This design comes from an exercise in tuning for small area and a short achievable clock period on the open sky130 flow, not from production work.
At most, simulation tests tie the RTL to the original design; equivalence was not proved.
Not every run is shown, and edits may drop behaviour that the tests do not exercise.
No functional check of the RTL was part of runs 3 to 8.

run_1/power_grid.png
Scale bar: 200 um. Pins as bars on the die edge.
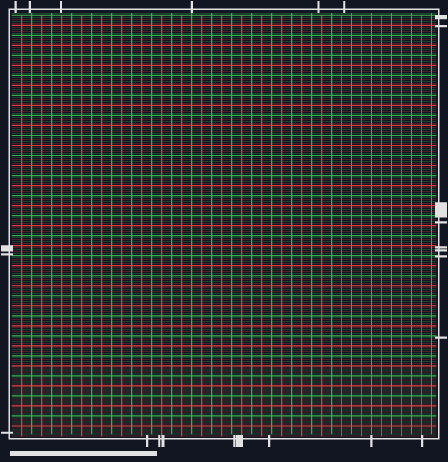
run_1/placement_by_type.png
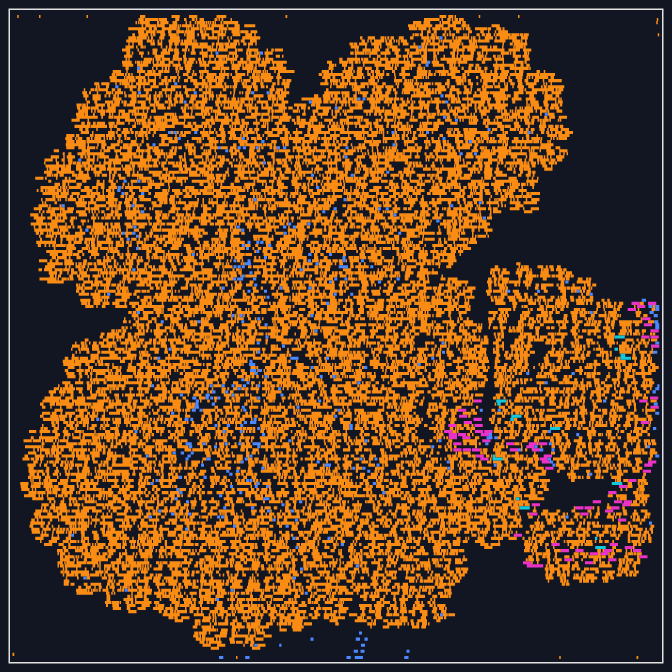
run_1/clk_routes.png
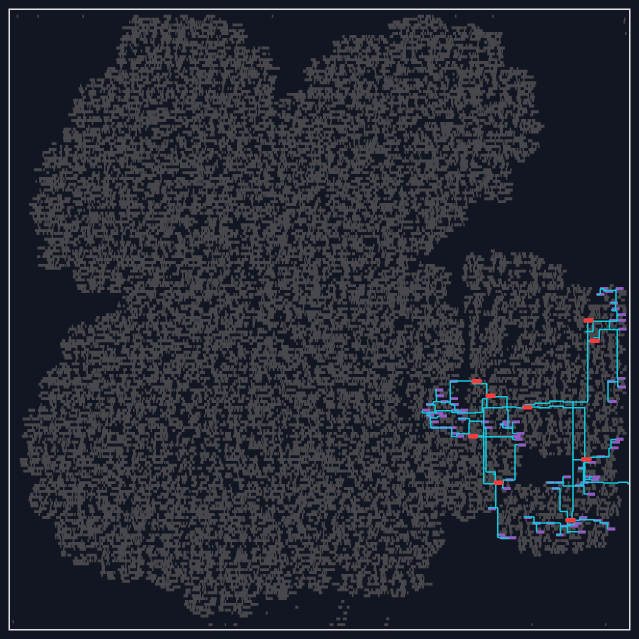
===== design/flow/design.v =====
module ALU( clk, rst, sw, c, d, led, dp );
  input [15:0] sw;  
  input clk;
  input rst;
  output reg dp;
  output reg [0:6] c;
  output reg [3:0] d;
  output [15:0] led;  
  reg [2:0] cmd;
  reg signed [5:0] A, B;
  reg [15:0] out;  
  reg [15:0] res;      
  reg [15:0] nxt;      
  reg        nxt_set;
  reg [15:0] out_d;
  reg [5:0] temp;
  reg [13:0] factorial;
  reg [5:0] i;
  reg negFlag;
  reg led15, led14, led13;
  reg led15_d, led14_d, led13_d;
  reg [31:0] count;
  reg [31:0] num;
  reg [1:0] cycle;
  reg [31:0] digit;
  reg [31:0] aboveRadix;
  reg [31:0] belowRadix;
  assign led = {led15, led14, led13, 13'b0};
  always @* begin
    A = sw[15:10];
    B = sw[9:4];
    cmd = sw[3:1];
    factorial = 1;
    negFlag = 0;
    temp = 0;
    aboveRadix = 0;
    belowRadix = 0;
    res = out;
    nxt = 0;
    nxt_set = 0;
    if( (cmd == 3'b010 || cmd == 3'b011) && sw[0] == 1 ) begin
        if( sw[15] == 1 && sw[9] == 1 ) begin
            negFlag = 0;
            A = A * -1;
            B = B * -1;
        end
        if( sw[15] == 1 && sw[9] == 0 ) begin
            negFlag = 1;
            A = A * -1;
        end
        if( sw[15] == 0 && sw[9] == 1 ) begin
            negFlag = 1;
            B = B * -1;
        end
    end
    case(cmd)
      3'b000 : begin  
        nxt = A + B; nxt_set = 1;
      end
      3'b001 : begin  
        nxt = A - B; nxt_set = 1;
      end
      3'b010 : begin  
        nxt = A * B; nxt_set = 1;
        if( sw[0] == 1 )
            res = out >>> 3;
      end
      3'b011 : begin  
        if( B != 0 )
            nxt = A / B;
        nxt_set = 1;
        if( sw[0] == 1 )
            res = out <<< 3;
      end
      3'b100 : begin  
        if( B != 0 )
            nxt = A % B;
        nxt_set = 1;
      end
      3'b101 : begin  
        nxt = A >>> B; nxt_set = 1;
        if( B == 0 )
            res = A;
      end
      3'b110 : begin  
        nxt = A <<< B; nxt_set = 1;
        if( B == 0 )
            res = A;
      end
      default : begin  
        temp = A;
        for( i = 0; i < 50; i=i+1 ) begin
            if( i < A-1 ) begin
               factorial = factorial*temp;
               temp = temp - 1;
            end
        end
        if( A == 0 )
           factorial = 1;
        if( A < 8 )
            res = factorial;
        else
            res = 10000;
      end
    endcase
    if( res[15] == 1 ) begin
        res = (res*-1);
        negFlag = 1;
    end
    led13_d = negFlag;
    if( res > 9999 ) begin
        led15_d = 1;
        nxt = 0; nxt_set = 1;
    end
    else
        led15_d = 0;
    if( cmd == 3'b011 && B == 0 ) begin
        led14_d = 1;
        nxt = 0; nxt_set = 1;
    end
    else
        led14_d = 0;
    if( sw[0] == 1 ) begin
        aboveRadix = res >> 3;
        case(res[2:0])
            3'b000 : belowRadix = 0;
            3'b001 : belowRadix = 12;
            3'b010 : belowRadix = 25;
            3'b011 : belowRadix = 37;
            3'b100 : belowRadix = 50;
            3'b101 : belowRadix = 52;
            3'b110 : belowRadix = 75;
            3'b111 : belowRadix = 87;
            default : belowRadix = 0;
        endcase
        res = aboveRadix*100 + belowRadix;
    end
    out_d = nxt_set ? nxt : res;
  end
  function [0:6] seg( input [31:0] n );
        case( n )
            32'd0: seg = 7'b0000001;
            32'd1: seg = 7'b1001111;
            32'd2: seg = 7'b0010010;
            32'd3: seg = 7'b0000110;
            32'd4: seg = 7'b1001100;
            32'd5: seg = 7'b0100100;
            32'd6: seg = 7'b0100000;
            32'd7: seg = 7'b0001111;
            32'd8: seg = 7'b0000000;
            32'd9: seg = 7'b0000100;
            default: seg = 7'b0000001;
        endcase
  endfunction
  always @ ( posedge clk ) begin
    if( rst ) begin
        out <= 0;
        num <= 0;
        led15 <= 0;
        led14 <= 0;
        led13 <= 0;
        count <= 0;
        cycle <= 0;
        c <= 0;
        d <= 4'b1111;
        dp <= 1;
    end
    else begin
        out <= out_d;
        num <= res;
        led15 <= led15_d;
        led14 <= led14_d;
        led13 <= led13_d;
        count <= count + 32'd1;
        cycle <= count[5:4];
        if( (count%32'd10 == 0) ) begin
            case( cycle )
                2'b00: begin
                    digit = num%32'd10;
                    c <= seg( digit );
                    d <= 4'b1110;
                    dp <= 1;
                end
                2'b01: begin
                    digit = ( num%32'd100 )/32'd10;
                    c <= seg( digit );
                    d <= 4'b1101;
                    dp <= 1;
                end
                2'b10: begin
                    digit = ( num%32'd1000 )/32'd100;
                    c <= seg( digit );
                    d <= 4'b1011;
                    dp <= (sw[0]==1) ? 0 : 1;
                end
                default: begin
                    digit = ( num%32'd10000 )/32'd1000;
                    c <= seg( digit );
                    d <= 4'b0111;
                    dp <= 1;
                end
            endcase
        end
    end
  end
endmodule

===== design/flow/run.sh =====
#!/bin/bash
# synth_recipe.tcl (not shown) runs the flow's synth.tcl, then flattens the netlist and writes it again
# the make line also repeats each setting of config.mk as NAME=value (left out here)
make -C /OpenROAD-flow-scripts/flow DESIGN_CONFIG=/design/flow/config.mk WORK_HOME=/design/flow/orfs CLKGATE_MAP_FILE= SYNTH_SCRIPT=/design/flow/synth_recipe.tcl finish

===== design/flow/config.mk =====
export PLATFORM = sky130hd
export DESIGN_NAME = ALU
export DESIGN_NICKNAME = ALU
export VERILOG_FILES = /design/flow/design.v
export SDC_FILE = /design/flow/constraint.sdc
export NUM_CORES = 4
export LEC_CHECK = 0
export CAP_MARGIN = 20
export CORE_MARGIN = 2
export CORE_UTILIZATION = 40
export SLEW_MARGIN = 20

===== design/flow/constraint.sdc =====
create_clock -name core_clock -period 180.0 [get_ports {clk}]
set_input_delay 36.0000 -clock core_clock [delete_from_list [all_inputs] [get_ports {clk}]]
set_output_delay 36.0000 -clock core_clock [all_outputs]
set_load 0.01 [all_outputs]

==> notes.md, run 1 <==
* IO buf count at 32
* Hold crit path type: flop to flop
* CP Class: primary input to flop
* Crit path DAT at approximately 170 ns
* Post-synthesis mux area share at under 10%
* GRT busiest layer: met2
* Critical Path RT at around 180 ns
* Top cells by count, synth: 2415 x nor2_1, 2284 x nand2_1, 2115 x inv_1, 1874 x fa_1, 1143 x ha_1
* Placed Cells at 21950
* Post-synth ARST share at 0%
* Final WS setup at about 6.4 ns
* RSZ-0062 raised after global routing: no
* Fraction of area in multi-input gates at between 80% and 90%
* Post-synth EDFFs at 0
* Register area share after synthesis at under 10%
* Max Used Layer: met5
* Clock network area share at 0.1989%
* Fill cell count at 34170
* Post-Synth XOR/XNOR Area at a little over a tenth
* Routed wl met2 at approximately 190000 um
* H-Tree Depth at 3
* Final period utilization at 96.42%
* # diodes at 1
* CP Capture Type: flop
* First-pass GRT wire length at 678400 um
* Area contributors post-synth: fa_1 28%, ha_1 11%, xnor2_1 7.5%
* Critical-path top delay cell: clkdlybuf4s50_1
* Place WS at -0.3977 ns
* Root buf cell: clkbuf_16
* Final setup viols at 0
* Clk sinks at between 80 and 90
* Worst Hold Launch: c[6]
* Final hold violation count at 0
* # Taps at approximately 4400
* Inverters at 2170
* Hold path cells at 2
* Status: finished clean
* Die Width at about 580 um
* Post-synthesis simple-gate area fraction at between 20 and 25%
* Total wire length at between 400000 and 500000 um
* Max Cap Viol at 0
* Slew Limit Fails at 0
* # DRC at 0
* CP bufs+invs at 64
* Post-CTS sizing at 2
* WL met1 at 186100 um
* Largest net degree at the start of global routing at 64
* Peak Freq at around 5.8 MHz
* GR Overflow Total at 0
* NumNets Final at 20650
* Top flop regs: count: 32 flops, num: 16 flops, out: 16 flops
* Multi-input comb cells at between 10000 and 15000
* GP Congestion at roughly 0.92
* Worst-Skew Late Latency at around 0.4 ns
* Min Tclk post-route at 173.55 ns
* Routed vias at between 100k and 150k
* Register area at approximately 1600 um2
* Worst Setup EP: num[15]
* Total Routing Usage GR at approximately a quarter
* Largest register FFs at 32
* CP Launch Type: primary input
* Largest fanout on the critical path at 28
* Crit path top cell by count: fa_1
* Clock buffer count at 10
* Non-Clock Buffer Count at about 380
* Seq cells post-synth at 81
* Layout non-clock buf frac at under 10%
* Crit path max-delay family: adder cells
* DRT Pass-1 Iters at 8
* Footprint of the multi-input gates at about 120000 um2
* Setup Skew at about 0.0095 ns
* Post-DP HPWL at 342200 um
* Final core occ at between 40% and 50%
* Setup TNS at 0 ns
* Finished Layout Cells at 21980
* Initial antenna violation count at 5
* Slew margin rel. at about 22%
* R2R setup slack at 161.81 ns
* CTS Hold Bufs at 0
* Register clock-pin slew on the reported worst setup and hold paths at around 0.07 ns
* Met3 usage at about 2%
* Die area at 337700 um2
* CTS buffer count at 9
* Netlist cell types at between 100 and 150
* FFs & Latches at 81
* Most common cell after layout, fill and taps aside: nor2_1
* Routed Antenna Nets at 0
* Crit. Startpoint: sw[9]
* Hold slack at just under 0.5 ns
* Largest reg by FF count: count
* Compound-Gate Fraction of Synth Area at 16.97%
* Yosys warning count at 1
Back to the opening pictures, power_grid.png:
colour	net
green	VDD
red	VSS
met4 straps	42
signal pins	46
rows	211

Back to the opening pictures, placement_by_type.png:
colour	class	cells	share of their area
blue	remaining buffers and delay cells	382	2.2%
cyan	clock drivers and dummy loads	16	0.21%
orange	combinational and other logic	17138	96%
magenta	sequential cells	81	1.2%
sequential cell area share: 1.151%
row count: 211
final instance area: 140900 um2
core area: 330800 um2

Back to the opening pictures, clk_routes.png:
[red] clock drivers | count: 9
[purple] flip-flops | count: 81
[cyan] clock wires | length: 1860 um
routed clock nets	10

## Run 2: files that changed since run 1, shown whole
==> design/flow/design.v <==
module ALU( clk, rst, sw, c, d, led, dp );
  input [15:0] sw;
  input clk;
  input rst;
  output reg dp;
  output reg [0:6] c;
  output reg [3:0] d;
  output [15:0] led;
  reg led15, led14, led13;
  assign led = {led15, led14, led13, 13'b0};
  reg [15:0] s;       
  reg [15:0] p;       
  reg [3:0]  m;       
  reg [4:0]  k;       
  wire first = (m == 4'd10);
  function [16:0] addc(input [15:0] a, input [15:0] b, input ci);
    integer i;
    reg cy;
    begin
      cy = ci;
      for (i = 0; i < 16; i = i + 1) begin
        addc[i] = a[i] ^ b[i] ^ cy;
        cy = (a[i] & b[i]) | (cy & (a[i] ^ b[i]));
      end
      addc[16] = cy;
    end
  endfunction
  function [11:0] cneg12(input [11:0] a, input ng);
    integer i;
    reg cy;
    begin
      cy = ng;
      for (i = 0; i < 12; i = i + 1) begin
        cneg12[i] = (a[i] ^ ng) ^ cy;
        cy = cy & (a[i] ^ ng);
      end
    end
  endfunction
  function [15:0] cneg16(input [15:0] a, input ng);
    integer i;
    reg cy;
    begin
      cy = ng;
      for (i = 0; i < 16; i = i + 1) begin
        cneg16[i] = (a[i] ^ ng) ^ cy;
        cy = cy & (a[i] ^ ng);
      end
    end
  endfunction
  function ovf(input [15:0] x);
    begin
      if (x[15])
        ovf = (x[14:0] <= 15'd22768);
      else
        ovf = (x[14:0] >= 15'd10000);
    end
  endfunction
  wire [5:0] sa = s[15:10];
  wire [5:0] sb = s[9:4];
  wire [2:0] scmd = s[3:1];
  wire       sfp  = s[0];
  wire       fpmd = sfp & (scmd[2:1] == 2'b01);
  wire [5:0] ua = cneg12({6'b0, sa}, sa[5]);    
  wire [5:0] ub = cneg12({6'b0, sb}, sb[5]);
  wire sa32 = (sa == 6'b100000);
  wire sb32 = (sb == 6'b100000);
  wire qneg = fpmd ? (sa32 ^ sb32) : (sa[5] ^ sb[5]);
  reg [10:0] mag_mul;
  always @* begin : mulblk
    reg [10:0] acc;
    integer i;
    acc = 0;
    for (i = 0; i < 5; i = i + 1)
      if (ub[i]) acc = addc({5'b0, acc}, {11'b0, ua[4:0]} << i, 1'b0);
    if (ua[5]) acc = {ub[4:0], 5'b0} | {ub[5], 10'b0};
    else if (ub[5]) acc = {ua[4:0], 5'b0};
    mag_mul = acc;
  end
  reg [5:0] uq;
  reg [5:0] ur;
  always @* begin : divblk
    reg [6:0] r;
    reg [16:0 ] t;
    integer j;
    r = 0;
    for (j = 5; j >= 0; j = j - 1) begin
      r = {r[5:0], ua[j]};
      t = addc({9'b0, r}, {9'h1ff, ~{1'b0, ub}}, 1'b1);    
      uq[j] = t[16];
      if (t[16]) r = t[6:0];
    end
    ur = r[5:0];
  end
  wire [11:0] mag = (scmd == 3'd2) ? {1'b0, mag_mul} :
                    (scmd == 3'd3) ? {6'b0, uq} :
                    (sb == 6'd0)   ? 12'd0 : {6'b0, ur};
  wire        mneg = (scmd == 3'd4) ? sa[5] : qneg;
  wire [11:0] mres = cneg12(mag, mneg);
  wire [16:0] as_full = addc({{10{sa[5]}}, sa}, {{10{sb[5]}}, sb} ^ {16{scmd[0]}}, scmd[0]);
  wire [6:0]  asr = as_full[6:0];
  reg [5:0] shr;
  always @* begin : shrblk
    integer i;
    for (i = 0; i < 6; i = i + 1)
      shr[i] = ({26'b0, sb} + i <= 5) ? sa[i + sb] : sa[5];
  end
  wire [15:0] sxa = {{10{sa[5]}}, sa};
  wire [15:0] shl = sxa << sb;
  reg [15:0] fct;
  always @* begin
    case (sa[2:0])
      3'd0, 3'd1: fct = sfp ? 16'd12    : 16'd1;
      3'd2: fct = sfp ? 16'd25    : 16'd2;
      3'd3: fct = sfp ? 16'd75    : 16'd6;
      3'd4: fct = sfp ? 16'd300   : 16'd24;
      3'd5: fct = sfp ? 16'd1500  : 16'd120;
      3'd6: fct = sfp ? 16'd9000  : 16'd720;
      default: fct = sfp ? 16'd63000 : 16'd5040;
    endcase
  end
  reg [15:0] arith;
  always @* begin
    case (scmd)
      3'd0, 3'd1: arith = {{9{asr[6]}}, asr};
      3'd2, 3'd3, 3'd4: arith = {{4{mres[11]}}, mres};
      3'd5: arith = {{10{shr[5]}}, shr};
      3'd6: arith = shl;
      default: arith = (sa[5:3] == 3'b000) ? fct : 16'd0;
    endcase
  end
  wire [15:0] out = (first | led15 | led14) ? 16'd0 : arith;
  wire [5:0] A = sw[15:10];
  wire [5:0] B = sw[9:4];
  wire [2:0] cmd = sw[3:1];
  wire fp = sw[0];
  wire ov_out  = ovf(out);
  wire ov_outl = ovf({out[12:0], 3'b000});
  wire bz = (B == 6'd0);
  wire sgn = A[5] ^ B[5];
  reg ov, neg;
  always @* begin
    ov  = ov_out;
    neg = out[15];
    case (cmd)
      3'd7: begin ov = ~A[5] & (A[4] | A[3]); neg = 1'b0; end
      3'd5, 3'd6: if (bz) begin ov = 1'b0; neg = A[5]; end
      3'd2: if (fp) begin ov = 1'b0; neg = sgn; end
      3'd3: if (fp) begin ov = ov_outl; neg = sgn | out[12]; end
      default: ;
    endcase
  end
  reg [15:0] res;
  always @* begin
    res = p;
    case (scmd)
      3'd7: res = sa[5] ? 16'd0 : (sa[4:3] != 2'b00) ? 16'd10000 :
                  (sa[2:0] == 3'd0 || sa[2:0] == 3'd1) ? 16'd1 :
                  (sa[2:0] == 3'd2) ? 16'd2 : (sa[2:0] == 3'd3) ? 16'd6 :
                  (sa[2:0] == 3'd4) ? 16'd24 : (sa[2:0] == 3'd5) ? 16'd120 :
                  (sa[2:0] == 3'd6) ? 16'd720 : 16'd5040;
      3'd5, 3'd6: if (sb == 6'd0) res = {{10{sa[5]}}, sa};
      3'd2: if (sfp) res = {3'b000, p[15:3]};
      3'd3: if (sfp) res = {p[12:0], 3'b000};
      default: ;
    endcase
  end
  wire [15:0] ab = cneg16(res, res[15]);
  reg [4:0] fq;    
  always @* begin
    case (ab[2:0])
      3'd0: fq = 5'd0;     
      3'd1: fq = 5'd3;     
      3'd2: fq = 5'd6;     
      3'd3: fq = 5'd9;     
      3'd4: fq = 5'd12;    
      3'd5: fq = 5'd13;    
      3'd6: fq = 5'd18;    
      default: fq = 5'd21;  
    endcase
  end
  reg [1:0] f01;   
  always @* begin
    case (ab[2:0])
      3'd2, 3'd3: f01 = 2'd1;
      3'd4: f01 = 2'd2;
      3'd6, 3'd7: f01 = 2'd3;
      default: f01 = 2'd0;
    endcase
  end
  wire [15:0] y = {3'b000, ab[15:3]};
  wire [16:0] t1 = addc(y, {y[11:0], 4'b0}, 1'b0);
  wire [16:0] t2 = addc(t1[15:0], {y[12:0], 3'b0}, 1'b0);
  wire [16:0] t3 = addc(t2[15:0], {11'b0, fq}, 1'b0);
  wire [15:0] num = sfp ? {t3[13:0], f01} : ab;
  function [4:0] dcell(input [3:0] r, input b);
    begin
      dcell[4] = r[3] | (r[2] & (r[1] | r[0]));
      dcell[3] = (r[2] & ~r[1] & ~r[0]) | (r[3] & r[0]);
      dcell[2] = (r[1] & (~r[2] | r[0])) | (r[3] & ~r[0]);
      dcell[1] = (~r[3] & ~r[2] & r[0]) | (r[2] & r[1] & ~r[0]) | (r[3] & ~r[0]);
      dcell[0] = b;
    end
  endfunction
  reg [3:0] r0, r1, r2, r3;
  always @* begin : bcdblk
    reg [12:0] q1;
    reg [9:0] q2;
    reg [6:0] q3;
    reg [4:0] o;
    integer i;
    r0 = {1'b0, num[15:13]};
    for (i = 12; i >= 0; i = i - 1) begin o = dcell(r0, num[i]); q1[i] = o[4]; r0 = o[3:0]; end
    r1 = {1'b0, q1[12:10]};
    for (i = 9; i >= 0; i = i - 1) begin o = dcell(r1, q1[i]); q2[i] = o[4]; r1 = o[3:0]; end
    r2 = {1'b0, q2[9:7]};
    for (i = 6; i >= 0; i = i - 1) begin o = dcell(r2, q2[i]); q3[i] = o[4]; r2 = o[3:0]; end
    r3 = {1'b0, q3[6:4]};
    for (i = 3; i >= 0; i = i - 1) begin o = dcell(r3, q3[i]); r3 = o[3:0]; end
  end
  reg [1:0] sel;
  always @* begin
    case (k)
      5'd0, 5'd5, 5'd6, 5'd12, 5'd18, 5'd19, 5'd25, 5'd31: sel = 2'd3;
      5'd4, 5'd10, 5'd11, 5'd17, 5'd23, 5'd24, 5'd29, 5'd30: sel = 2'd2;
      5'd2, 5'd3, 5'd9, 5'd15, 5'd16, 5'd21, 5'd22, 5'd28: sel = 2'd1;
      default: sel = 2'd0;
    endcase
    if (first) sel = 2'd0;
  end
  wire [3:0] dig = first ? 4'd0 :
                   (sel == 2'd0) ? r0 : (sel == 2'd1) ? r1 : (sel == 2'd2) ? r2 : r3;
  function [0:6] seg( input [3:0] x );
    case( x )
      4'd0: seg = 7'b0000001;
      4'd1: seg = 7'b1001111;
      4'd2: seg = 7'b0010010;
      4'd3: seg = 7'b0000110;
      4'd4: seg = 7'b1001100;
      4'd5: seg = 7'b0100100;
      4'd6: seg = 7'b0100000;
      4'd7: seg = 7'b0001111;
      4'd8: seg = 7'b0000000;
      4'd9: seg = 7'b0000100;
      default: seg = 7'b0000001;
    endcase
  endfunction
  wire refresh = (m == 4'd0) | first;
  always @(posedge clk) begin
    s <= sw;
    p <= out;
    if (rst) begin
      led15 <= 0;
      led14 <= 0;
      led13 <= 0;
      m <= 4'd10;
      k <= 5'd0;
      c <= 0;
      d <= 4'b1111;
      dp <= 1;
    end else begin
      led15 <= ov;
      led14 <= (cmd == 3'd3) & bz;
      led13 <= neg;
      m <= (m == 4'd9) ? 4'd0 : (first ? 4'd1 : m + 4'd1);
      if (m == 4'd9) k <= k + 5'd1;
      if (refresh) begin
        c <= seg(dig);
        d <= ~(4'b0001 << sel);
        dp <= ~((sel == 2'd2) & fp);
      end
    end
  end
endmodule
==> design/flow/config.mk <==
export PLATFORM = sky130hd
export DESIGN_NAME = ALU
export DESIGN_NICKNAME = ALU
export VERILOG_FILES = /design/flow/design.v
export SDC_FILE = /design/flow/constraint.sdc
export NUM_CORES = 4
export LEC_CHECK = 0
export ABC_AREA = 1
export CAP_MARGIN = 20
export CORE_MARGIN = 2
export CORE_UTILIZATION = 40
export SLEW_MARGIN = 20
run_2/wires.png
Two of the layers only.
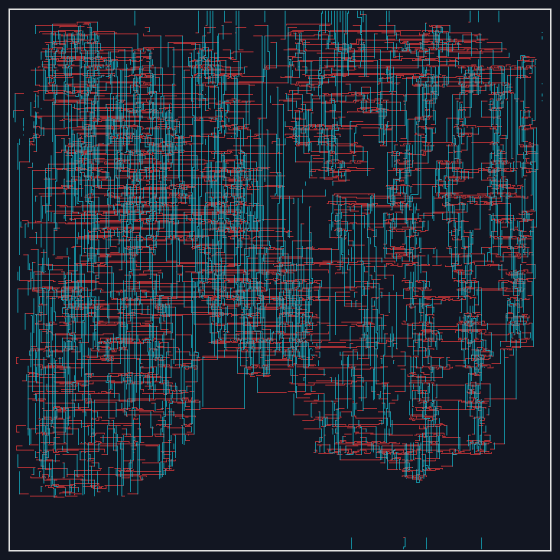
colour	layer	wire length
red	metal 1	13500 um
cyan	metal 2	15000 um
Total Routing Usage GR: 20.82%
total wire length: 30540 um
wire per inst: 13.85 um
routed vias: 11630

run_2/clk_routes.png
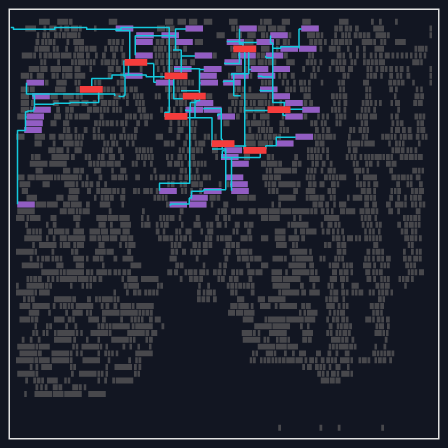
Worst-Skew Late Latency: 0.33 ns
Setup Skew: 0.007257 ns

==> run 2 against run 1 <==
Highest routed layer is now met4. Worst setup slack gained 140 ns. Clock-buffer cell count is 1 lower. Flip-flop and latch count down 23. First-iteration DRC count is 92% lower. Area after synthesis down 92%. Die area decreased by 91%. Utilization rose by 1.4 points. Maximum frequency increased to 4.6 times the previous value. Global-route usage down 3.7 points. Worst hold slack got worse by 0.034 ns.
==> notes.md, run 2 <==
* Register clock-pin slew on the reported worst setup and hold paths at around 0.05 ns
* Root buf cell: clkbuf_16
* Slew margin rel. at 30.82%
* Place WS at ~140 ns
* Routed Antenna Nets at 0
* Syn avg cell area at approximately 6.2 um2
* Met3 usage at roughly 2%
* Hold path cells at 2
* Footprint of the multi-input gates at about 8900 um2
* Largest net degree at the start of global routing at a little under 50
* CTS tree: built
* Top flop regs: p: 16 flops, s: 16 flops, c: 7 flops
* Post-synthesis cell count at around 1800
* CP max stage delay at roughly 0.9 ns
* Register area at roughly 1200 um2
* Status: finished clean
* Placed Cells at roughly 2200
* Critical-path top delay cell: clkdlybuf4s50_1
* Fill cell count at approximately 3000
* Clk sinks at 58
* RSZ-0062 raised after global routing: no
* Multi-input comb cells at 1461
* Crit. Startpoint: rst
* CP Class: primary input to flop
* CP Capture Type: flop
* Max Used Layer: met4
* WL met1 at roughly 14000 um
* Num ports at 46
* GR Overflow Total at 0
* Adder-cell share of the synthesized area at 22.46%
* Worst path depth at 11
* Clock network area share at approximately 2.5%
* RR Endpoint: led15
* Slew Limit Fails at 0
* Peak Freq at about 26 MHz
* Initial Utilization at between 40 and 50%
* Post-synth EDFFs at 0
* Layout non-clock buf frac at about 3.1%
* # DRC at 0
* Final WS setup at between 100 and 150 ns
* Crit path DAT at between 30 and 40 ns
* Critical path, cell by cell: clkdlybuf4s50_1 -> clkinv_1 -> nand2_1 -> nor2_1 -> inv_1 -> nor2_1 -> inv_1 -> nand2_1 -> a21oi_1 -> o21ai_0 -> and3_1
* Commonest cells after routing, fill and taps aside: 463 x nand2_1, 217 x inv_1, 170 x nor2_1
* Post-DP HPWL at between 20000 and 25000 um
* WL met3 at 1296 um
* Largest fanout on the critical path at 16
* Max Cap Viol at 0
* Non-Clock Buffer Count at 40
* Dpl cell area at around 12000 um2
* Worst Hold Launch: d[2]
* Final period utilization at 21.10%
* Ys flop type: dfxtp_1
* H-Tree Depth at 3
* Area share of the largest cell type after synthesis at between 10% and 20%
* Final hold violation count at 0
* Post-synthesis simple-gate area fraction at 34.89%
* Crit path max-delay family: buffers and inverters
* Area contributors post-synth: nand2_1 15%, fa_1 12%, ha_1 11%
* P&R area growth vs syn at 8.181%
* CP bufs+invs at 4
* Main combinational cell family by area after synthesis: simple AND/OR/NAND/NOR gates
* # Taps at around 380
* Fraction of area in multi-input gates at between 70% and 80%
* Post-synthesis mux area share at less than 1%
* IO buf count at 32
* Post-Synth XOR/XNOR Area at ~3.4%
* Finished Layout Cells at about 2200
* Top cell category: multi-input combinational cells
* Final instance area at approximately 12000 um2
* Reg2reg path depth at 86
* Vias in the first global route at about 11000
* Most common cell after layout, fill and taps aside: nand2_1
* Hold slack at around 0.45 ns
* Top cells by count, synth: 463 x nand2_1, 217 x inv_1, 170 x nor2_1, 136 x o21ai_0, 129 x nand3_1
* Register area share after synthesis at between 10 and 15%
* GRT busiest layer: met2
* # diodes at 0
* Seq cells post-synth at between 50 and 60
* Count leader, synth: nand2_1
* NumNets Final at 2003
* Reg2reg start: s[4]
* CTS buffer count at 9
* DR vias/cell at roughly 5.3
* Post-CTS Repair Setup Buffers at 0
* Final setup viols at 0
* Starting DRC count in detailed routing at 738
* Top cell type by total area after synthesis: nand2_1
* M2 GR Usage at 38.05%
* FFs & Latches at between 50 and 60
* GP Congestion at 0.9516
* Netlist cell types at between 50 and 60
* DRT Pass-1 Iters at 6
* Die area at 29580 um2
* Post-synthesis instance area at 11290 um2
* Critical Path RT at approximately 180 ns
* Clock buffer count at 9
* Worst-margin pin slew at around 1.0 ns
* Initial antenna violation count at 0
* Hold crit path type: flop to flop
* Share of layout cells above drive strength 1 at approximately 7.5%
* Setup TNS at 0 ns
* CTS Hold Bufs at 0
* Routed wl met2 at 14980 um
* R2R setup slack at 160.66 ns
* Met1 usage at between 20% and 30%
* CTS Buffer Depth at 2
* Compound-Gate Fraction of Synth Area at 17.99%
* Hold EP: d[2]
* Post-CTS sizing at 0
* Yosys warning count at 1
* Inverters at between 200 and 300
* Min Tclk post-route at roughly 38 ns
* Post-synth ARST share at 0%
* First-pass GRT wire length at about 51000 um
* CP Launch Type: primary input
run_2/placement_by_type.png
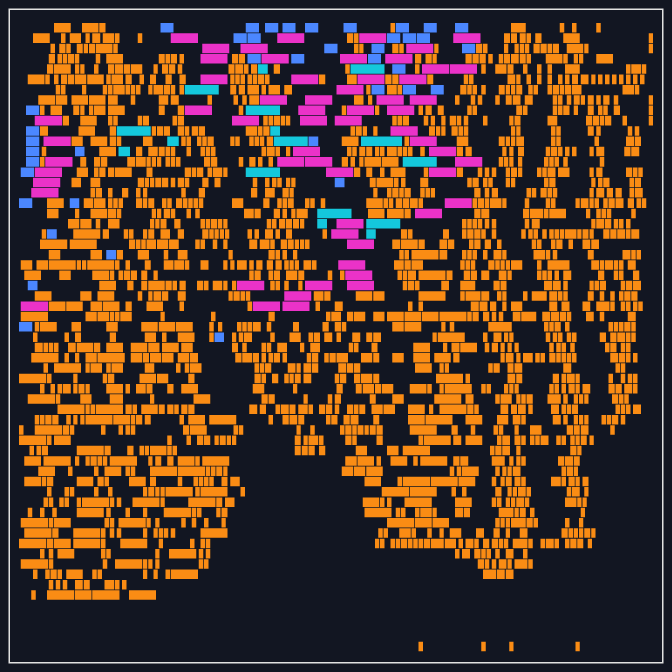
core area: 27780 um2
sequential cell area share: 9.509%
final core occ: 43.95%
row count: 61

run_2/power_grid.png
Scale bar: 50 um. Pins as bars on the die edge.
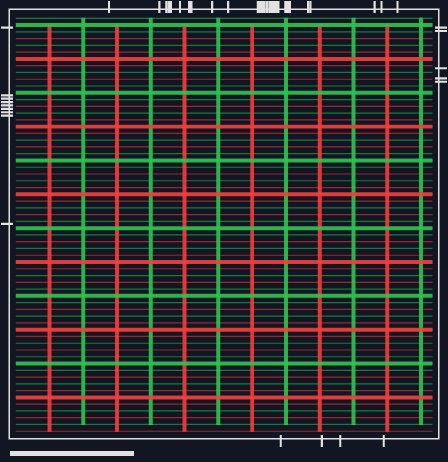
colour	net
red	VSS
green	VDD
met4 straps	12
signal pins	46
met5 straps	12
rows	61
Die Width: 172.0 um
Die Ht: 172.0 um

==> run 3, diff against run 2 <==
--- a/design/flow/design.v
+++ b/design/flow/design.v
@@ -5,9 +5,9 @@
   output reg dp;
   output reg [0:6] c;
   output reg [3:0] d;
-  output [15:0] led;
-  reg led15, led14, led13;
-  assign led = {led15, led14, led13, 13'b0};
+  output reg [15:0] led;    
+  wire led15 = led[15];
+  wire led14 = led[14];
   reg [15:0] s;       
   reg [15:0] p;       
   reg [3:0]  m;       
@@ -249,18 +249,14 @@
     s <= sw;
     p <= out;
     if (rst) begin
-      led15 <= 0;
-      led14 <= 0;
-      led13 <= 0;
+      led <= 16'd0;
       m <= 4'd10;
       k <= 5'd0;
       c <= 0;
       d <= 4'b1111;
       dp <= 1;
     end else begin
-      led15 <= ov;
-      led14 <= (cmd == 3'd3) & bz;
-      led13 <= neg;
+      led <= {ov, (cmd == 3'd3) & bz, neg, 13'b0};
       m <= (m == 4'd9) ? 4'd0 : (first ? 4'd1 : m + 4'd1);
       if (m == 4'd9) k <= k + 5'd1;
       if (refresh) begin
==> design/flow/flow/run.sh (new file) <==
#!/bin/bash
# Own layout flow: the standard synthesis, then the combinational logic
# re-mapped with a stronger ABC script (registers and their names kept),
# then the standard layout from the re-mapped netlist.
set -euo pipefail
W=$(pwd)
R=$W/orfs/results/$FLOW_PLATFORM/ALU/base
YOSYS=$(command -v yosys || echo "$FLOW_HOME/../tools/install/yosys/bin/yosys")
bash standard.sh synth > "$W/std_synth.log" 2>&1
cp "$R/1_2_yosys.v" "$W/std_1_2_yosys.v"
export REMAP_LIB=$FLOW_HOME/platforms/$FLOW_PLATFORM/lib/sky130_fd_sc_hd__tt_025C_1v80.lib
export REMAP_IN=$W/std_1_2_yosys.v
export REMAP_OUT=$W/remap_1_2_yosys.v
export REMAP_SCRIPT=$W/flow/abc.script
export REMAP_TOP=$FLOW_TOP
export REMAP_DONT_USE="$(sed -n '/DONT_USE_CELLS += /,/^#/p' "$FLOW_HOME/platforms/$FLOW_PLATFORM/config.mk" | grep -o 'sky130_fd_sc_hd__[a-z0-9_]*' | tr '\n' ' ')"
"$YOSYS" -c "$W/flow/remap.tcl" > "$W/remap.log" 2>&1
cp "$REMAP_OUT" "$R/1_2_yosys.v"
rm -f "$R/1_synth.odb" "$R/1_synth.sdc"
bash standard.sh > "$W/layout.log" 2>&1
==> design/flow/flow/abc.script (new file) <==
strash
balance
rewrite
refactor
balance
rewrite
rewrite -z
balance
refactor -z
rewrite -z
balance
dch -f
amap
==> design/flow/flow/remap.tcl (new file) <==
# Re-map the combinational logic of the standard synthesis netlist with a
# stronger ABC script. Registers (and their instance names) are kept as is.
set lib $::env(REMAP_LIB)
set in  $::env(REMAP_IN)
set out $::env(REMAP_OUT)
set scr $::env(REMAP_SCRIPT)
set dont_use {}
foreach c $::env(REMAP_DONT_USE) { lappend dont_use -dont_use $c }
yosys read_liberty -ignore_miss_func $lib
yosys read_verilog $in
yosys hierarchy -top $::env(REMAP_TOP)
# keep sequential and tie cells as they are
set fh [open $in r]
set text [read $fh]
close $fh
set keep {}
foreach name [lsort -unique [regexp -all -inline {sky130_fd_sc_hd__[a-z0-9_]+} $text]] {
  if {[regexp {__(e?s?df|dl)} $name]} { lappend keep $name }
}
foreach m $keep { yosys blackbox $m }
yosys stat -liberty $lib
yosys flatten
yosys rename -hide {w:*.*}
yosys opt_clean -purge
yosys techmap
yosys opt -fast
yosys abc -liberty $lib {*}$dont_use -script $scr
yosys opt_clean -purge
yosys read_liberty -lib -ignore_redef $lib
yosys hilomap -hicell sky130_fd_sc_hd__conb_1 HI -locell sky130_fd_sc_hd__conb_1 LO
yosys splitnets
yosys opt_clean -purge
yosys insbuf -buf sky130_fd_sc_hd__buf_4 A X
yosys opt_clean -purge
yosys opt_clean -purge
yosys stat -liberty $lib
yosys check -assert
yosys write_verilog -noattr -noexpr -nohex -nodec $out
==> design/flow/standard.sh (new file) <==
#!/bin/bash
# synth_recipe.tcl (not shown) runs the flow's synth.tcl, then flattens the netlist and writes it again
# the make line also repeats each setting of config.mk as NAME=value (left out here)
make -C /OpenROAD-flow-scripts/flow DESIGN_CONFIG=/design/flow/config.mk WORK_HOME=/design/flow/orfs CLKGATE_MAP_FILE= SYNTH_SCRIPT=/design/flow/synth_recipe.tcl "${@:-finish}"
removed: design/flow/run.sh
run_3/power_grid.png
Scale bar: 50 um. Pins as bars on the die edge.
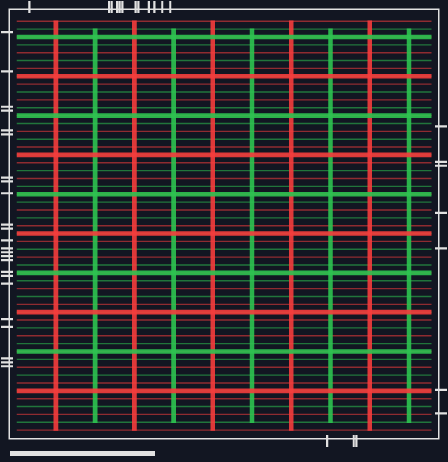
colour	net
green	VDD
red	VSS
met5 straps	10
met4 straps	10

run_3/wires.png
Two of the layers only.
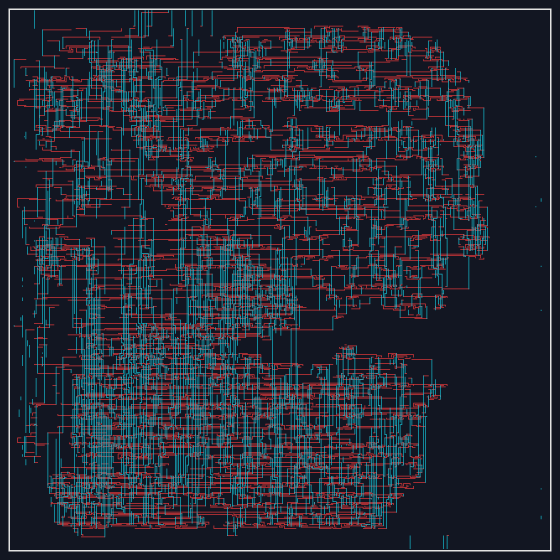
colour	layer	wire length
cyan	metal 2	11000 um
red	metal 1	12500 um
routed vias: 10710
wire per inst: 14.03 um
Total Routing Usage GR: 23.41%
total wire length: 26170 um

==> run 3 against run 2 <==
Die area decreased by 26%. Clock-buffer cell count rose by 1. Design area is 24% lower. Highest routed layer unchanged. Clock skew is 0.0031 ns higher. Critical path depth shrank 4. Worst setup slack improved by 0.23 ns.
==> notes.md, run 3 <==
* Top flop regs: p: 16 flops, s: 16 flops, c: 7 flops
* Top cell category: multi-input combinational cells
* Register clock-pin slew on the reported worst setup and hold paths at ~0.050 ns
* Hold EP: m[0]
* Final core occ at a little under half
* Critical path, cell by cell: clkdlybuf4s50_1 -> clkinv_1 -> o211ai_1 -> or2_0 -> o21ai_0 -> a211oi_1 -> nor3_1
* Slew margin rel. at approximately two fifths
* Final setup viols at 0
* # DRC at 0
* Status: finished clean
* Post-DP HPWL at 20650 um
* CTS Hold Bufs at 0
* Critical Path RT at about 180 ns
* RSZ-0062 raised after global routing: no
* Max Used Layer: met4
* DR vias/cell at around 5.7
* Crit path max-delay family: buffers and inverters
* CTS Buffer Depth at 2
* Layout non-clock buf frac at between 4 and 5%
* Largest net degree at the start of global routing at 33
* Dpl cell area at between 9000 and 10000 um2
* CTS buffer count at 9
* CP bufs+invs at 2
* Die Width at ~150 um
* IO buf count at 32
* Most common cell after layout, fill and taps aside: nor2_1
* Critical-path top delay cell: clkdlybuf4s50_1
* R2R setup slack at around 160 ns
* Post-CTS sizing at 0
* RR Endpoint: c[3]
* Share of layout cells above drive strength 1 at 1.505%
* Fill cell count at about 2200
* Vias in the first global route at a little over 9000
* Inverters at roughly 180
* Non-Clock Buffer Count at 41
* Worst path depth at 7
* Met1 usage at approximately 34%
* Reg2reg path depth at between 70 and 80
* Initial antenna violation count at 0
* WL met1 at ~12000 um
* Initial Utilization at between 40% and 50%
* Worst Hold Launch: m[0]
* Slew Limit Fails at 0
* Die Ht at approximately 150 um
* Clock buffer count at 10
* Crit path DAT at around 38 ns
* Crit. Startpoint: rst
* Setup TNS at 0 ns
* Post-synthesis cell count at around 1500
* GRT busiest layer: met2
* H-Tree Depth at 3
* First-pass GRT wire length at approximately 43000 um
* Peak Freq at around 26 MHz
* # diodes at 0
* # Taps at 270
* CP Class: primary input to flop
* P&R area growth vs syn at 12.01%
* Yosys warning count at 1
* Finished Layout Cells at around 1900
* Clk sinks at 58
* Routed wl met2 at 11030 um
* Die area at 21920 um2
* Final instance area at 9298 um2
* Hold path cells at 1
* Num ports at 46
* Fraction of area in multi-input gates at a little over two thirds
* NumNets Final at between 1500 and 2000
* Met3 usage at between 2 and 3%
* Placed Cells at ~1800
* Root buf cell: clkbuf_16
* CP Launch Type: primary input
* Starting DRC count in detailed routing at 894
* Largest fanout on the critical path at 12
* Final period utilization at 20.97%
* CP Capture Type: flop
* Final hold violation count at 0
* Register area at about 1200 um2
* Syn avg cell area at between 5 and 6 um2
* CTS tree: built
run_3/placement_by_type.png
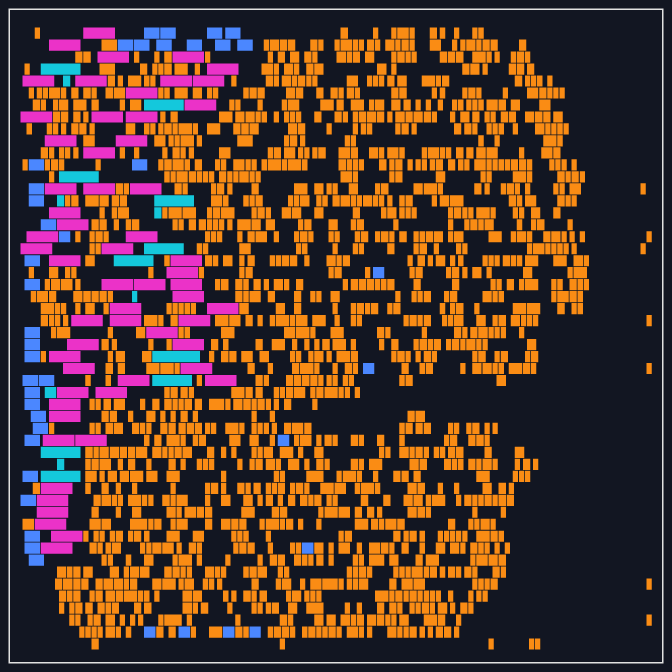
colour	class	cells	share of their area
magenta	sequential cells	58	13%
cyan	clock drivers and dummy loads	16	3.2%
orange	combinational and other logic	1480	80%
blue	remaining buffers and delay cells	41	4.3%
sequential cell area share: 12.49%
row count: 52
core area: 20300 um2

run_3/clk_routes.png
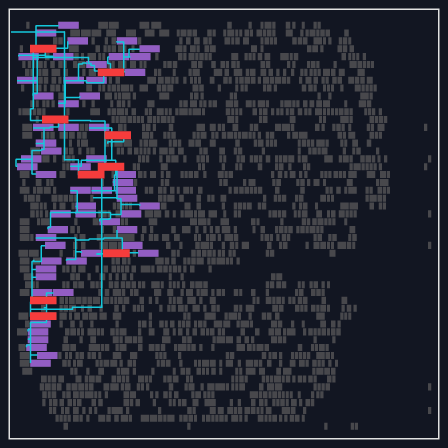
Setup Skew: 0.01034 ns

==> run 4, diff against run 3 <==
--- a/design/flow/design.v
+++ b/design/flow/design.v
@@ -164,11 +164,14 @@
       default: ;
     endcase
   end
-  wire [15:0] ab = cneg16(res, res[15]);
+  wire        ng = res[15];
+  wire [15:0] v  = res ^ {16{ng}};
+  wire [2:0]  x3 = v[2:0] + {2'b00, ng};           
+  wire        cy = ng & (v[2:0] == 3'b111);        
   reg [4:0] fq;    
   always @* begin
-    case (ab[2:0])
-      3'd0: fq = 5'd0;     
+    case (x3)
+      3'd0: fq = cy ? 5'd25 : 5'd0;   
       3'd1: fq = 5'd3;     
       3'd2: fq = 5'd6;     
       3'd3: fq = 5'd9;     
@@ -180,43 +183,65 @@
   end
   reg [1:0] f01;   
   always @* begin
-    case (ab[2:0])
+    case (x3)
       3'd2, 3'd3: f01 = 2'd1;
       3'd4: f01 = 2'd2;
       3'd6, 3'd7: f01 = 2'd3;
       default: f01 = 2'd0;
     endcase
   end
-  wire [15:0] y = {3'b000, ab[15:3]};
+  wire [15:0] y = {3'b000, v[15:3]};
   wire [16:0] t1 = addc(y, {y[11:0], 4'b0}, 1'b0);
   wire [16:0] t2 = addc(t1[15:0], {y[12:0], 3'b0}, 1'b0);
   wire [16:0] t3 = addc(t2[15:0], {11'b0, fq}, 1'b0);
-  wire [15:0] num = sfp ? {t3[13:0], f01} : ab;
-  function [4:0] dcell(input [3:0] r, input b);
-    begin
-      dcell[4] = r[3] | (r[2] & (r[1] | r[0]));
-      dcell[3] = (r[2] & ~r[1] & ~r[0]) | (r[3] & r[0]);
-      dcell[2] = (r[1] & (~r[2] | r[0])) | (r[3] & ~r[0]);
-      dcell[1] = (~r[3] & ~r[2] & r[0]) | (r[2] & r[1] & ~r[0]) | (r[3] & ~r[0]);
-      dcell[0] = b;
-    end
-  endfunction
-  reg [3:0] r0, r1, r2, r3;
+  wire [15:0] num = sfp ? {t3[13:0], f01} : v;
+  wire        inc = ~sfp & ng;                     
+  function [2:0] mupd(input [2:0] m, input b);    
+    begin
+      mupd[0] = (m[1] ^ b) | m[2];
+      mupd[1] = (m[0] & ~m[1] & ~b) | (m[0] & ~m[2] & b);
+      mupd[2] = (~m[0] & m[1] & ~b) | (m[2] & b);
+    end
+  endfunction
+  function par(input [2:0] m);                     
+    par = m[0] & ~m[2];
+  endfunction
+  function [2:0] enc(input [2:0] x);               
+    case (x)
+      3'd0, 3'd5: enc = 3'b000;
+      3'd1, 3'd6: enc = 3'b001;
+      3'd2, 3'd7: enc = 3'b010;
+      3'd3: enc = 3'b011;
+      default: enc = 3'b101;
+    endcase
+  endfunction
+  function [2:0] minc(input [2:0] m);              
+    case (m)
+      3'b000: minc = 3'b001;
+      3'b001: minc = 3'b010;
+      3'b010: minc = 3'b011;
+      3'b011: minc = 3'b101;
+      default: minc = 3'b000;
+    endcase
+  endfunction
+  reg [2:0] M0, M1, M2, M3;
+  reg [12:0] q1;
+  reg [9:0] q2;
+  reg [6:0] q3;
   always @* begin : bcdblk
-    reg [12:0] q1;
-    reg [9:0] q2;
-    reg [6:0] q3;
-    reg [4:0] o;
-    integer i;
-    r0 = {1'b0, num[15:13]};
-    for (i = 12; i >= 0; i = i - 1) begin o = dcell(r0, num[i]); q1[i] = o[4]; r0 = o[3:0]; end
-    r1 = {1'b0, q1[12:10]};
-    for (i = 9; i >= 0; i = i - 1) begin o = dcell(r1, q1[i]); q2[i] = o[4]; r1 = o[3:0]; end
-    r2 = {1'b0, q2[9:7]};
-    for (i = 6; i >= 0; i = i - 1) begin o = dcell(r2, q2[i]); q3[i] = o[4]; r2 = o[3:0]; end
-    r3 = {1'b0, q3[6:4]};
-    for (i = 3; i >= 0; i = i - 1) begin o = dcell(r3, q3[i]); r3 = o[3:0]; end
-  end
+    integer i;
+    M0 = enc(num[15:13]);
+    for (i = 12; i >= 0; i = i - 1) begin q1[i] = par(M0) ^ num[i+1]; M0 = mupd(M0, num[i]); end
+    M1 = enc(q1[12:10]);
+    for (i = 9; i >= 0; i = i - 1) begin q2[i] = par(M1) ^ q1[i+1]; M1 = mupd(M1, q1[i]); end
+    M2 = enc(q2[9:7]);
+    for (i = 6; i >= 0; i = i - 1) begin q3[i] = par(M2) ^ q2[i+1]; M2 = mupd(M2, q2[i]); end
+    M3 = enc(q3[6:4]);
+    for (i = 3; i >= 0; i = i - 1) M3 = mupd(M3, q3[i]);
+  end
+  wire n0 = (M0 == 3'b101) & num[0];    
+  wire n1 = (M1 == 3'b101) & q1[0];
+  wire n2 = (M2 == 3'b101) & q2[0];
   reg [1:0] sel;
   always @* begin
     case (k)
@@ -227,21 +252,32 @@
     endcase
     if (first) sel = 2'd0;
   end
-  wire [3:0] dig = first ? 4'd0 :
-                   (sel == 2'd0) ? r0 : (sel == 2'd1) ? r1 : (sel == 2'd2) ? r2 : r3;
-  function [0:6] seg( input [3:0] x );
-    case( x )
-      4'd0: seg = 7'b0000001;
-      4'd1: seg = 7'b1001111;
-      4'd2: seg = 7'b0010010;
-      4'd3: seg = 7'b0000110;
-      4'd4: seg = 7'b1001100;
-      4'd5: seg = 7'b0100100;
-      4'd6: seg = 7'b0100000;
-      4'd7: seg = 7'b0001111;
-      4'd8: seg = 7'b0000000;
-      4'd9: seg = 7'b0000100;
-      default: seg = 7'b0000001;
+  reg [2:0] Ms;
+  reg ps, cs;
+  always @* begin
+    case (sel)
+      2'd0: begin Ms = M0; ps = num[0]; cs = 1'b1; end
+      2'd1: begin Ms = M1; ps = q1[0];  cs = n0; end
+      2'd2: begin Ms = M2; ps = q2[0];  cs = n0 & n1; end
+      default: begin Ms = M3; ps = q3[0]; cs = n0 & n1 & n2; end
+    endcase
+  end
+  wire       up = inc & cs;
+  wire [2:0] Md = first ? 3'b000 : up ? minc(Ms) : Ms;
+  wire       pd = ~first & (ps ^ up);
+  function [0:6] segm( input [2:0] m, input p );
+    case ({m, p})
+      4'b0000: segm = 7'b0000001;   
+      4'b0011: segm = 7'b1001111;   
+      4'b0100: segm = 7'b0010010;   
+      4'b0111: segm = 7'b0000110;   
+      4'b1010: segm = 7'b1001100;   
+      4'b0001: segm = 7'b0100100;   
+      4'b0010: segm = 7'b0100000;   
+      4'b0101: segm = 7'b0001111;   
+      4'b0110: segm = 7'b0000000;   
+      4'b1011: segm = 7'b0000100;   
+      default: segm = 7'b0000001;
     endcase
   endfunction
   wire refresh = (m == 4'd0) | first;
@@ -260,7 +296,7 @@
       m <= (m == 4'd9) ? 4'd0 : (first ? 4'd1 : m + 4'd1);
       if (m == 4'd9) k <= k + 5'd1;
       if (refresh) begin
-        c <= seg(dig);
+        c <= segm(Md, pd);
         d <= ~(4'b0001 << sel);
         dp <= ~((sel == 2'd2) & fp);
       end
--- a/design/flow/flow/run.sh
+++ b/design/flow/flow/run.sh
@@ -12,9 +12,10 @@
 export REMAP_IN=$W/std_1_2_yosys.v
 export REMAP_OUT=$W/remap_1_2_yosys.v
 export REMAP_SCRIPT=$W/flow/abc.script
+export REMAP_SCRIPT_IN=$W/flow/abc_in.script
 export REMAP_TOP=$FLOW_TOP
 export REMAP_DONT_USE="$(sed -n '/DONT_USE_CELLS += /,/^#/p' "$FLOW_HOME/platforms/$FLOW_PLATFORM/config.mk" | grep -o 'sky130_fd_sc_hd__[a-z0-9_]*' | tr '\n' ' ')"
 "$YOSYS" -c "$W/flow/remap.tcl" > "$W/remap.log" 2>&1
 cp "$REMAP_OUT" "$R/1_2_yosys.v"
 rm -f "$R/1_synth.odb" "$R/1_synth.sdc"
-bash standard.sh > "$W/layout.log" 2>&1
+bash standard.sh BUFFER_PORTS_ARGS="-buffer_cell sky130_fd_sc_hd__buf_1" finish > "$W/layout.log" 2>&1
==> design/flow/flow/abc_in.script (new file) <==
strash
dch -f
map
topo
--- a/design/flow/flow/remap.tcl
+++ b/design/flow/flow/remap.tcl
@@ -24,6 +24,12 @@
 yosys opt_clean -purge
 yosys techmap
 yosys opt -fast
+# logic fed by the input ports (up to the registers) is mapped on its own,
+# so that the inputs stay close to the registers they feed
+set ffsel {}
+foreach m $keep { lappend ffsel -$m }
+yosys select -set incone i:* %co*:[join $ffsel :]
+yosys abc -liberty $lib {*}$dont_use -script $::env(REMAP_SCRIPT_IN) @incone
 yosys abc -liberty $lib {*}$dont_use -script $scr
 yosys opt_clean -purge
 yosys read_liberty -lib -ignore_redef $lib
--- a/design/flow/config.mk
+++ b/design/flow/config.mk
@@ -9,4 +9,5 @@
 export CAP_MARGIN = 20
 export CORE_MARGIN = 2
 export CORE_UTILIZATION = 40
+export CTS_BUF_LIST = sky130_fd_sc_hd__clkbuf_4
 export SLEW_MARGIN = 20
run_4/wires.png
Two of the layers only.
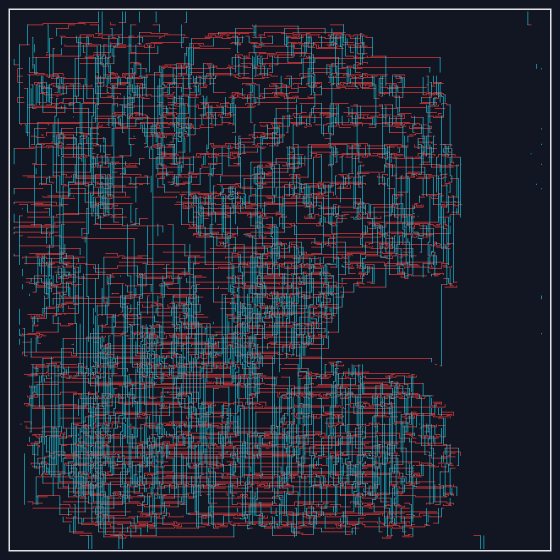
colour	layer	wire length
red	metal 1	12400 um
cyan	metal 2	11200 um

run_4/clock_tree.png
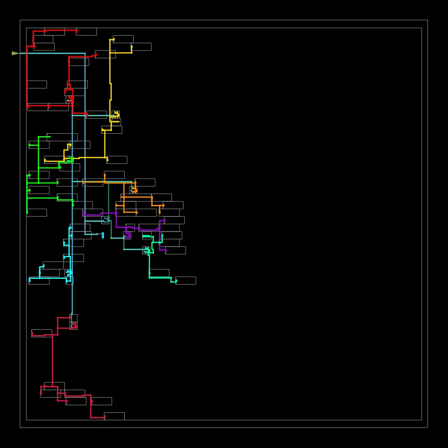
clk sinks: 58
FFs & Latches: 58
H-Tree Depth: 3
root buf cell: clkbuf_4

==> run 4 against run 3 <==
Sequential share of layout area is 0.57 points higher. Cell count is 2.8% lower. Non-clock buffer count is 3 higher.
==> notes.md, run 4 <==
* Final setup viols at 0
* Largest net degree at the start of global routing at between 40 and 50
* Routed vias at ~10000
* Crit. Startpoint: d[1]
* Top cell category: multi-input combinational cells
* CP Capture Type: output port
* Final hold violation count at 0
* CTS Hold Bufs at 0
* Status: finished clean
* M2 GR Usage at 37.28%
* Wire per inst at roughly 14 um
* DR vias/cell at roughly 5.8
* Final instance area at roughly 8900 um2
* Fill cell count at between 2000 and 2500
* R2R setup slack at approximately 160 ns
* Syn avg cell area at about 5.5 um2
* Min Tclk post-route at ~37 ns
* Routed wl met2 at 11200 um
* Worst-margin pin slew at approximately 0.93 ns
* Total wire length at ~26000 um
* Place WS at between 100 and 150 ns
* CTS Buffer Depth at 2
* Die area at 21610 um2
* Post-CTS sizing at 0
* Max Cap Viol at 0
* Multi-input comb cells at approximately 1300
* Routed Antenna Nets at 0
* Post-synthesis cell count at about 1500
* Reg2reg path depth at 73
* Final period utilization at 20.51%
* Slew Limit Fails at 0
* Final core occ at approximately 44%
* Dpl cell area at roughly 8700 um2
* CP Launch Type: flop
* Setup Skew at roughly 0.019 ns
* Row count at between 50 and 60
* P&R area growth vs syn at 8.702%
* Worst path depth at 1
* Starting DRC count in detailed routing at roughly 1000
* Top flop regs: p: 16 flops, s: 16 flops, c: 7 flops
* Hold slack at around 0.51 ns
* CTS tree: built
* Fraction of area in multi-input gates at ~72%
* First-pass GRT wire length at 43370 um
* Register clock-pin slew on the reported worst setup and hold paths at between 0.1 and 0.15 ns
* RSZ-0062 raised after global routing: no
* GR Overflow Total at 0
* Commonest cells after routing, fill and taps aside: 409 x nor2_1, 161 x clkinv_1, 159 x nand2_1
* Crit path max-delay family: flip-flops
* Slew margin rel. at 37.35%
* WL met3 at 2080 um
* Worst Setup EP: d[1]
* Critical Path RT at ~140 ns
* Post-DP HPWL at 20100 um
* CP bufs+invs at 1
* Critical-path top delay cell: dfxtp_1
* Num ports at 46
* Layout non-clock buf frac at around 2.4%
* Max Used Layer: met4
* Die Ht at 147.0 um
* Vias in the first global route at 9076
* Core area at approximately 20000 um2
* Post-synthesis instance area at between 8000 and 9000 um2
* IO buf count at 32
* Critical path, cell by cell: buf_1
* Total Routing Usage GR at 23.64%
* Hold EP: c[0]
* Peak Freq at 27.08 MHz
* Setup TNS at 0 ns
* Hold crit path type: flop to flop
* Met3 usage at 3.043%
* Placed Cells at between 1500 and 2000
* Largest fanout on the critical path at 2
* Yosys warning count at 1
* Clock buffer count at 9
* GP Congestion at about 0.98
* NumNets Final at roughly 1600
* # DRC at 0
* WL met1 at about 12000 um
* # diodes at 1
* CTS buffer count at 9
* Hold path cells at 2
* GRT busiest layer: met2
* CP max stage delay at 0.36 ns
* Reg2reg start: s[6]
* Worst Hold Launch: c[0]
* Met1 usage at around a third
* Inverters at 161
* RR Endpoint: c[3]
* Finished Layout Cells at between 1500 and 2000
* # Taps at 270
* Register area at 1161 um2
* Sequential cell area share at 13.06%
* Share of layout cells above drive strength 1 at just over 2%
* Initial antenna violation count at 1
* Initial Utilization at ~41%
* Footprint of the multi-input gates at approximately 6400 um2
* Most common cell after layout, fill and taps aside: nor2_1
* Crit path DAT at a little over 0.9 ns
* Non-Clock Buffer Count at 44
* DRT Pass-1 Iters at 7
* CP Class: flop to output port
* Clock network area share at approximately 1.9%
* Die Width at ~150 um
* Post-CTS Repair Setup Buffers at 0
* Final WS setup at 143.07 ns
run_4/placement_by_type.png
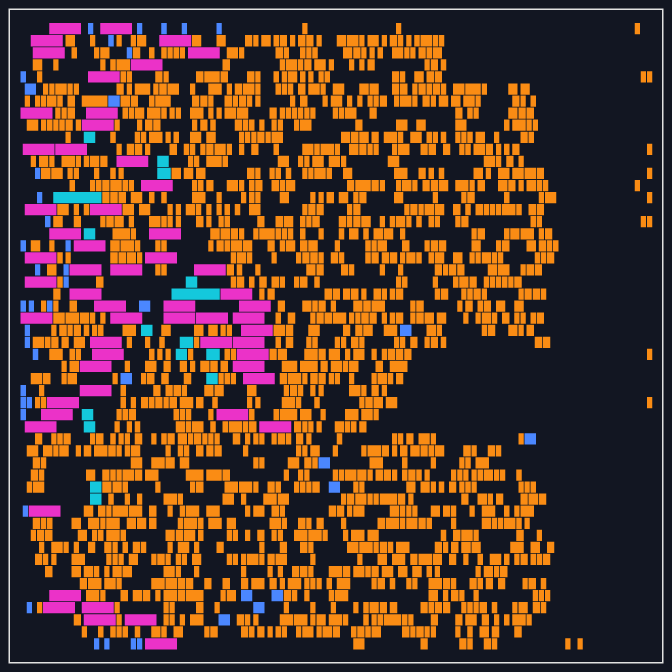
colour	class	cells	share of their area
magenta	sequential cells	58	14%
orange	combinational and other logic	1423	82%
cyan	clock drivers and dummy loads	16	2.0%
blue	remaining buffers and delay cells	44	2.5%

run_4/clk_routes.png
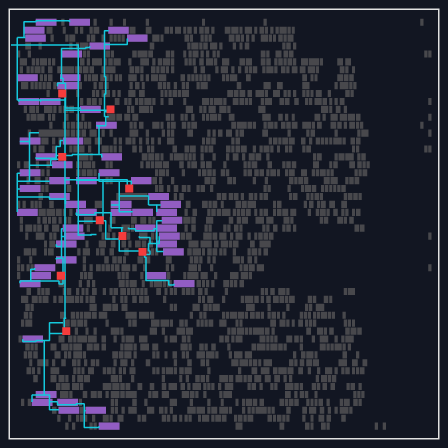
Worst-Skew Late Latency: 0.42 ns

==> run 5, diff against run 4 <==
--- a/design/flow/flow/run.sh
+++ b/design/flow/flow/run.sh
@@ -18,4 +18,4 @@
 "$YOSYS" -c "$W/flow/remap.tcl" > "$W/remap.log" 2>&1
 cp "$REMAP_OUT" "$R/1_2_yosys.v"
 rm -f "$R/1_synth.odb" "$R/1_synth.sdc"
-bash standard.sh BUFFER_PORTS_ARGS="-buffer_cell sky130_fd_sc_hd__buf_1" finish > "$W/layout.log" 2>&1
+bash standard.sh BUFFER_PORTS_ARGS="-buffer_cell sky130_fd_sc_hd__buf_1" CTS_ARGS="-sink_clustering_enable -repair_clock_nets -buf_list {sky130_fd_sc_hd__clkbuf_4 sky130_fd_sc_hd__clkbuf_8} -dont_use_dummy_load" finish > "$W/layout.log" 2>&1
==> design/flow/flow/abc.script (replaced) <==
strash
balance
rewrite
refactor
balance
rewrite
rewrite -z
balance
refactor -z
rewrite -z
balance
&get -n
&deepsyn -T 120
&put
dch -f
amap
--- a/design/flow/config.mk
+++ b/design/flow/config.mk
@@ -9,5 +9,6 @@
 export CAP_MARGIN = 20
 export CORE_MARGIN = 2
 export CORE_UTILIZATION = 40
-export CTS_BUF_LIST = sky130_fd_sc_hd__clkbuf_4
+export CTS_BUF_LIST = sky130_fd_sc_hd__clkbuf_4 sky130_fd_sc_hd__clkbuf_8
+export GPL_TIMING_DRIVEN = 0
 export SLEW_MARGIN = 20
run_5/clock_tree.png
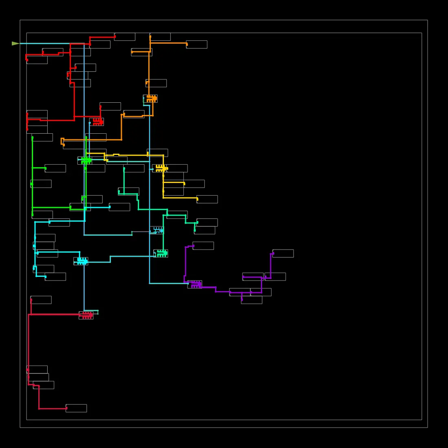
root buf cell: clkbuf_8
CTS buffer count: 9

run_5/wires.png
Two of the layers only.
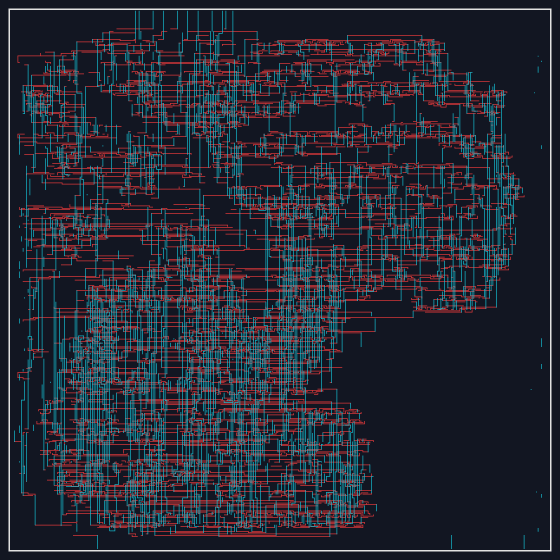
colour	layer	wire length
red	metal 1	12100 um
cyan	metal 2	10200 um
routed vias: 9777
total wire length: 24690 um
wire per inst: 14.47 um
Total Routing Usage GR: 23.60%

==> run 5 against run 4 <==
Still clean. Worst setup slack worse by 0.68 ns. Utilization is essentially flat. Clock skew rose by 0.0051 ns.
==> notes.md, run 5 <==
* Post-DP HPWL at approximately 19000 um
* Clock network area share at 1.487%
* IO buf count at 32
* Final hold violation count at 0
* CP Class: primary input to flop
* Dpl cell area at 8202 um2
* CTS Buffer Depth at 2
* Critical Path RT at ~180 ns
* Status: finished clean
* CP Launch Type: primary input
* Hold slack at between 0.4 and 0.5 ns
* Top flop regs: p: 16 flops, s: 16 flops, c: 7 flops
* R2R setup slack at around 160 ns
* Footprint of the multi-input gates at roughly 5900 um2
* WL met1 at 12080 um
* FFs & Latches at 58
* DR vias/cell at 5.731
* Setup TNS at 0 ns
* Most common cell after layout, fill and taps aside: nor2_1
* Num ports at 46
* Reg2reg start: s[6]
* Place WS at around 140 ns
* Final WS setup at 142.39 ns
* # Taps at between 200 and 300
* GP Congestion at 1.018
* Yosys warning count at 1
* Share of layout cells above drive strength 1 at between 1 and 1.5%
* Final period utilization at 20.89%
* # diodes at 0
* Max Used Layer: met4
* Final instance area at roughly 8300 um2
* H-Tree Depth at 3
* Hold crit path type: flop to flop
* GRT busiest layer: met2
* Die area at a little over 20000 um2
* CP bufs+invs at 2
* Hold EP: c[0]
* Final core occ at between 40% and 50%
* Finished Layout Cells at about 1700
* Worst path depth at 6
* CP Capture Type: flop
* Post-synthesis instance area at slightly below 8000 um2
* Slew Limit Fails at 0
* Clock buffer count at 9
* Crit. Startpoint: rst
* Worst-margin pin slew at 1.084 ns
* Non-Clock Buffer Count at 34
* Commonest cells after routing, fill and taps aside: 365 x nor2_1, 174 x clkinv_1, 158 x nand2_1
* NumNets Final at 1466
* Critical path, cell by cell: buf_1 -> clkinv_1 -> nand3b_1 -> nand2_1 -> o2111ai_1 -> o2111a_1
* Initial Utilization at 41.05%
* Top cell category: multi-input combinational cells
* Reg2reg path depth at 97
* Clk sinks at 58
* Register clock-pin slew on the reported worst setup and hold paths at ~0.080 ns
* First-pass GRT wire length at 39760 um
* Post-CTS sizing at 0
* Max Cap Viol at 0
* P&R area growth vs syn at 7.421%
* Largest net degree at the start of global routing at 26
* Initial antenna violation count at 0
* # DRC at 0
* Routed Antenna Nets at 0
* Fill cell count at roughly 2100
* WL met3 at roughly 1900 um
* Layout non-clock buf frac at roughly 1.6%
* DRT Pass-1 Iters at 6
* Register area at 1161 um2
* Peak Freq at about 27 MHz
* Largest fanout on the critical path at 22
* Critical-path top delay cell: buf_1
* Crit path max-delay family: buffers and inverters
* Worst Hold Launch: c[0]
* Min Tclk post-route at about 38 ns
* Routed wl met2 at ~10000 um
* Placed Cells at around 1700
* Post-CTS Repair Setup Buffers at 0
* Row count at 50
* CP max stage delay at 0.71 ns
* Met1 usage at 34.45%
* Met3 usage at under 10%
* Starting DRC count in detailed routing at just under 800
* Syn avg cell area at 5.520 um2
* CTS tree: built
* Crit path DAT at 37.91 ns
* RR Endpoint: c[6]
* M2 GR Usage at 35.73%
* Sequential cell area share at ~14%
* Inverters at between 150 and 200
* Post-synthesis cell count at approximately 1400
* CTS Hold Bufs at 0
* Slew margin rel. at 25.86%
* RSZ-0062 raised after global routing: no
* Hold path cells at 2
* Fraction of area in multi-input gates at between 70% and 80%
* Vias in the first global route at a little over 8000
* Final setup viols at 0
* GR Overflow Total at 0
* Multi-input comb cells at 1171
run_5/clk_routes.png
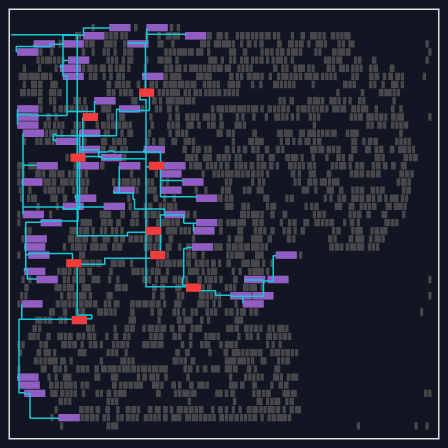
Worst-Skew Late Latency: 0.36 ns
Setup Skew: 0.02452 ns

run_5/power_grid.png
Scale bar: 50 um. Pins as bars on the die edge.
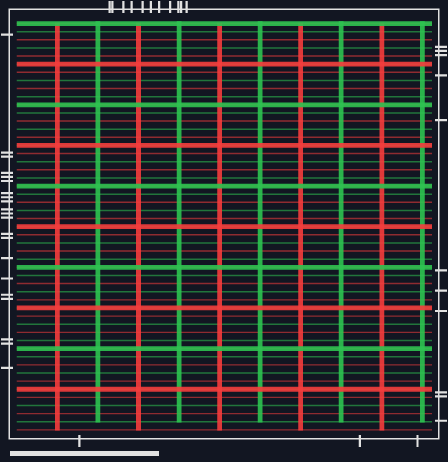
colour	net
green	VDD
red	VSS
met4 straps	10
met5 straps	10
signal pins	46
Die Ht: 143.3 um
Die Width: 143.3 um
core area: 18890 um2

==> run 6, diff against run 5 <==
--- a/design/flow/flow/run.sh
+++ b/design/flow/flow/run.sh
@@ -12,7 +12,6 @@
 export REMAP_IN=$W/std_1_2_yosys.v
 export REMAP_OUT=$W/remap_1_2_yosys.v
 export REMAP_SCRIPT=$W/flow/abc.script
-export REMAP_SCRIPT_IN=$W/flow/abc_in.script
 export REMAP_TOP=$FLOW_TOP
 export REMAP_DONT_USE="$(sed -n '/DONT_USE_CELLS += /,/^#/p' "$FLOW_HOME/platforms/$FLOW_PLATFORM/config.mk" | grep -o 'sky130_fd_sc_hd__[a-z0-9_]*' | tr '\n' ' ')"
 "$YOSYS" -c "$W/flow/remap.tcl" > "$W/remap.log" 2>&1
--- a/design/flow/flow/remap.tcl
+++ b/design/flow/flow/remap.tcl
@@ -24,12 +24,6 @@
 yosys opt_clean -purge
 yosys techmap
 yosys opt -fast
-# logic fed by the input ports (up to the registers) is mapped on its own,
-# so that the inputs stay close to the registers they feed
-set ffsel {}
-foreach m $keep { lappend ffsel -$m }
-yosys select -set incone i:* %co*:[join $ffsel :]
-yosys abc -liberty $lib {*}$dont_use -script $::env(REMAP_SCRIPT_IN) @incone
 yosys abc -liberty $lib {*}$dont_use -script $scr
 yosys opt_clean -purge
 yosys read_liberty -lib -ignore_redef $lib
removed: design/flow/flow/abc_in.script
run_6/power_grid.png
Scale bar: 50 um. Pins as bars on the die edge.
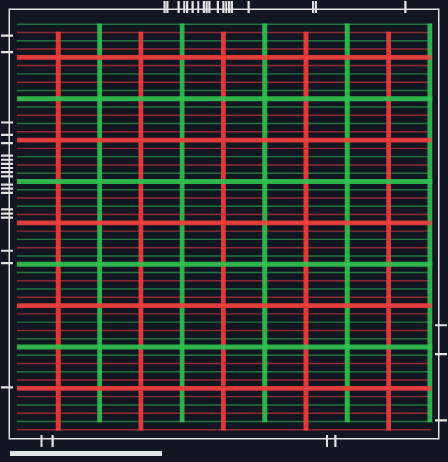
colour	net
red	VSS
green	VDD
met5 straps	9
met4 straps	10
met1 rails	50
signal pins	46

run_6/clock_tree.png
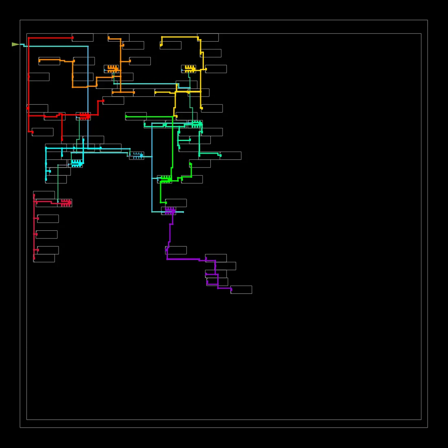

==> run 6 against run 5 <==
Utilization is 0.088 points higher. Via count fell by 2.7%. Synthesized cell count decreased by 4.5%. Worst setup slack got worse by 0.032 ns. Worst hold slack worse by 0.028 ns. First-iteration DRC count fell by 2.7%. Clock skew decreased by 0.0064 ns. Routed wire length shrank 2.0%. Cell count shrank 5.5%. Area after synthesis decreased by 3.7%.
==> notes.md, run 6 <==
* Footprint of the multi-input gates at between 5000 and 6000 um2
* Starting DRC count in detailed routing at between 700 and 800
* CTS buffer count at 9
* Syn avg cell area at 5.568 um2
* Routed wl met2 at 10470 um
* Top cell category: multi-input combinational cells
* Worst path depth at 9
* Register area at approximately 1200 um2
* Critical path, cell by cell: buf_1 -> nor4_1 -> nand2_1 -> a2111oi_0 -> clkinv_1 -> nand3_1 -> nor3_1 -> a21oi_1 -> a21oi_1
* NumNets Final at about 1400
* Post-synthesis instance area at 7472 um2
* Post-synthesis cell count at about 1300
* First-pass GRT wire length at about 40000 um
* Non-Clock Buffer Count at 35
* R2R setup slack at about 160 ns
* Hold path cells at 2
* IO buf count at 32
* Max Cap Viol at 0
* Share of layout cells above drive strength 1 at 1.012%
* Total wire length at around 24000 um
* Routed Antenna Nets at 0
* Top flop regs: p: 16 flops, s: 16 flops, c: 7 flops
* Vias in the first global route at 8157
* Register clock-pin slew on the reported worst setup and hold paths at about 0.070 ns
* P&R area growth vs syn at 7.317%
* Reg2reg path depth at between 90 and 100
* Post-CTS Repair Setup Buffers at 0
* DRT Pass-1 Iters at 6
* Worst Hold Launch: c[1]
* Die area at a little under 20000 um2
* GRT busiest layer: met2
* Placed Cells at roughly 1600
* Slew margin rel. at between 30% and 40%
* Num ports at 46
* Die Width at ~140 um
* CTS Buffer Depth at 2
* Worst-margin pin slew at a little under 1 ns
* H-Tree Depth at 3
* Critical-path top delay cell: a2111oi_0
* Finished Layout Cells at between 1500 and 2000
* Initial antenna violation count at 0
* Hold slack at ~0.47 ns
* # Taps at between 200 and 250
* Crit. Startpoint: sw[9]
* Hold EP: c[1]
* Layout non-clock buf frac at ~1.7%
* Largest net degree at the start of global routing at 28
* Fraction of area in multi-input gates at 70.51%
* Worst Setup EP: led[15]
* Multi-input comb cells at 1108
* Final period utilization at 20.91%
* Hold crit path type: flop to flop
* Worst-Skew Late Latency at about 0.34 ns
* CP Capture Type: flop
* DR vias/cell at about 6
* Max Used Layer: met4
* Largest fanout on the critical path at 4
* Final setup viols at 0
* CP bufs+invs at 2
* # DRC at 0
* GR Overflow Total at 0
* Die Ht at 140.7 um
* Final hold violation count at 0
* Final WS setup at 142.36 ns
* CTS tree: built
* Sequential cell area share at between 10 and 15%
* # diodes at 0
* Post-DP HPWL at 19050 um
* Clock buffer count at 9
* Min Tclk post-route at 37.64 ns
* WL met1 at between 10000 and 15000 um
* Crit path top cell by count: a21oi_1
* Setup Skew at ~0.018 ns
* CP max stage delay at 0.61 ns
* Routed vias at ~9500
* Wire per inst at ~15 um
* GP Congestion at a little under 1
* Commonest cells after routing, fill and taps aside: 306 x nor2_1, 174 x clkinv_1, 164 x o21ai_0
* CP Class: primary input to flop
* Met1 usage at approximately 34%
* Total Routing Usage GR at a little under a quarter
* Post-CTS sizing at 0
* M2 GR Usage at between 30% and 40%
* Clock network area share at 1.545%
* WL met3 at 1781 um
* FFs & Latches at 58
* Fill cell count at 1995
* Met3 usage at 3.057%
* Initial Utilization at 41.17%
* Root buf cell: clkbuf_8
* Reg2reg start: s[4]
* Place WS at ~140 ns
* Crit path max-delay family: compound AO/OA/AOI/OAI gates
* Critical Path RT at between 150 and 200 ns
* Crit path DAT at roughly 38 ns
* Dpl cell area at 7884 um2
* Setup TNS at 0 ns
* Most common cell after layout, fill and taps aside: nor2_1
* RR Endpoint: c[6]
* RSZ-0062 raised after global routing: no
* Status: finished clean
* Inverters at ~170
* Yosys warning count at 1
* Clk sinks at between 50 and 60
* CP Launch Type: primary input
* Peak Freq at about 27 MHz
* CTS Hold Bufs at 0
* Slew Limit Fails at 0
run_6/placement_by_type.png
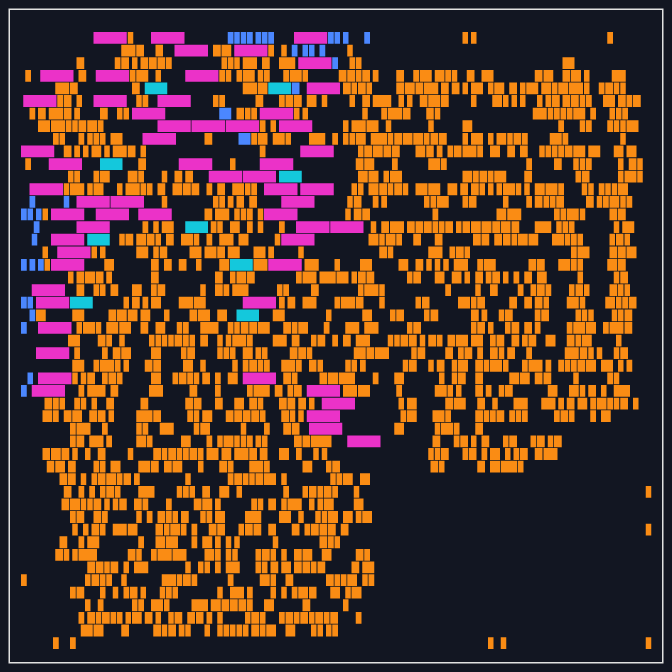
colour	class	cells	share of their area
magenta	sequential cells	58	15%
blue	remaining buffers and delay cells	35	1.8%
cyan	clock drivers	9	1.6%
orange	combinational and other logic	1282	82%
core area: 18150 um2
final core occ: 44.19%
row count: 49
final instance area: 8019 um2

run_6/wires.png
Two of the layers only.
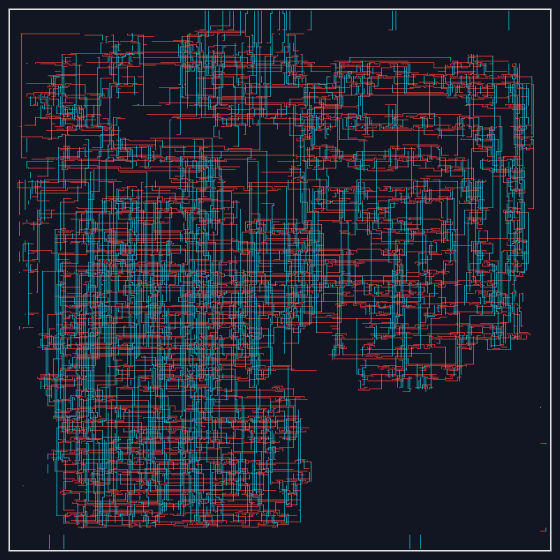
colour	layer	wire length
cyan	metal 2	10500 um
red	metal 1	11400 um

==> run 7, diff against run 6 <==
--- a/design/flow/flow/run.sh
+++ b/design/flow/flow/run.sh
@@ -17,4 +17,4 @@
 "$YOSYS" -c "$W/flow/remap.tcl" > "$W/remap.log" 2>&1
 cp "$REMAP_OUT" "$R/1_2_yosys.v"
 rm -f "$R/1_synth.odb" "$R/1_synth.sdc"
-bash standard.sh BUFFER_PORTS_ARGS="-buffer_cell sky130_fd_sc_hd__buf_1" CTS_ARGS="-sink_clustering_enable -repair_clock_nets -buf_list {sky130_fd_sc_hd__clkbuf_4 sky130_fd_sc_hd__clkbuf_8} -dont_use_dummy_load" finish > "$W/layout.log" 2>&1
+bash standard.sh BUFFER_PORTS_ARGS="-buffer_cell sky130_fd_sc_hd__buf_2" CTS_ARGS="-sink_clustering_enable -repair_clock_nets -buf_list {sky130_fd_sc_hd__clkbuf_4 sky130_fd_sc_hd__clkbuf_8} -dont_use_dummy_load" finish > "$W/layout.log" 2>&1
run_7/wires.png
Two of the layers only.
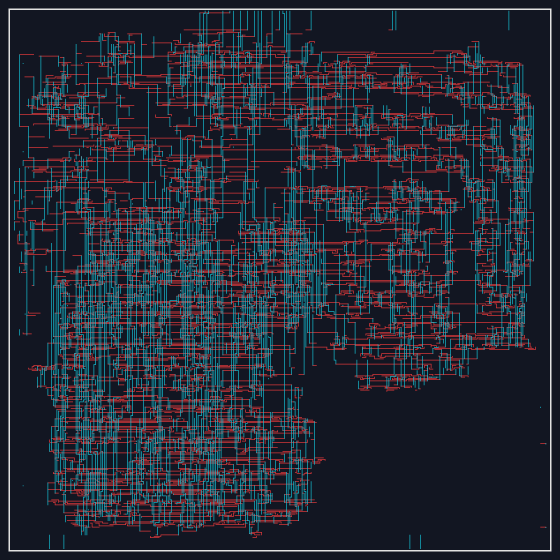
colour	layer	wire length
red	metal 1	11300 um
cyan	metal 2	10600 um
routed vias: 9526
total wire length: 24270 um
wire per inst: 15.05 um
Total Routing Usage GR: 23.92%

run_7/clock_tree.png
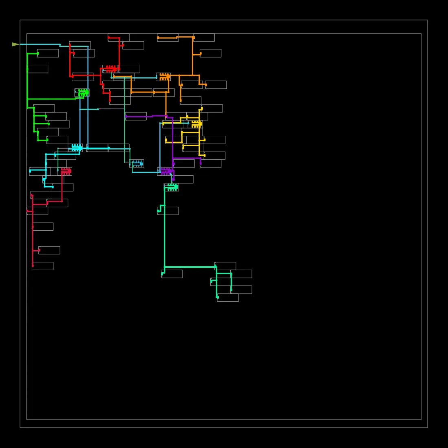

==> run 7 against run 6 <==
Critical path depth unchanged. Utilization up 0.19 points. Synthesized cell count unchanged. Cell count unchanged. Critical endpoint unchanged. Non-clock buffer count unchanged. Register-to-register slack worse by 0.06 ns. Largest cell class unchanged. Die area unchanged.
==> notes.md, run 7 <==
* DRT Pass-1 Iters at 6
* Worst-Skew Late Latency at 0.34 ns
* Layout non-clock buf frac at between 2 and 2.5%
* Footprint of the multi-input gates at between 5000 and 6000 um2
* Commonest cells after routing, fill and taps aside: 306 x nor2_1, 174 x clkinv_1, 164 x o21ai_0
* Placed Cells at 1604
* Hold EP: c[2]
* Crit path top cell by count: a21oi_1
* Largest fanout on the critical path at 4
* CP Launch Type: primary input
* Num ports at between 40 and 50
* Min Tclk post-route at 37.40 ns
* CP max stage delay at 0.48 ns
* Routed Antenna Nets at 0
* Critical-path top delay cell: a2111oi_0
* Fill cell count at 1976
* Dpl cell area at between 7000 and 8000 um2
* Yosys warning count at 1
* GRT busiest layer: met2
* CTS tree: built
* Clk sinks at slightly below 60
* RSZ-0062 raised after global routing: no
* Hold path cells at 2
* CTS Hold Bufs at 0
* First-pass GRT wire length at 39860 um
* Top cell category: multi-input combinational cells
* Final WS setup at around 140 ns
* Top flop regs: p: 16 flops, s: 16 flops, c: 7 flops
* RR Endpoint: c[6]
* Crit path DAT at approximately 38 ns
* # DRC at 0
* Setup TNS at 0 ns
* Place WS at 142.26 ns
* Crit. Startpoint: sw[9]
* Post-CTS Repair Setup Buffers at 0
* Vias in the first global route at between 8000 and 9000
* Slew margin rel. at between 20 and 30%
* Max Used Layer: met4
* Slew Limit Fails at 0
* WL met3 at 1735 um
* GR Overflow Total at 0
* Most common cell after layout, fill and taps aside: nor2_1
* Status: finished clean
* Final hold violation count at 0
* Reg2reg start: s[4]
* Core area at about 18000 um2
* Clock network area share at 1.538%
* Final setup viols at 0
* Clock buffer count at 9
* Final period utilization at between 20% and 30%
* CTS buffer count at 9
* Hold slack at ~0.45 ns
* NumNets Final at approximately 1400
* Met3 usage at 2.344%
* Initial antenna violation count at 0
* Non-Clock Buffer Count at 35
* CP Class: primary input to flop
* Met1 usage at around a third
* Routed wl met2 at about 11000 um
* Share of layout cells above drive strength 1 at ~3.3%
* GP Congestion at 0.9659
* Post-synthesis cell count at 1342
* Peak Freq at approximately 27 MHz
* Setup Skew at about 0.024 ns
* Largest net degree at the start of global routing at 28
* # Taps at between 200 and 250
* Die area at 19790 um2
* Register clock-pin slew on the reported worst setup and hold paths at roughly 0.060 ns
* Initial Utilization at about two fifths
* P&R area growth vs syn at 7.770%
* Register area at 1161 um2
* Post-CTS sizing at 0
* Reg2reg path depth at 94
* Row count at 49
* CP Capture Type: flop
* Critical path, cell by cell: buf_2 -> nor4_1 -> nand2_1 -> a2111oi_0 -> clkinv_1 -> nand3_1 -> nor3_1 -> a21oi_1 -> a21oi_1
* Hold crit path type: flop to flop
run_7/clk_routes.png
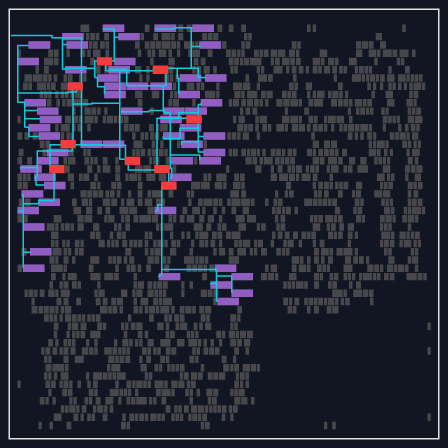
[cyan] clock wires | length: 753 um
[purple] flip-flops | count: 58
[red] clock drivers | count: 9
routed clock nets	10

run_7/placement_by_type.png
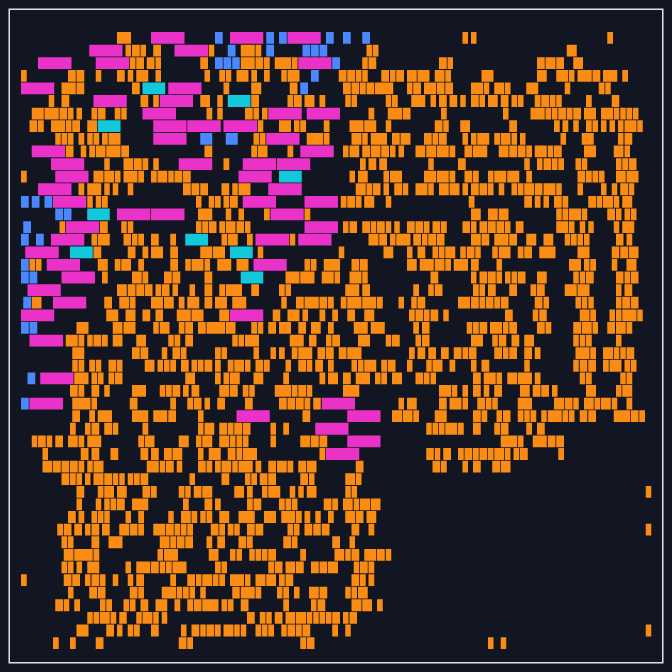
colour	class	cells	share of their area
magenta	sequential cells	58	15%
orange	combinational and other logic	1282	81%
blue	remaining buffers and delay cells	35	2.3%
cyan	clock drivers	9	1.6%
final core occ: 44.37%
final instance area: 8053 um2
sequential cell area share: 14.42%

==> run 8, diff against run 7 <==
--- a/design/flow/flow/run.sh
+++ b/design/flow/flow/run.sh
@@ -17,4 +17,4 @@
 "$YOSYS" -c "$W/flow/remap.tcl" > "$W/remap.log" 2>&1
 cp "$REMAP_OUT" "$R/1_2_yosys.v"
 rm -f "$R/1_synth.odb" "$R/1_synth.sdc"
-bash standard.sh BUFFER_PORTS_ARGS="-buffer_cell sky130_fd_sc_hd__buf_2" CTS_ARGS="-sink_clustering_enable -repair_clock_nets -buf_list {sky130_fd_sc_hd__clkbuf_4 sky130_fd_sc_hd__clkbuf_8} -dont_use_dummy_load" finish > "$W/layout.log" 2>&1
+bash standard.sh BUFFER_PORTS_ARGS="-buffer_cell sky130_fd_sc_hd__buf_1" CTS_ARGS="-sink_clustering_enable -repair_clock_nets -buf_list {sky130_fd_sc_hd__clkbuf_4 sky130_fd_sc_hd__clkbuf_8} -dont_use_dummy_load" SETUP_SLACK_MARGIN=143.0 finish > "$W/layout.log" 2>&1
run_8/wires.png
Two of the layers only.
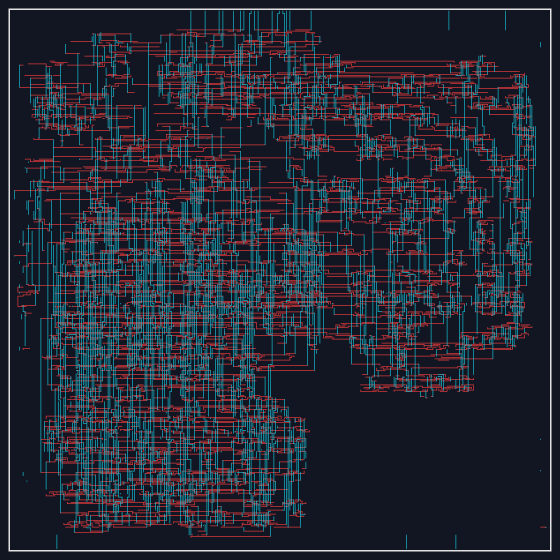
colour	layer	wire length
cyan	metal 2	10400 um
red	metal 1	11400 um
routed vias: 9493
wire per inst: 14.75 um
Total Routing Usage GR: 23.51%

run_8/clk_routes.png
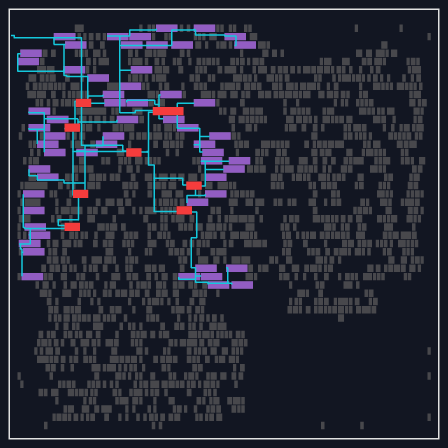
[red] clock drivers | count: 9
[purple] flip-flops | count: 58
[cyan] clock wires | length: 722 um
routed clock nets	10

==> run 8 against run 7 <==
Still clean. Clock skew grew 0.00059 ns. Register-to-register slack gained 0.11 ns. Routed wire length shrank 1.9%. Area after synthesis is the same. Cell count grew 0.12%. Flip-flop and latch count is the same. Synthesized cell count is the same. Sequential share of layout area shrank 0.11 points. Worst hold slack gained 0.013 ns. Critical path type unchanged. Critical endpoint unchanged. Largest cell class unchanged.
==> notes.md, run 8 <==
* Post-CTS sizing at 10
* Met3 usage at under 10%
* Max Cap Viol at 0
* CP bufs+invs at 2
* Vias in the first global route at roughly 8300
* Top cell category: multi-input combinational cells
* First-pass GRT wire length at slightly below 40000 um
* Worst-margin pin slew at around 1.1 ns
* Top flop regs: p: 16 flops, s: 16 flops, c: 7 flops
* DR vias/cell at about 6
* Worst Hold Launch: c[2]
* Slew margin rel. at around 27%
* Worst Setup EP: led[15]
* # diodes at 0
* Die Ht at 140.7 um
* H-Tree Depth at 3
* RR Endpoint: c[6]
* Setup Skew at roughly 0.025 ns
* DRT Pass-1 Iters at 5
* Place WS at ~140 ns
* Register clock-pin slew on the reported worst setup and hold paths at ~0.080 ns
* Dpl cell area at 7898 um2
* P&R area growth vs syn at 8.624%
* Final WS setup at 143.00 ns
* Worst-Skew Late Latency at between 0.3 and 0.4 ns
* CTS Hold Bufs at 0
* Post-DP HPWL at 19010 um
* Slew Limit Fails at 0
* Critical-path top delay cell: a2111oi_4
* Status: finished clean
* Row count at 49
* Routed wl met2 at approximately 10000 um
* Met1 usage at between 30% and 40%
* Reg2reg start: s[4]
* Die Width at ~140 um
* Multi-input comb cells at 1108
* Initial antenna violation count at 0
* Post-CTS Repair Setup Buffers at 2
* # Taps at 229
* Core area at between 15000 and 20000 um2
* Routed Antenna Nets at 0
* Register area at roughly 1200 um2
* # DRC at 0
* IO buf count at 32
* Final setup viols at 0
* Worst path depth at 9
* Critical path, cell by cell: buf_6 -> nor4_4 -> nand2_2 -> a2111oi_4 -> inv_2 -> nand3_2 -> nor3_2 -> a21oi_1 -> a21oi_1
* Fraction of area in multi-input gates at a little over two thirds
* FFs & Latches at 58
* CP Capture Type: flop
* Min Tclk post-route at between 30 and 40 ns
* Crit path DAT at between 30 and 40 ns
* NumNets Final at roughly 1400
* Clock buffer count at 9
* CTS buffer count at 9
* Placed Cells at around 1600
* Peak Freq at between 20 and 30 MHz
* Finished Layout Cells at 1615
* Root buf cell: clkbuf_8
* Max Used Layer: met4
* Largest fanout on the critical path at 2
* Share of layout cells above drive strength 1 at between 2 and 2.5%
* Most common cell after layout, fill and taps aside: nor2_1
* Fill cell count at roughly 2000
* Setup TNS at 0 ns
* GP Congestion at about 1.0
* Inverters at ~170
* Initial Utilization at 41.17%
* Hold path cells at 2
* Post-synthesis instance area at ~7500 um2
* Non-Clock Buffer Count at 37
* R2R setup slack at around 160 ns
* Critical Path RT at 180.22 ns
* Footprint of the multi-input gates at approximately 5700 um2
* CP max stage delay at between 0.3 and 0.4 ns
* CTS Buffer Depth at 2
* Crit path max-delay family: compound AO/OA/AOI/OAI gates
* Layout non-clock buf frac at about 2.2%
* Syn avg cell area at 5.568 um2
* GRT busiest layer: met2
* Final hold violation count at 0
* Hold EP: c[2]
* CTS tree: built
* Total wire length at roughly 24000 um
* Commonest cells after routing, fill and taps aside: 304 x nor2_1, 171 x clkinv_1, 164 x o21ai_0
* Reg2reg path depth at 96
* Hold slack at approximately 0.47 ns
* WL met3 at roughly 1500 um
* Post-synthesis cell count at approximately 1300
* Hold crit path type: flop to flop
* Crit. Startpoint: sw[5]
* Final period utilization at 20.56%
* GR Overflow Total at 0
* RSZ-0062 raised after global routing: yes
* Crit path top cell by count: a21oi_1
* Num ports at 46
* Largest net degree at the start of global routing at 28
* CP Launch Type: primary input
* Yosys warning count at 1
* Starting DRC count in detailed routing at 740
run_8/power_grid.png
Scale bar: 50 um. Pins as bars on the die edge.
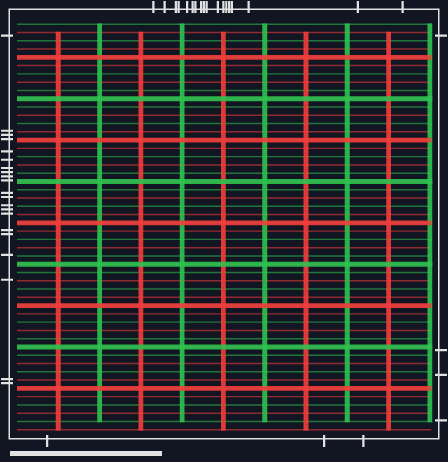
colour	net
red	VSS
green	VDD
met1 rails	50
met5 straps	9
signal pins	46

run_8/placement_by_type.png
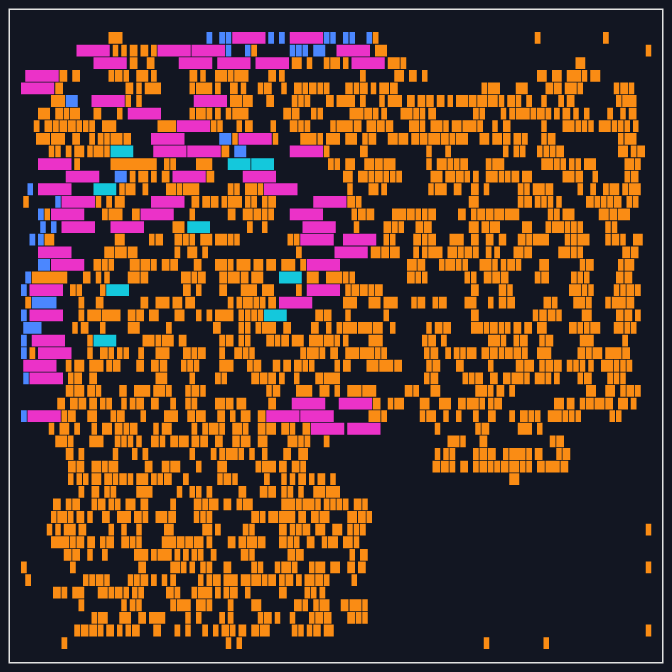
colour	class	cells	share of their area
magenta	sequential cells	58	15%
cyan	clock drivers	9	1.6%
orange	combinational and other logic	1282	81%
blue	remaining buffers and delay cells	37	2.3%
sequential cell area share: 14.31%
final instance area: 8117 um2
final core occ: 44.73%

==> run 9, diff against run 8 <==
--- a/design/flow/design.v
+++ b/design/flow/design.v
@@ -287,14 +287,14 @@
     if (rst) begin
       led <= 16'd0;
       m <= 4'd10;
-      k <= 5'd0;
       c <= 0;
       d <= 4'b1111;
       dp <= 1;
     end else begin
       led <= {ov, (cmd == 3'd3) & bz, neg, 13'b0};
       m <= (m == 4'd9) ? 4'd0 : (first ? 4'd1 : m + 4'd1);
-      if (m == 4'd9) k <= k + 5'd1;
+      if (first) k <= 5'd0;
+      else if (m == 4'd9) k <= k + 5'd1;
       if (refresh) begin
         c <= segm(Md, pd);
         d <= ~(4'b0001 << sel);
--- a/design/flow/flow/run.sh
+++ b/design/flow/flow/run.sh
@@ -17,4 +17,4 @@
 "$YOSYS" -c "$W/flow/remap.tcl" > "$W/remap.log" 2>&1
 cp "$REMAP_OUT" "$R/1_2_yosys.v"
 rm -f "$R/1_synth.odb" "$R/1_synth.sdc"
-bash standard.sh BUFFER_PORTS_ARGS="-buffer_cell sky130_fd_sc_hd__buf_1" CTS_ARGS="-sink_clustering_enable -repair_clock_nets -buf_list {sky130_fd_sc_hd__clkbuf_4 sky130_fd_sc_hd__clkbuf_8} -dont_use_dummy_load" SETUP_SLACK_MARGIN=143.0 finish > "$W/layout.log" 2>&1
+bash standard.sh BUFFER_PORTS_ARGS="-buffer_cell sky130_fd_sc_hd__buf_1" CTS_ARGS="-sink_clustering_enable -repair_clock_nets -buf_list {sky130_fd_sc_hd__clkbuf_4 sky130_fd_sc_hd__clkbuf_8} -dont_use_dummy_load" SETUP_SLACK_MARGIN=143.4 finish > "$W/layout.log" 2>&1
run_9/wires.png
Two of the layers only.
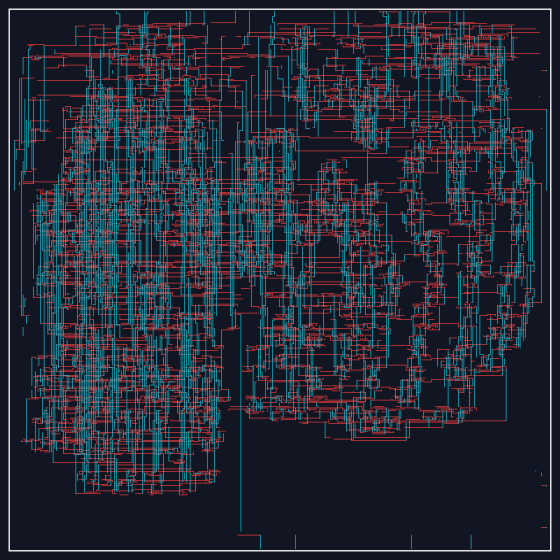
Total Routing Usage GR: 23.77%
wire per inst: 15.13 um

run_9/power_grid.png
Scale bar: 50 um. Pins as bars on the die edge.
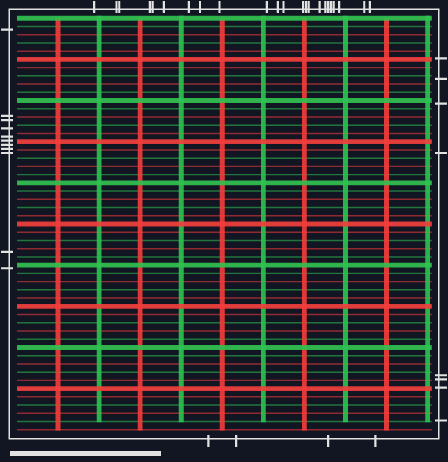
colour	net
green	VDD
red	VSS
met4 straps	10
met5 straps	10
signal pins	46
rows	50
met1 rails	51

==> run 9 against run 8 <==
Via count increased by 1.2%. Critical path depth decreased by 7. Worst setup slack improved by 0.13 ns. Clock-buffer cell count unchanged. Register-to-register slack improved by 0.47 ns. Critical path type is now flop to output port. Largest cell class unchanged. Highest routed layer unchanged.
==> notes.md, run 9 <==
* Routed wl met2 at between 10000 and 15000 um
* Initial antenna violation count at 0
* Min Tclk post-route at between 30 and 40 ns
* Die area at about 20000 um2
* Top flop regs: p: 16 flops, s: 16 flops, c: 7 flops
* Reg2reg path depth at 86
* CP max stage delay at between 0.3 and 0.4 ns
* Setup TNS at 0 ns
* Initial Utilization at 40.53%
* Non-Clock Buffer Count at 37
* Critical path, cell by cell: buf_6 -> buf_6
* Max Cap Viol at 0
* Critical-path top delay cell: dfxtp_2
* Die Width at approximately 140 um
* Row count at 50
* Final hold violation count at 0
* Slew Limit Fails at 0
* Inverters at about 180
* GR Overflow Total at 0
* Post-CTS Repair Setup Buffers at 1
* Hold slack at roughly 0.47 ns
* M2 GR Usage at 41.19%
* Layout non-clock buf frac at around 3.5%
* CP Capture Type: output port
* Post-synthesis cell count at 1359
* RR Endpoint: c[1]
* Place WS at between 100 and 150 ns
* WL met3 at 1346 um
* CP bufs+invs at 2
* Largest fanout on the critical path at 2
* Placed Cells at 1626
* H-Tree Depth at 3
* Peak Freq at 27.12 MHz
* FFs & Latches at 58
* Slew margin rel. at a little under two fifths
* Met3 usage at between 3 and 4%
* First-pass GRT wire length at approximately 39000 um
* Worst-Skew Late Latency at roughly 0.34 ns
* Reg2reg start: s[6]
* Post-CTS sizing at 59
* Crit path max-delay family: flip-flops
* Post-DP HPWL at roughly 19000 um
* RSZ-0062 raised after global routing: yes
* CTS buffer count at 9
* Crit path top cell by count: buf_6
* Fill cell count at roughly 2000
* Syn avg cell area at between 5 and 6 um2
* Largest net degree at the start of global routing at 24
* Starting DRC count in detailed routing at just over 900
* Dpl cell area at between 8000 and 9000 um2
* CTS Buffer Depth at 2
* Routed vias at 9608
* P&R area growth vs syn at 10.93%
* Final core occ at roughly 45%
* # Taps at between 200 and 250
* Crit. Startpoint: led[15]
* # diodes at 0
* Share of layout cells above drive strength 1 at under 10%
* Clock network area share at roughly 1.5%
* Clk sinks at just under 60
* Critical Path RT at between 100 and 150 ns
* DRT Pass-1 Iters at 8
* Worst path depth at 2
* Setup Skew at 0.01455 ns
* CTS Hold Bufs at 0
* Worst Hold Launch: m[0]
* Hold crit path type: flop to flop
* # DRC at 0
* IO buf count at 32
* Footprint of the multi-input gates at between 5000 and 6000 um2
* Final setup viols at 0
* Core area at approximately 19000 um2
* Most common cell after layout, fill and taps aside: nor2_1
* Post-synthesis instance area at roughly 7600 um2
* Final period utilization at slightly above 20%
* Hold path cells at 1
* NumNets Final at about 1400
* Status: finished clean
* Final instance area at between 8000 and 9000 um2
* Register area at 1229 um2
* R2R setup slack at about 160 ns
* Worst-margin pin slew at 0.9285 ns
* Max Used Layer: met4
* Finished Layout Cells at approximately 1600
* Crit path DAT at a little under 0.9 ns
* Total wire length at ~25000 um
* Routed Antenna Nets at 0
* GP Congestion at roughly 1.0
* DR vias/cell at roughly 6
* CTS tree: built
* Final WS setup at approximately 140 ns
* Yosys warning count at 1
* Register clock-pin slew on the reported worst setup and hold paths at about 0.060 ns
* Commonest cells after routing, fill and taps aside: 369 x nor2_1, 179 x clkinv_1, 136 x nand2_1
* Top cell category: multi-input combinational cells
* CP Launch Type: flop
* Root buf cell: clkbuf_8
* Vias in the first global route at around 8300
* GRT busiest layer: met2
* Sequential cell area share at between 10% and 20%
* Num ports at 46
* WL met1 at around 11000 um
* Worst Setup EP: led[15]
* Hold EP: m[0]
* Met1 usage at between 30% and 40%
* Fraction of area in multi-input gates at approximately 68%
* Multi-input comb cells at roughly 1100
* Clock buffer count at 9
* CP Class: flop to output port
run_9/placement_by_type.png
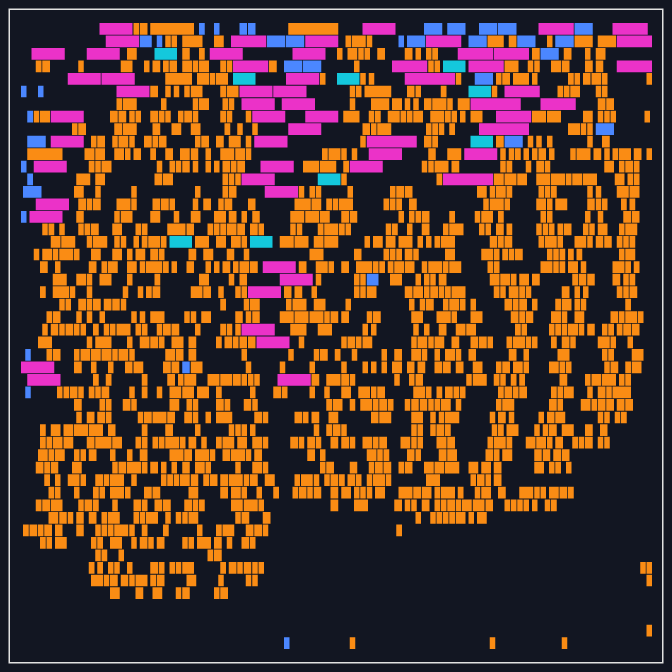
colour	class	cells	share of their area
cyan	clock drivers	9	1.5%
magenta	sequential cells	58	15%
orange	combinational and other logic	1300	80%
blue	remaining buffers and delay cells	37	3.6%

run_9/clock_tree.png
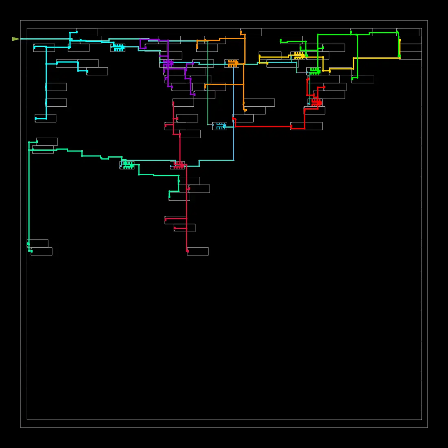

==> run 10, diff against run 9 <==
--- a/design/flow/flow/run.sh
+++ b/design/flow/flow/run.sh
@@ -17,4 +17,4 @@
 "$YOSYS" -c "$W/flow/remap.tcl" > "$W/remap.log" 2>&1
 cp "$REMAP_OUT" "$R/1_2_yosys.v"
 rm -f "$R/1_synth.odb" "$R/1_synth.sdc"
-bash standard.sh BUFFER_PORTS_ARGS="-buffer_cell sky130_fd_sc_hd__buf_1" CTS_ARGS="-sink_clustering_enable -repair_clock_nets -buf_list {sky130_fd_sc_hd__clkbuf_4 sky130_fd_sc_hd__clkbuf_8} -dont_use_dummy_load" SETUP_SLACK_MARGIN=143.4 finish > "$W/layout.log" 2>&1
+bash standard.sh BUFFER_PORTS_ARGS="-buffer_cell sky130_fd_sc_hd__buf_1" CTS_ARGS="-sink_clustering_enable -repair_clock_nets -buf_list {sky130_fd_sc_hd__clkbuf_4 sky130_fd_sc_hd__clkbuf_8} -dont_use_dummy_load" SETUP_SLACK_MARGIN=143.1 finish > "$W/layout.log" 2>&1
--- a/design/flow/config.mk
+++ b/design/flow/config.mk
@@ -8,7 +8,7 @@
 export ABC_AREA = 1
 export CAP_MARGIN = 20
 export CORE_MARGIN = 2
-export CORE_UTILIZATION = 40
+export CORE_UTILIZATION = 65
 export CTS_BUF_LIST = sky130_fd_sc_hd__clkbuf_4 sky130_fd_sc_hd__clkbuf_8
 export GPL_TIMING_DRIVEN = 0
 export SLEW_MARGIN = 20
run_10/clk_routes.png
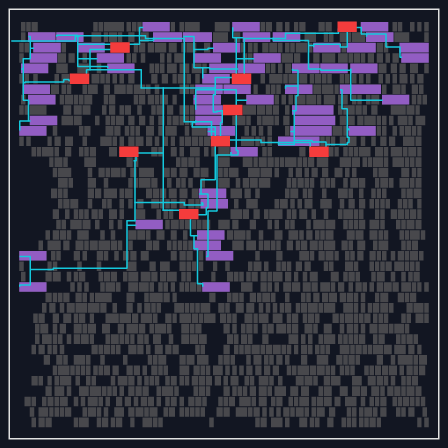
[red] clock drivers | count: 9
[cyan] clock wires | length: 821 um
[purple] flip-flops | count: 58
routed clock nets	10
Setup Skew: 0.01604 ns
Worst-Skew Late Latency: 0.35 ns

run_10/wires.png
Two of the layers only.
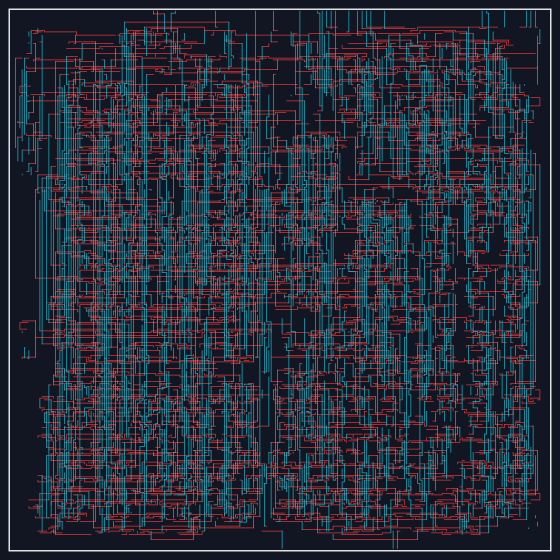
colour	layer	wire length
red	metal 1	9830 um
cyan	metal 2	11400 um

==> run 10 against run 9 <==
Non-clock buffer count increased by 2. Flip-flop and latch count unchanged. First-iteration DRC count rose by 28%. Cell count decreased by 5.5%. Area after synthesis stayed put. Design area decreased by 3.6%. Routed wire length down 2.3%. Global-route usage is 14 points higher. Worst hold slack worse by 0.013 ns.
==> notes.md, run 10 <==
* Routed Antenna Nets at 0
* WL met1 at between 9000 and 10000 um
* CP bufs+invs at 2
* Top cell category: multi-input combinational cells
* CP Class: flop to output port
* Min Tclk post-route at around 37 ns
* Footprint of the multi-input gates at approximately 5700 um2
* Commonest cells after routing, fill and taps aside: 370 x nor2_1, 180 x clkinv_1, 137 x nand2_1
* Post-CTS Repair Setup Buffers at 0
* Die area at between 10000 and 15000 um2
* Critical path, cell by cell: buf_6 -> buf_6
* Critical Path RT at about 140 ns
* Non-Clock Buffer Count at 39
* Post-synthesis instance area at around 7600 um2
* Crit path DAT at slightly below 0.9 ns
* GP Congestion at 1.047
* NumNets Final at between 1000 and 1500
* R2R setup slack at around 160 ns
* Sequential cell area share at around 15%
* Root buf cell: clkbuf_8
* Slew margin rel. at 24.87%
* # DRC at 0
* CP Capture Type: output port
* # diodes at 0
* Total Routing Usage GR at 37.55%
* Hold slack at roughly 0.46 ns
* Slew Limit Fails at 0
* M2 GR Usage at between 60 and 70%
* Worst path depth at 2
* Share of layout cells above drive strength 1 at under 10%
* Die Width at between 100 and 150 um
* Clock network area share at ~1.5%
* Worst-margin pin slew at 1.118 ns
* WL met3 at approximately 1900 um
* Row count at 39
* Place WS at approximately 140 ns
* Worst Hold Launch: m[0]
* RSZ-0062 raised after global routing: yes
* Setup TNS at 0 ns
* Register clock-pin slew on the reported worst setup and hold paths at roughly 0.06 ns
* Max Used Layer: met4
* Critical-path top delay cell: dfxtp_2
* Final instance area at 8079 um2
* Register area at 1216 um2
* First-pass GRT wire length at between 30000 and 40000 um
* IO buf count at 32
* Final core occ at a little under three quarters
* P&R area growth vs syn at 6.922%
* Hold path cells at 1
* Most common cell after layout, fill and taps aside: nor2_1
* Total wire length at ~24000 um
* Dpl cell area at 7870 um2
* Post-CTS sizing at 4
* Largest fanout on the critical path at 2
* Syn avg cell area at around 5.6 um2
* RR Endpoint: c[0]
* Fill cell count at 1083
* Post-synthesis cell count at between 1000 and 1500
* Inverters at ~180
* Crit path top cell by count: buf_6
* Core area at roughly 11000 um2
* Final WS setup at about 140 ns
* Wire per inst at 15.64 um
* Fraction of area in multi-input gates at a little over two thirds
* Reg2reg start: s[6]
* Top flop regs: p: 16 flops, s: 16 flops, c: 7 flops
* Clock buffer count at 9
* Post-DP HPWL at ~19000 um
* GR Overflow Total at 0
* DR vias/cell at about 6.4
* # Taps at around 140
* Initial antenna violation count at 0
* Crit path max-delay family: flip-flops
* GRT busiest layer: met2
* Routed vias at roughly 10000
* FFs & Latches at 58
* Initial Utilization at between 60 and 70%
* Clk sinks at 58
* Peak Freq at approximately 27 MHz
* Multi-input comb cells at around 1100
* Final setup viols at 0
* Die Ht at approximately 110 um
* CTS tree: built
* CTS Hold Bufs at 0
* Met3 usage at around 5.8%
* CTS buffer count at 9
* Hold crit path type: flop to flop
* H-Tree Depth at 3
* Crit. Startpoint: led[14]
* Placed Cells at between 1500 and 2000
* CP max stage delay at approximately 0.32 ns
* Status: finished clean
* Yosys warning count at 1
* Finished Layout Cells at 1548
* Final hold violation count at 0
* Routed wl met2 at 11390 um
* Starting DRC count in detailed routing at roughly 1200
* Worst Setup EP: led[14]
* Hold EP: m[0]
* Max Cap Viol at 0
* Num ports at 46
* CP Launch Type: flop
* Final period utilization at a little over 20%
run_10/clock_tree.png
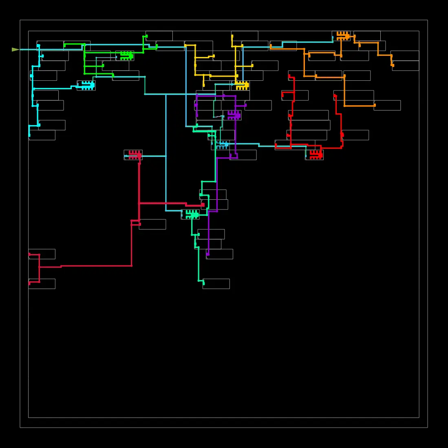

run_10/placement_by_type.png
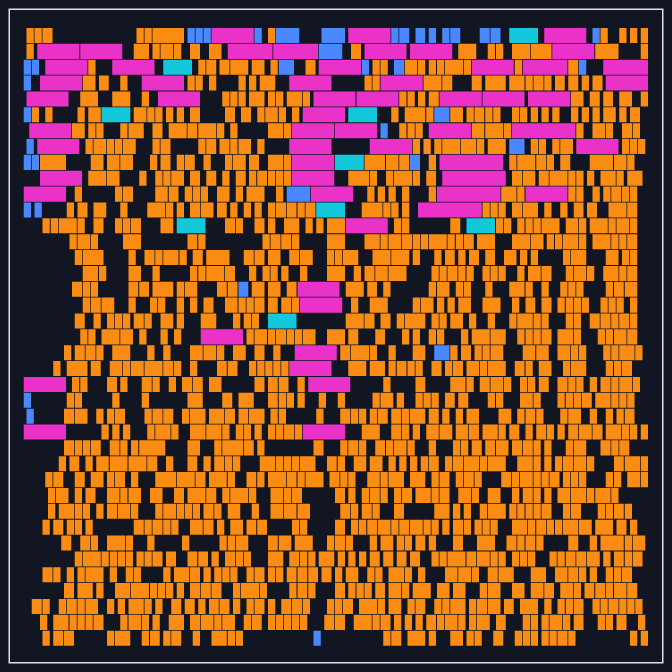
colour	class	cells	share of their area
orange	combinational and other logic	1299	80%
cyan	clock drivers	9	1.6%
magenta	sequential cells	58	15%
blue	remaining buffers and delay cells	39	2.5%

==> run 11, diff against run 10 <==
--- a/design/flow/config.mk
+++ b/design/flow/config.mk
@@ -8,7 +8,7 @@
 export ABC_AREA = 1
 export CAP_MARGIN = 20
 export CORE_MARGIN = 2
-export CORE_UTILIZATION = 65
+export CORE_UTILIZATION = 40
 export CTS_BUF_LIST = sky130_fd_sc_hd__clkbuf_4 sky130_fd_sc_hd__clkbuf_8
 export GPL_TIMING_DRIVEN = 0
 export SLEW_MARGIN = 20
run_11/clk_routes.png
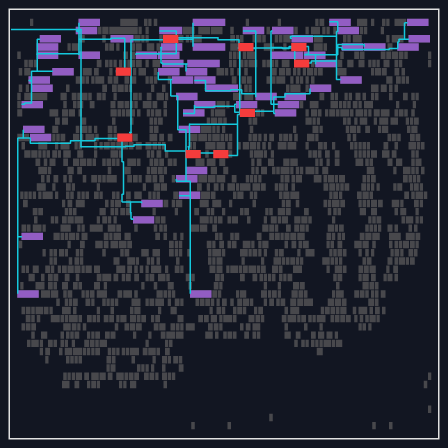
Worst-Skew Late Latency: 0.34 ns
Setup Skew: 0.02594 ns

run_11/power_grid.png
Scale bar: 50 um. Pins as bars on the die edge.
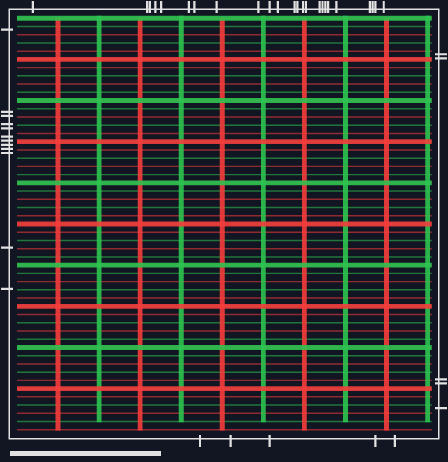
colour	net
red	VSS
green	VDD
met4 straps	10
signal pins	46
met1 rails	51

==> run 11 against run 10 <==
First-iteration DRC count fell by 18%. Routed wire length increased by 1.9%. Synthesized cell count unchanged. Sequential share of layout area fell by 0.27 points. Highest routed layer unchanged. Critical path type unchanged. Via count fell by 3.1%. Die area is 60% higher. Critical path depth is the same.
==> notes.md, run 11 <==
* Status: finished clean
* Final WS setup at between 100 and 150 ns
* Register area at about 1200 um2
* Final core occ at between 40% and 50%
* CTS Hold Bufs at 0
* Largest fanout on the critical path at 2
* H-Tree Depth at 3
* Fill cell count at 2033
* M2 GR Usage at approximately two fifths
* Post-CTS sizing at 9
* Worst Setup EP: led[14]
* CP Capture Type: output port
* Dpl cell area at about 8000 um2
* DRT Pass-1 Iters at 6
* Crit. Startpoint: led[14]
* Hold EP: m[0]
* Starting DRC count in detailed routing at approximately 960
* CP bufs+invs at 2
* CP Class: flop to output port
* Layout non-clock buf frac at under 10%
* Register clock-pin slew on the reported worst setup and hold paths at around 0.07 ns
* Peak Freq at around 27 MHz
* Post-synthesis instance area at approximately 7600 um2
* Clk sinks at 58
* Crit path top cell by count: buf_6
* Top flop regs: p: 16 flops, s: 16 flops, c: 7 flops
* Min Tclk post-route at 36.89 ns
* Crit path max-delay family: flip-flops
* CTS buffer count at 9
* Post-synthesis cell count at about 1400
* Syn avg cell area at around 5.6 um2
* Clock network area share at around 1.5%
* CP max stage delay at ~0.33 ns
* Root buf cell: clkbuf_8
* Slew margin rel. at between 20% and 30%
* Reg2reg start: s[6]
* Hold slack at approximately 0.45 ns
* Core area at between 15000 and 20000 um2
* Critical-path top delay cell: dfxtp_2
* Met3 usage at ~3%
* GRT busiest layer: met2
* Placed Cells at around 1600
* RSZ-0062 raised after global routing: yes
* NumNets Final at 1423
* Final hold violation count at 0
* Place WS at between 100 and 150 ns
* Routed wl met2 at 11290 um
* Largest net degree at the start of global routing at 24
* Setup TNS at 0 ns
* Non-Clock Buffer Count at 37
* Clock buffer count at 9
* Met1 usage at a little under a third
* Top cell category: multi-input combinational cells
* Routed vias at 9668
* Finished Layout Cells at between 1500 and 2000
* Worst-margin pin slew at about 1.1 ns
* Initial Utilization at between 40% and 50%
* Fraction of area in multi-input gates at between 60 and 70%
* Footprint of the multi-input gates at between 5000 and 6000 um2
* Critical path, cell by cell: buf_6 -> buf_6
* WL met3 at about 1600 um
* CP Launch Type: flop
* Multi-input comb cells at between 1000 and 1500
* Row count at 50
* # Taps at ~230
* Slew Limit Fails at 0
* Routed Antenna Nets at 0
* Post-DP HPWL at 19410 um
* Commonest cells after routing, fill and taps aside: 370 x nor2_1, 179 x clkinv_1, 136 x nand2_1
* Post-CTS Repair Setup Buffers at 2
* R2R setup slack at between 150 and 200 ns
* Die Ht at 141.4 um
* Vias in the first global route at 8501
* Worst Hold Launch: m[0]
* FFs & Latches at 58
* IO buf count at 32
* Most common cell after layout, fill and taps aside: nor2_1
* Max Cap Viol at 0
* First-pass GRT wire length at 40160 um
* Final setup viols at 0
* Critical Path RT at between 100 and 150 ns
* Hold path cells at 1
* Initial antenna violation count at 0
* Crit path DAT at a little under 0.9 ns
* Max Used Layer: met4
* CTS tree: built
* Inverters at approximately 180
* Yosys warning count at 1
* Hold crit path type: flop to flop
* # diodes at 0
* Die area at between 20000 and 25000 um2
* Final instance area at 8209 um2
* Total wire length at 24680 um
* Final period utilization at ~20%
* WL met1 at 10810 um
* GR Overflow Total at 0
* DR vias/cell at ~6
* RR Endpoint: c[6]
* # DRC at 0
* GP Congestion at about 1.0
* P&R area growth vs syn at 8.644%
* CTS Buffer Depth at 2
* Reg2reg path depth at between 80 and 90
* Num ports at between 40 and 50
* Sequential cell area share at about 15%
* Worst path depth at 2
* Share of layout cells above drive strength 1 at 2.138%
* Die Width at between 100 and 150 um
run_11/clock_tree.png
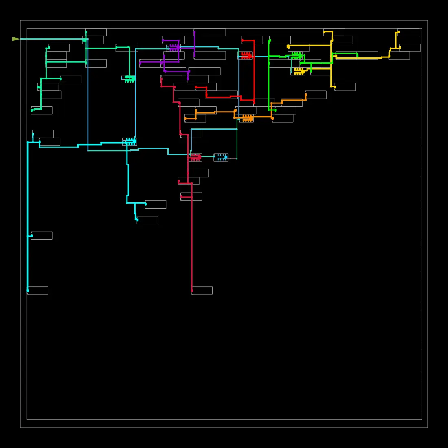

run_11/wires.png
Two of the layers only.
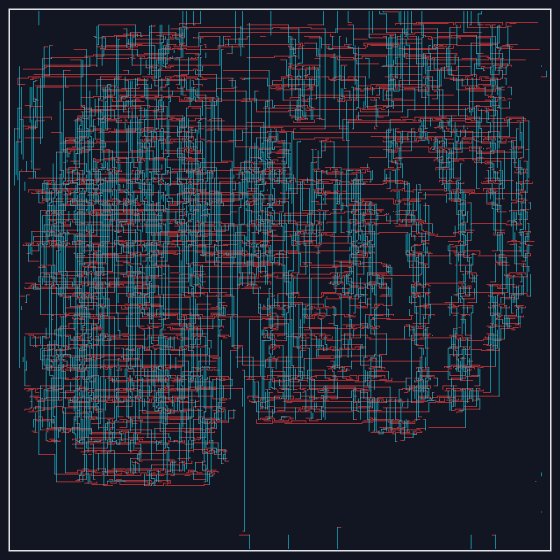
wire per inst: 15.07 um
Total Routing Usage GR: 24.21%

==> run 12, diff against run 11 <==
==> design/flow/flow/abc.script (replaced) <==
strash
balance
rewrite
refactor
balance
rewrite
rewrite -z
balance
refactor -z
rewrite -z
balance
&get -n
&deepsyn -I 5 -T 300
&put
dch -f
amap
run_12/clk_routes.png
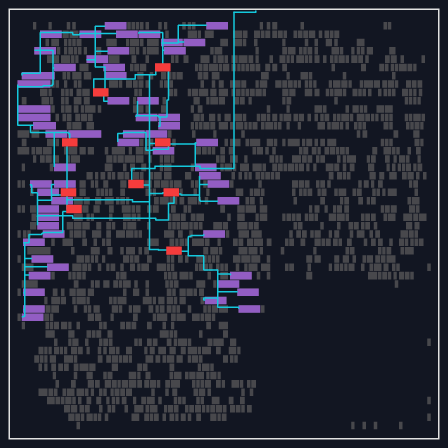
[purple] flip-flops | count: 58
[cyan] clock wires | length: 791 um
[red] clock drivers | count: 9
routed clock nets	10

run_12/clock_tree.png
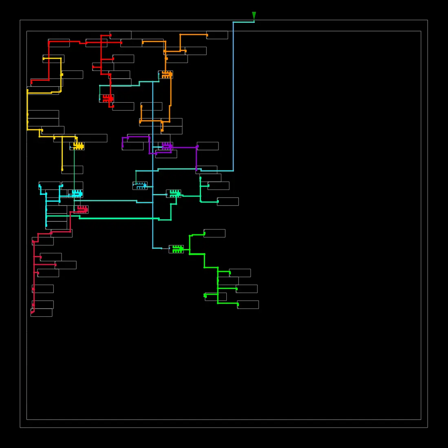

==> run 12 against run 11 <==
Still clean on timing, DRC and antenna. Die area shrank 2.3%. First-iteration DRC count shrank 8.0%. Critical path depth grew 7. Global-route usage shrank 0.11 points. Maximum frequency shrank 0.14%. Utilization grew 0.46 points. Cell count shrank 4.8%. Clock-buffer cell count is the same. Design area shrank 2.3%. Worst hold slack gained 0.0020 ns. Critical endpoint is now led[15].
==> notes.md, run 12 <==
* Met3 usage at between 3 and 4%
* DRT Pass-1 Iters at 5
* Crit path max-delay family: compound AO/OA/AOI/OAI gates
* Met1 usage at 34.93%
* Peak Freq at approximately 27 MHz
* CP Class: primary input to flop
* Final WS setup at between 100 and 150 ns
* Worst Hold Launch: m[0]
* Fraction of area in multi-input gates at slightly below 70%
* Commonest cells after routing, fill and taps aside: 304 x nor2_1, 164 x clkinv_1, 135 x o21ai_0
* Crit path DAT at between 30 and 40 ns
* Syn avg cell area at about 5.7 um2
* Initial antenna violation count at 0
* Total Routing Usage GR at approximately a quarter
* Die area at approximately 20000 um2
* R2R setup slack at roughly 160 ns
* Multi-input comb cells at around 1100
* Num ports at 46
* Footprint of the multi-input gates at ~5600 um2
* Top cell category: multi-input combinational cells
* Place WS at about 140 ns
* Top flop regs: p: 16 flops, s: 16 flops, c: 7 flops
* Register clock-pin slew on the reported worst setup and hold paths at 0.06 ns
* Vias in the first global route at 8238
* # diodes at 0
* GRT busiest layer: met2
* Max Cap Viol at 0
* Hold EP: m[0]
* Min Tclk post-route at ~37 ns
* CTS tree: built
* Worst-Skew Late Latency at ~0.33 ns
* Setup TNS at 0 ns
* Status: finished clean
* Yosys warning count at 1
* Post-synthesis instance area at 7377 um2
* Routed vias at approximately 9300
* # DRC at 0
* CTS buffer count at 9
* RR Endpoint: c[1]
* Hold slack at ~0.46 ns
* Clock buffer count at 9
* First-pass GRT wire length at between 40000 and 50000 um
* Hold crit path type: flop to flop
* Critical path, cell by cell: buf_8 -> nor4_4 -> nand2_2 -> o21ai_2 -> nor2_2 -> o31ai_2 -> a31oi_1 -> a311oi_1 -> nor2_1
* Placed Cells at approximately 1500
* Slew Limit Fails at 0
* Register area at 1212 um2
* Share of layout cells above drive strength 1 at between 2 and 2.5%
* Total wire length at around 24000 um
* NumNets Final at ~1400
* Layout non-clock buf frac at roughly 2.4%
* M2 GR Usage at 36.87%
* Worst Setup EP: led[15]
* Largest fanout on the critical path at 2
* IO buf count at 32
* Final period utilization at about a fifth
* Finished Layout Cells at 1559
* Dpl cell area at between 7000 and 8000 um2
* Initial Utilization at 40.93%
* Setup Skew at approximately 0.018 ns
* Critical Path RT at 180.22 ns
* Crit. Startpoint: sw[8]
* Worst-margin pin slew at 1.147 ns
* Starting DRC count in detailed routing at roughly 900
* Clk sinks at 58
* H-Tree Depth at 3
* GR Overflow Total at 0
* P&R area growth vs syn at 8.718%
* Max Used Layer: met4
* Fill cell count at roughly 2000
* CTS Hold Bufs at 0
* Post-DP HPWL at about 19000 um
* Hold path cells at 1
* Root buf cell: clkbuf_8
* Inverters at 166
* WL met1 at ~11000 um
* Non-Clock Buffer Count at 37
* CP max stage delay at ~0.27 ns
* WL met3 at between 1500 and 2000 um
* Routed Antenna Nets at 0
* Final instance area at roughly 8000 um2
* Post-CTS sizing at 10
* CTS Buffer Depth at 2
* RSZ-0062 raised after global routing: yes
* Most common cell after layout, fill and taps aside: nor2_1
* CP Launch Type: primary input
* Die Width at between 100 and 150 um
* DR vias/cell at 5.950
* Post-CTS Repair Setup Buffers at 2
* Reg2reg path depth at around 80
* Slew margin rel. at a little over a fifth
* Row count at 49
* Largest net degree at the start of global routing at 29
* CP bufs+invs at 1
* CP Capture Type: flop
* Reg2reg start: s[0]
* Critical-path top delay cell: nor4_4
* Final setup viols at 0
* Post-synthesis cell count at between 1000 and 1500
* Final hold violation count at 0
* # Taps at between 200 and 250
* Wire per inst at ~15 um
* Routed wl met2 at 10100 um
* Clock network area share at 1.544%
* GP Congestion at 0.9707
* Worst path depth at 9
* FFs & Latches at between 50 and 60
run_12/power_grid.png
Scale bar: 50 um. Pins as bars on the die edge.
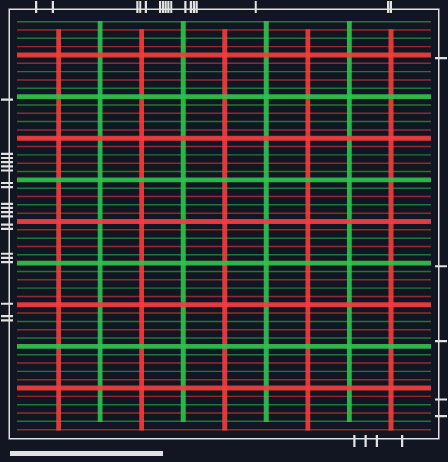
Die Ht: 139.8 um
core area: 18020 um2

run_12/placement_by_type.png
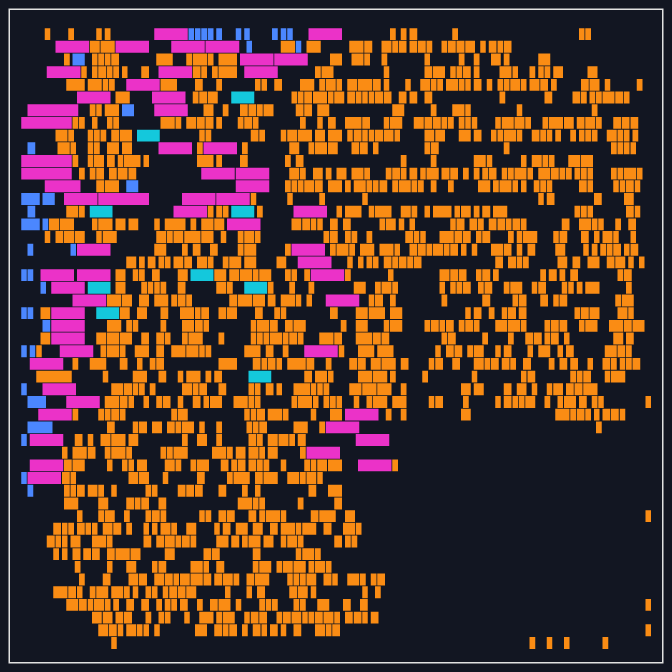
colour	class	cells	share of their area
cyan	clock drivers	9	1.6%
orange	combinational and other logic	1226	80%
magenta	sequential cells	58	16%
blue	remaining buffers and delay cells	37	2.5%
final core occ: 44.50%
sequential cell area share: 15.12%

port drivers added, routing unchanged:
No port has a modelled driver above. Below, the same layouts with a new extraction and two added sets of constraints.
Step 1 sets driving cells, clkbuf_16 on the clock port and buf_2 on the other inputs (assumed; they add their load-dependent delay and slew).
Step 2 moves the port delays by t, midway between the first and last clock arrival at a register: inputs arrive t later, outputs are due t later. That takes back most of the time a late clock gives input paths.
Slacks: ideal / step 1 / step 2; pairs: ideal / step 1.
| run | shift t [ns] | setup WS [ns] | worst setup path after step 2 |
|---|---|---|---|
| run 1 | 0.439 | 6.447 / 6.478 / 6.039 | input to register |
| run 2 | 0.364 | 142.014 / 142.029 / 141.665 | input to register |
| run 3 | 0.355 | 142.249 / 142.260 / 141.905 | input to register |
| run 4 | 0.441 | 143.073 / 143.039 / 142.657 | input to register |
| run 5 | 0.381 | 142.390 / 142.398 / 142.018 | input to register |
| run 6 | 0.359 | 142.358 / 142.367 / 142.008 | input to register |
| run 7 | 0.353 | 142.599 / 142.607 / 142.255 | input to register |
| run 8 | 0.359 | 142.998 / 142.996 / 142.637 | input to register |
| run 9 | 0.365 | 143.129 / 143.097 / 142.890 | input to register |
| run 10 | 0.376 | 143.124 / 143.092 / 142.803 | input to register |
| run 11 | 0.369 | 143.111 / 143.073 / 142.840 | input to register |
| run 12 | 0.362 | 143.058 / 143.053 / 142.691 | input to register |
After both steps setup and hold are still met in every run listed. For run 4, which loses most, drivers alone change the setup slack by -0.034 ns; drivers and shift together by -0.416 ns.
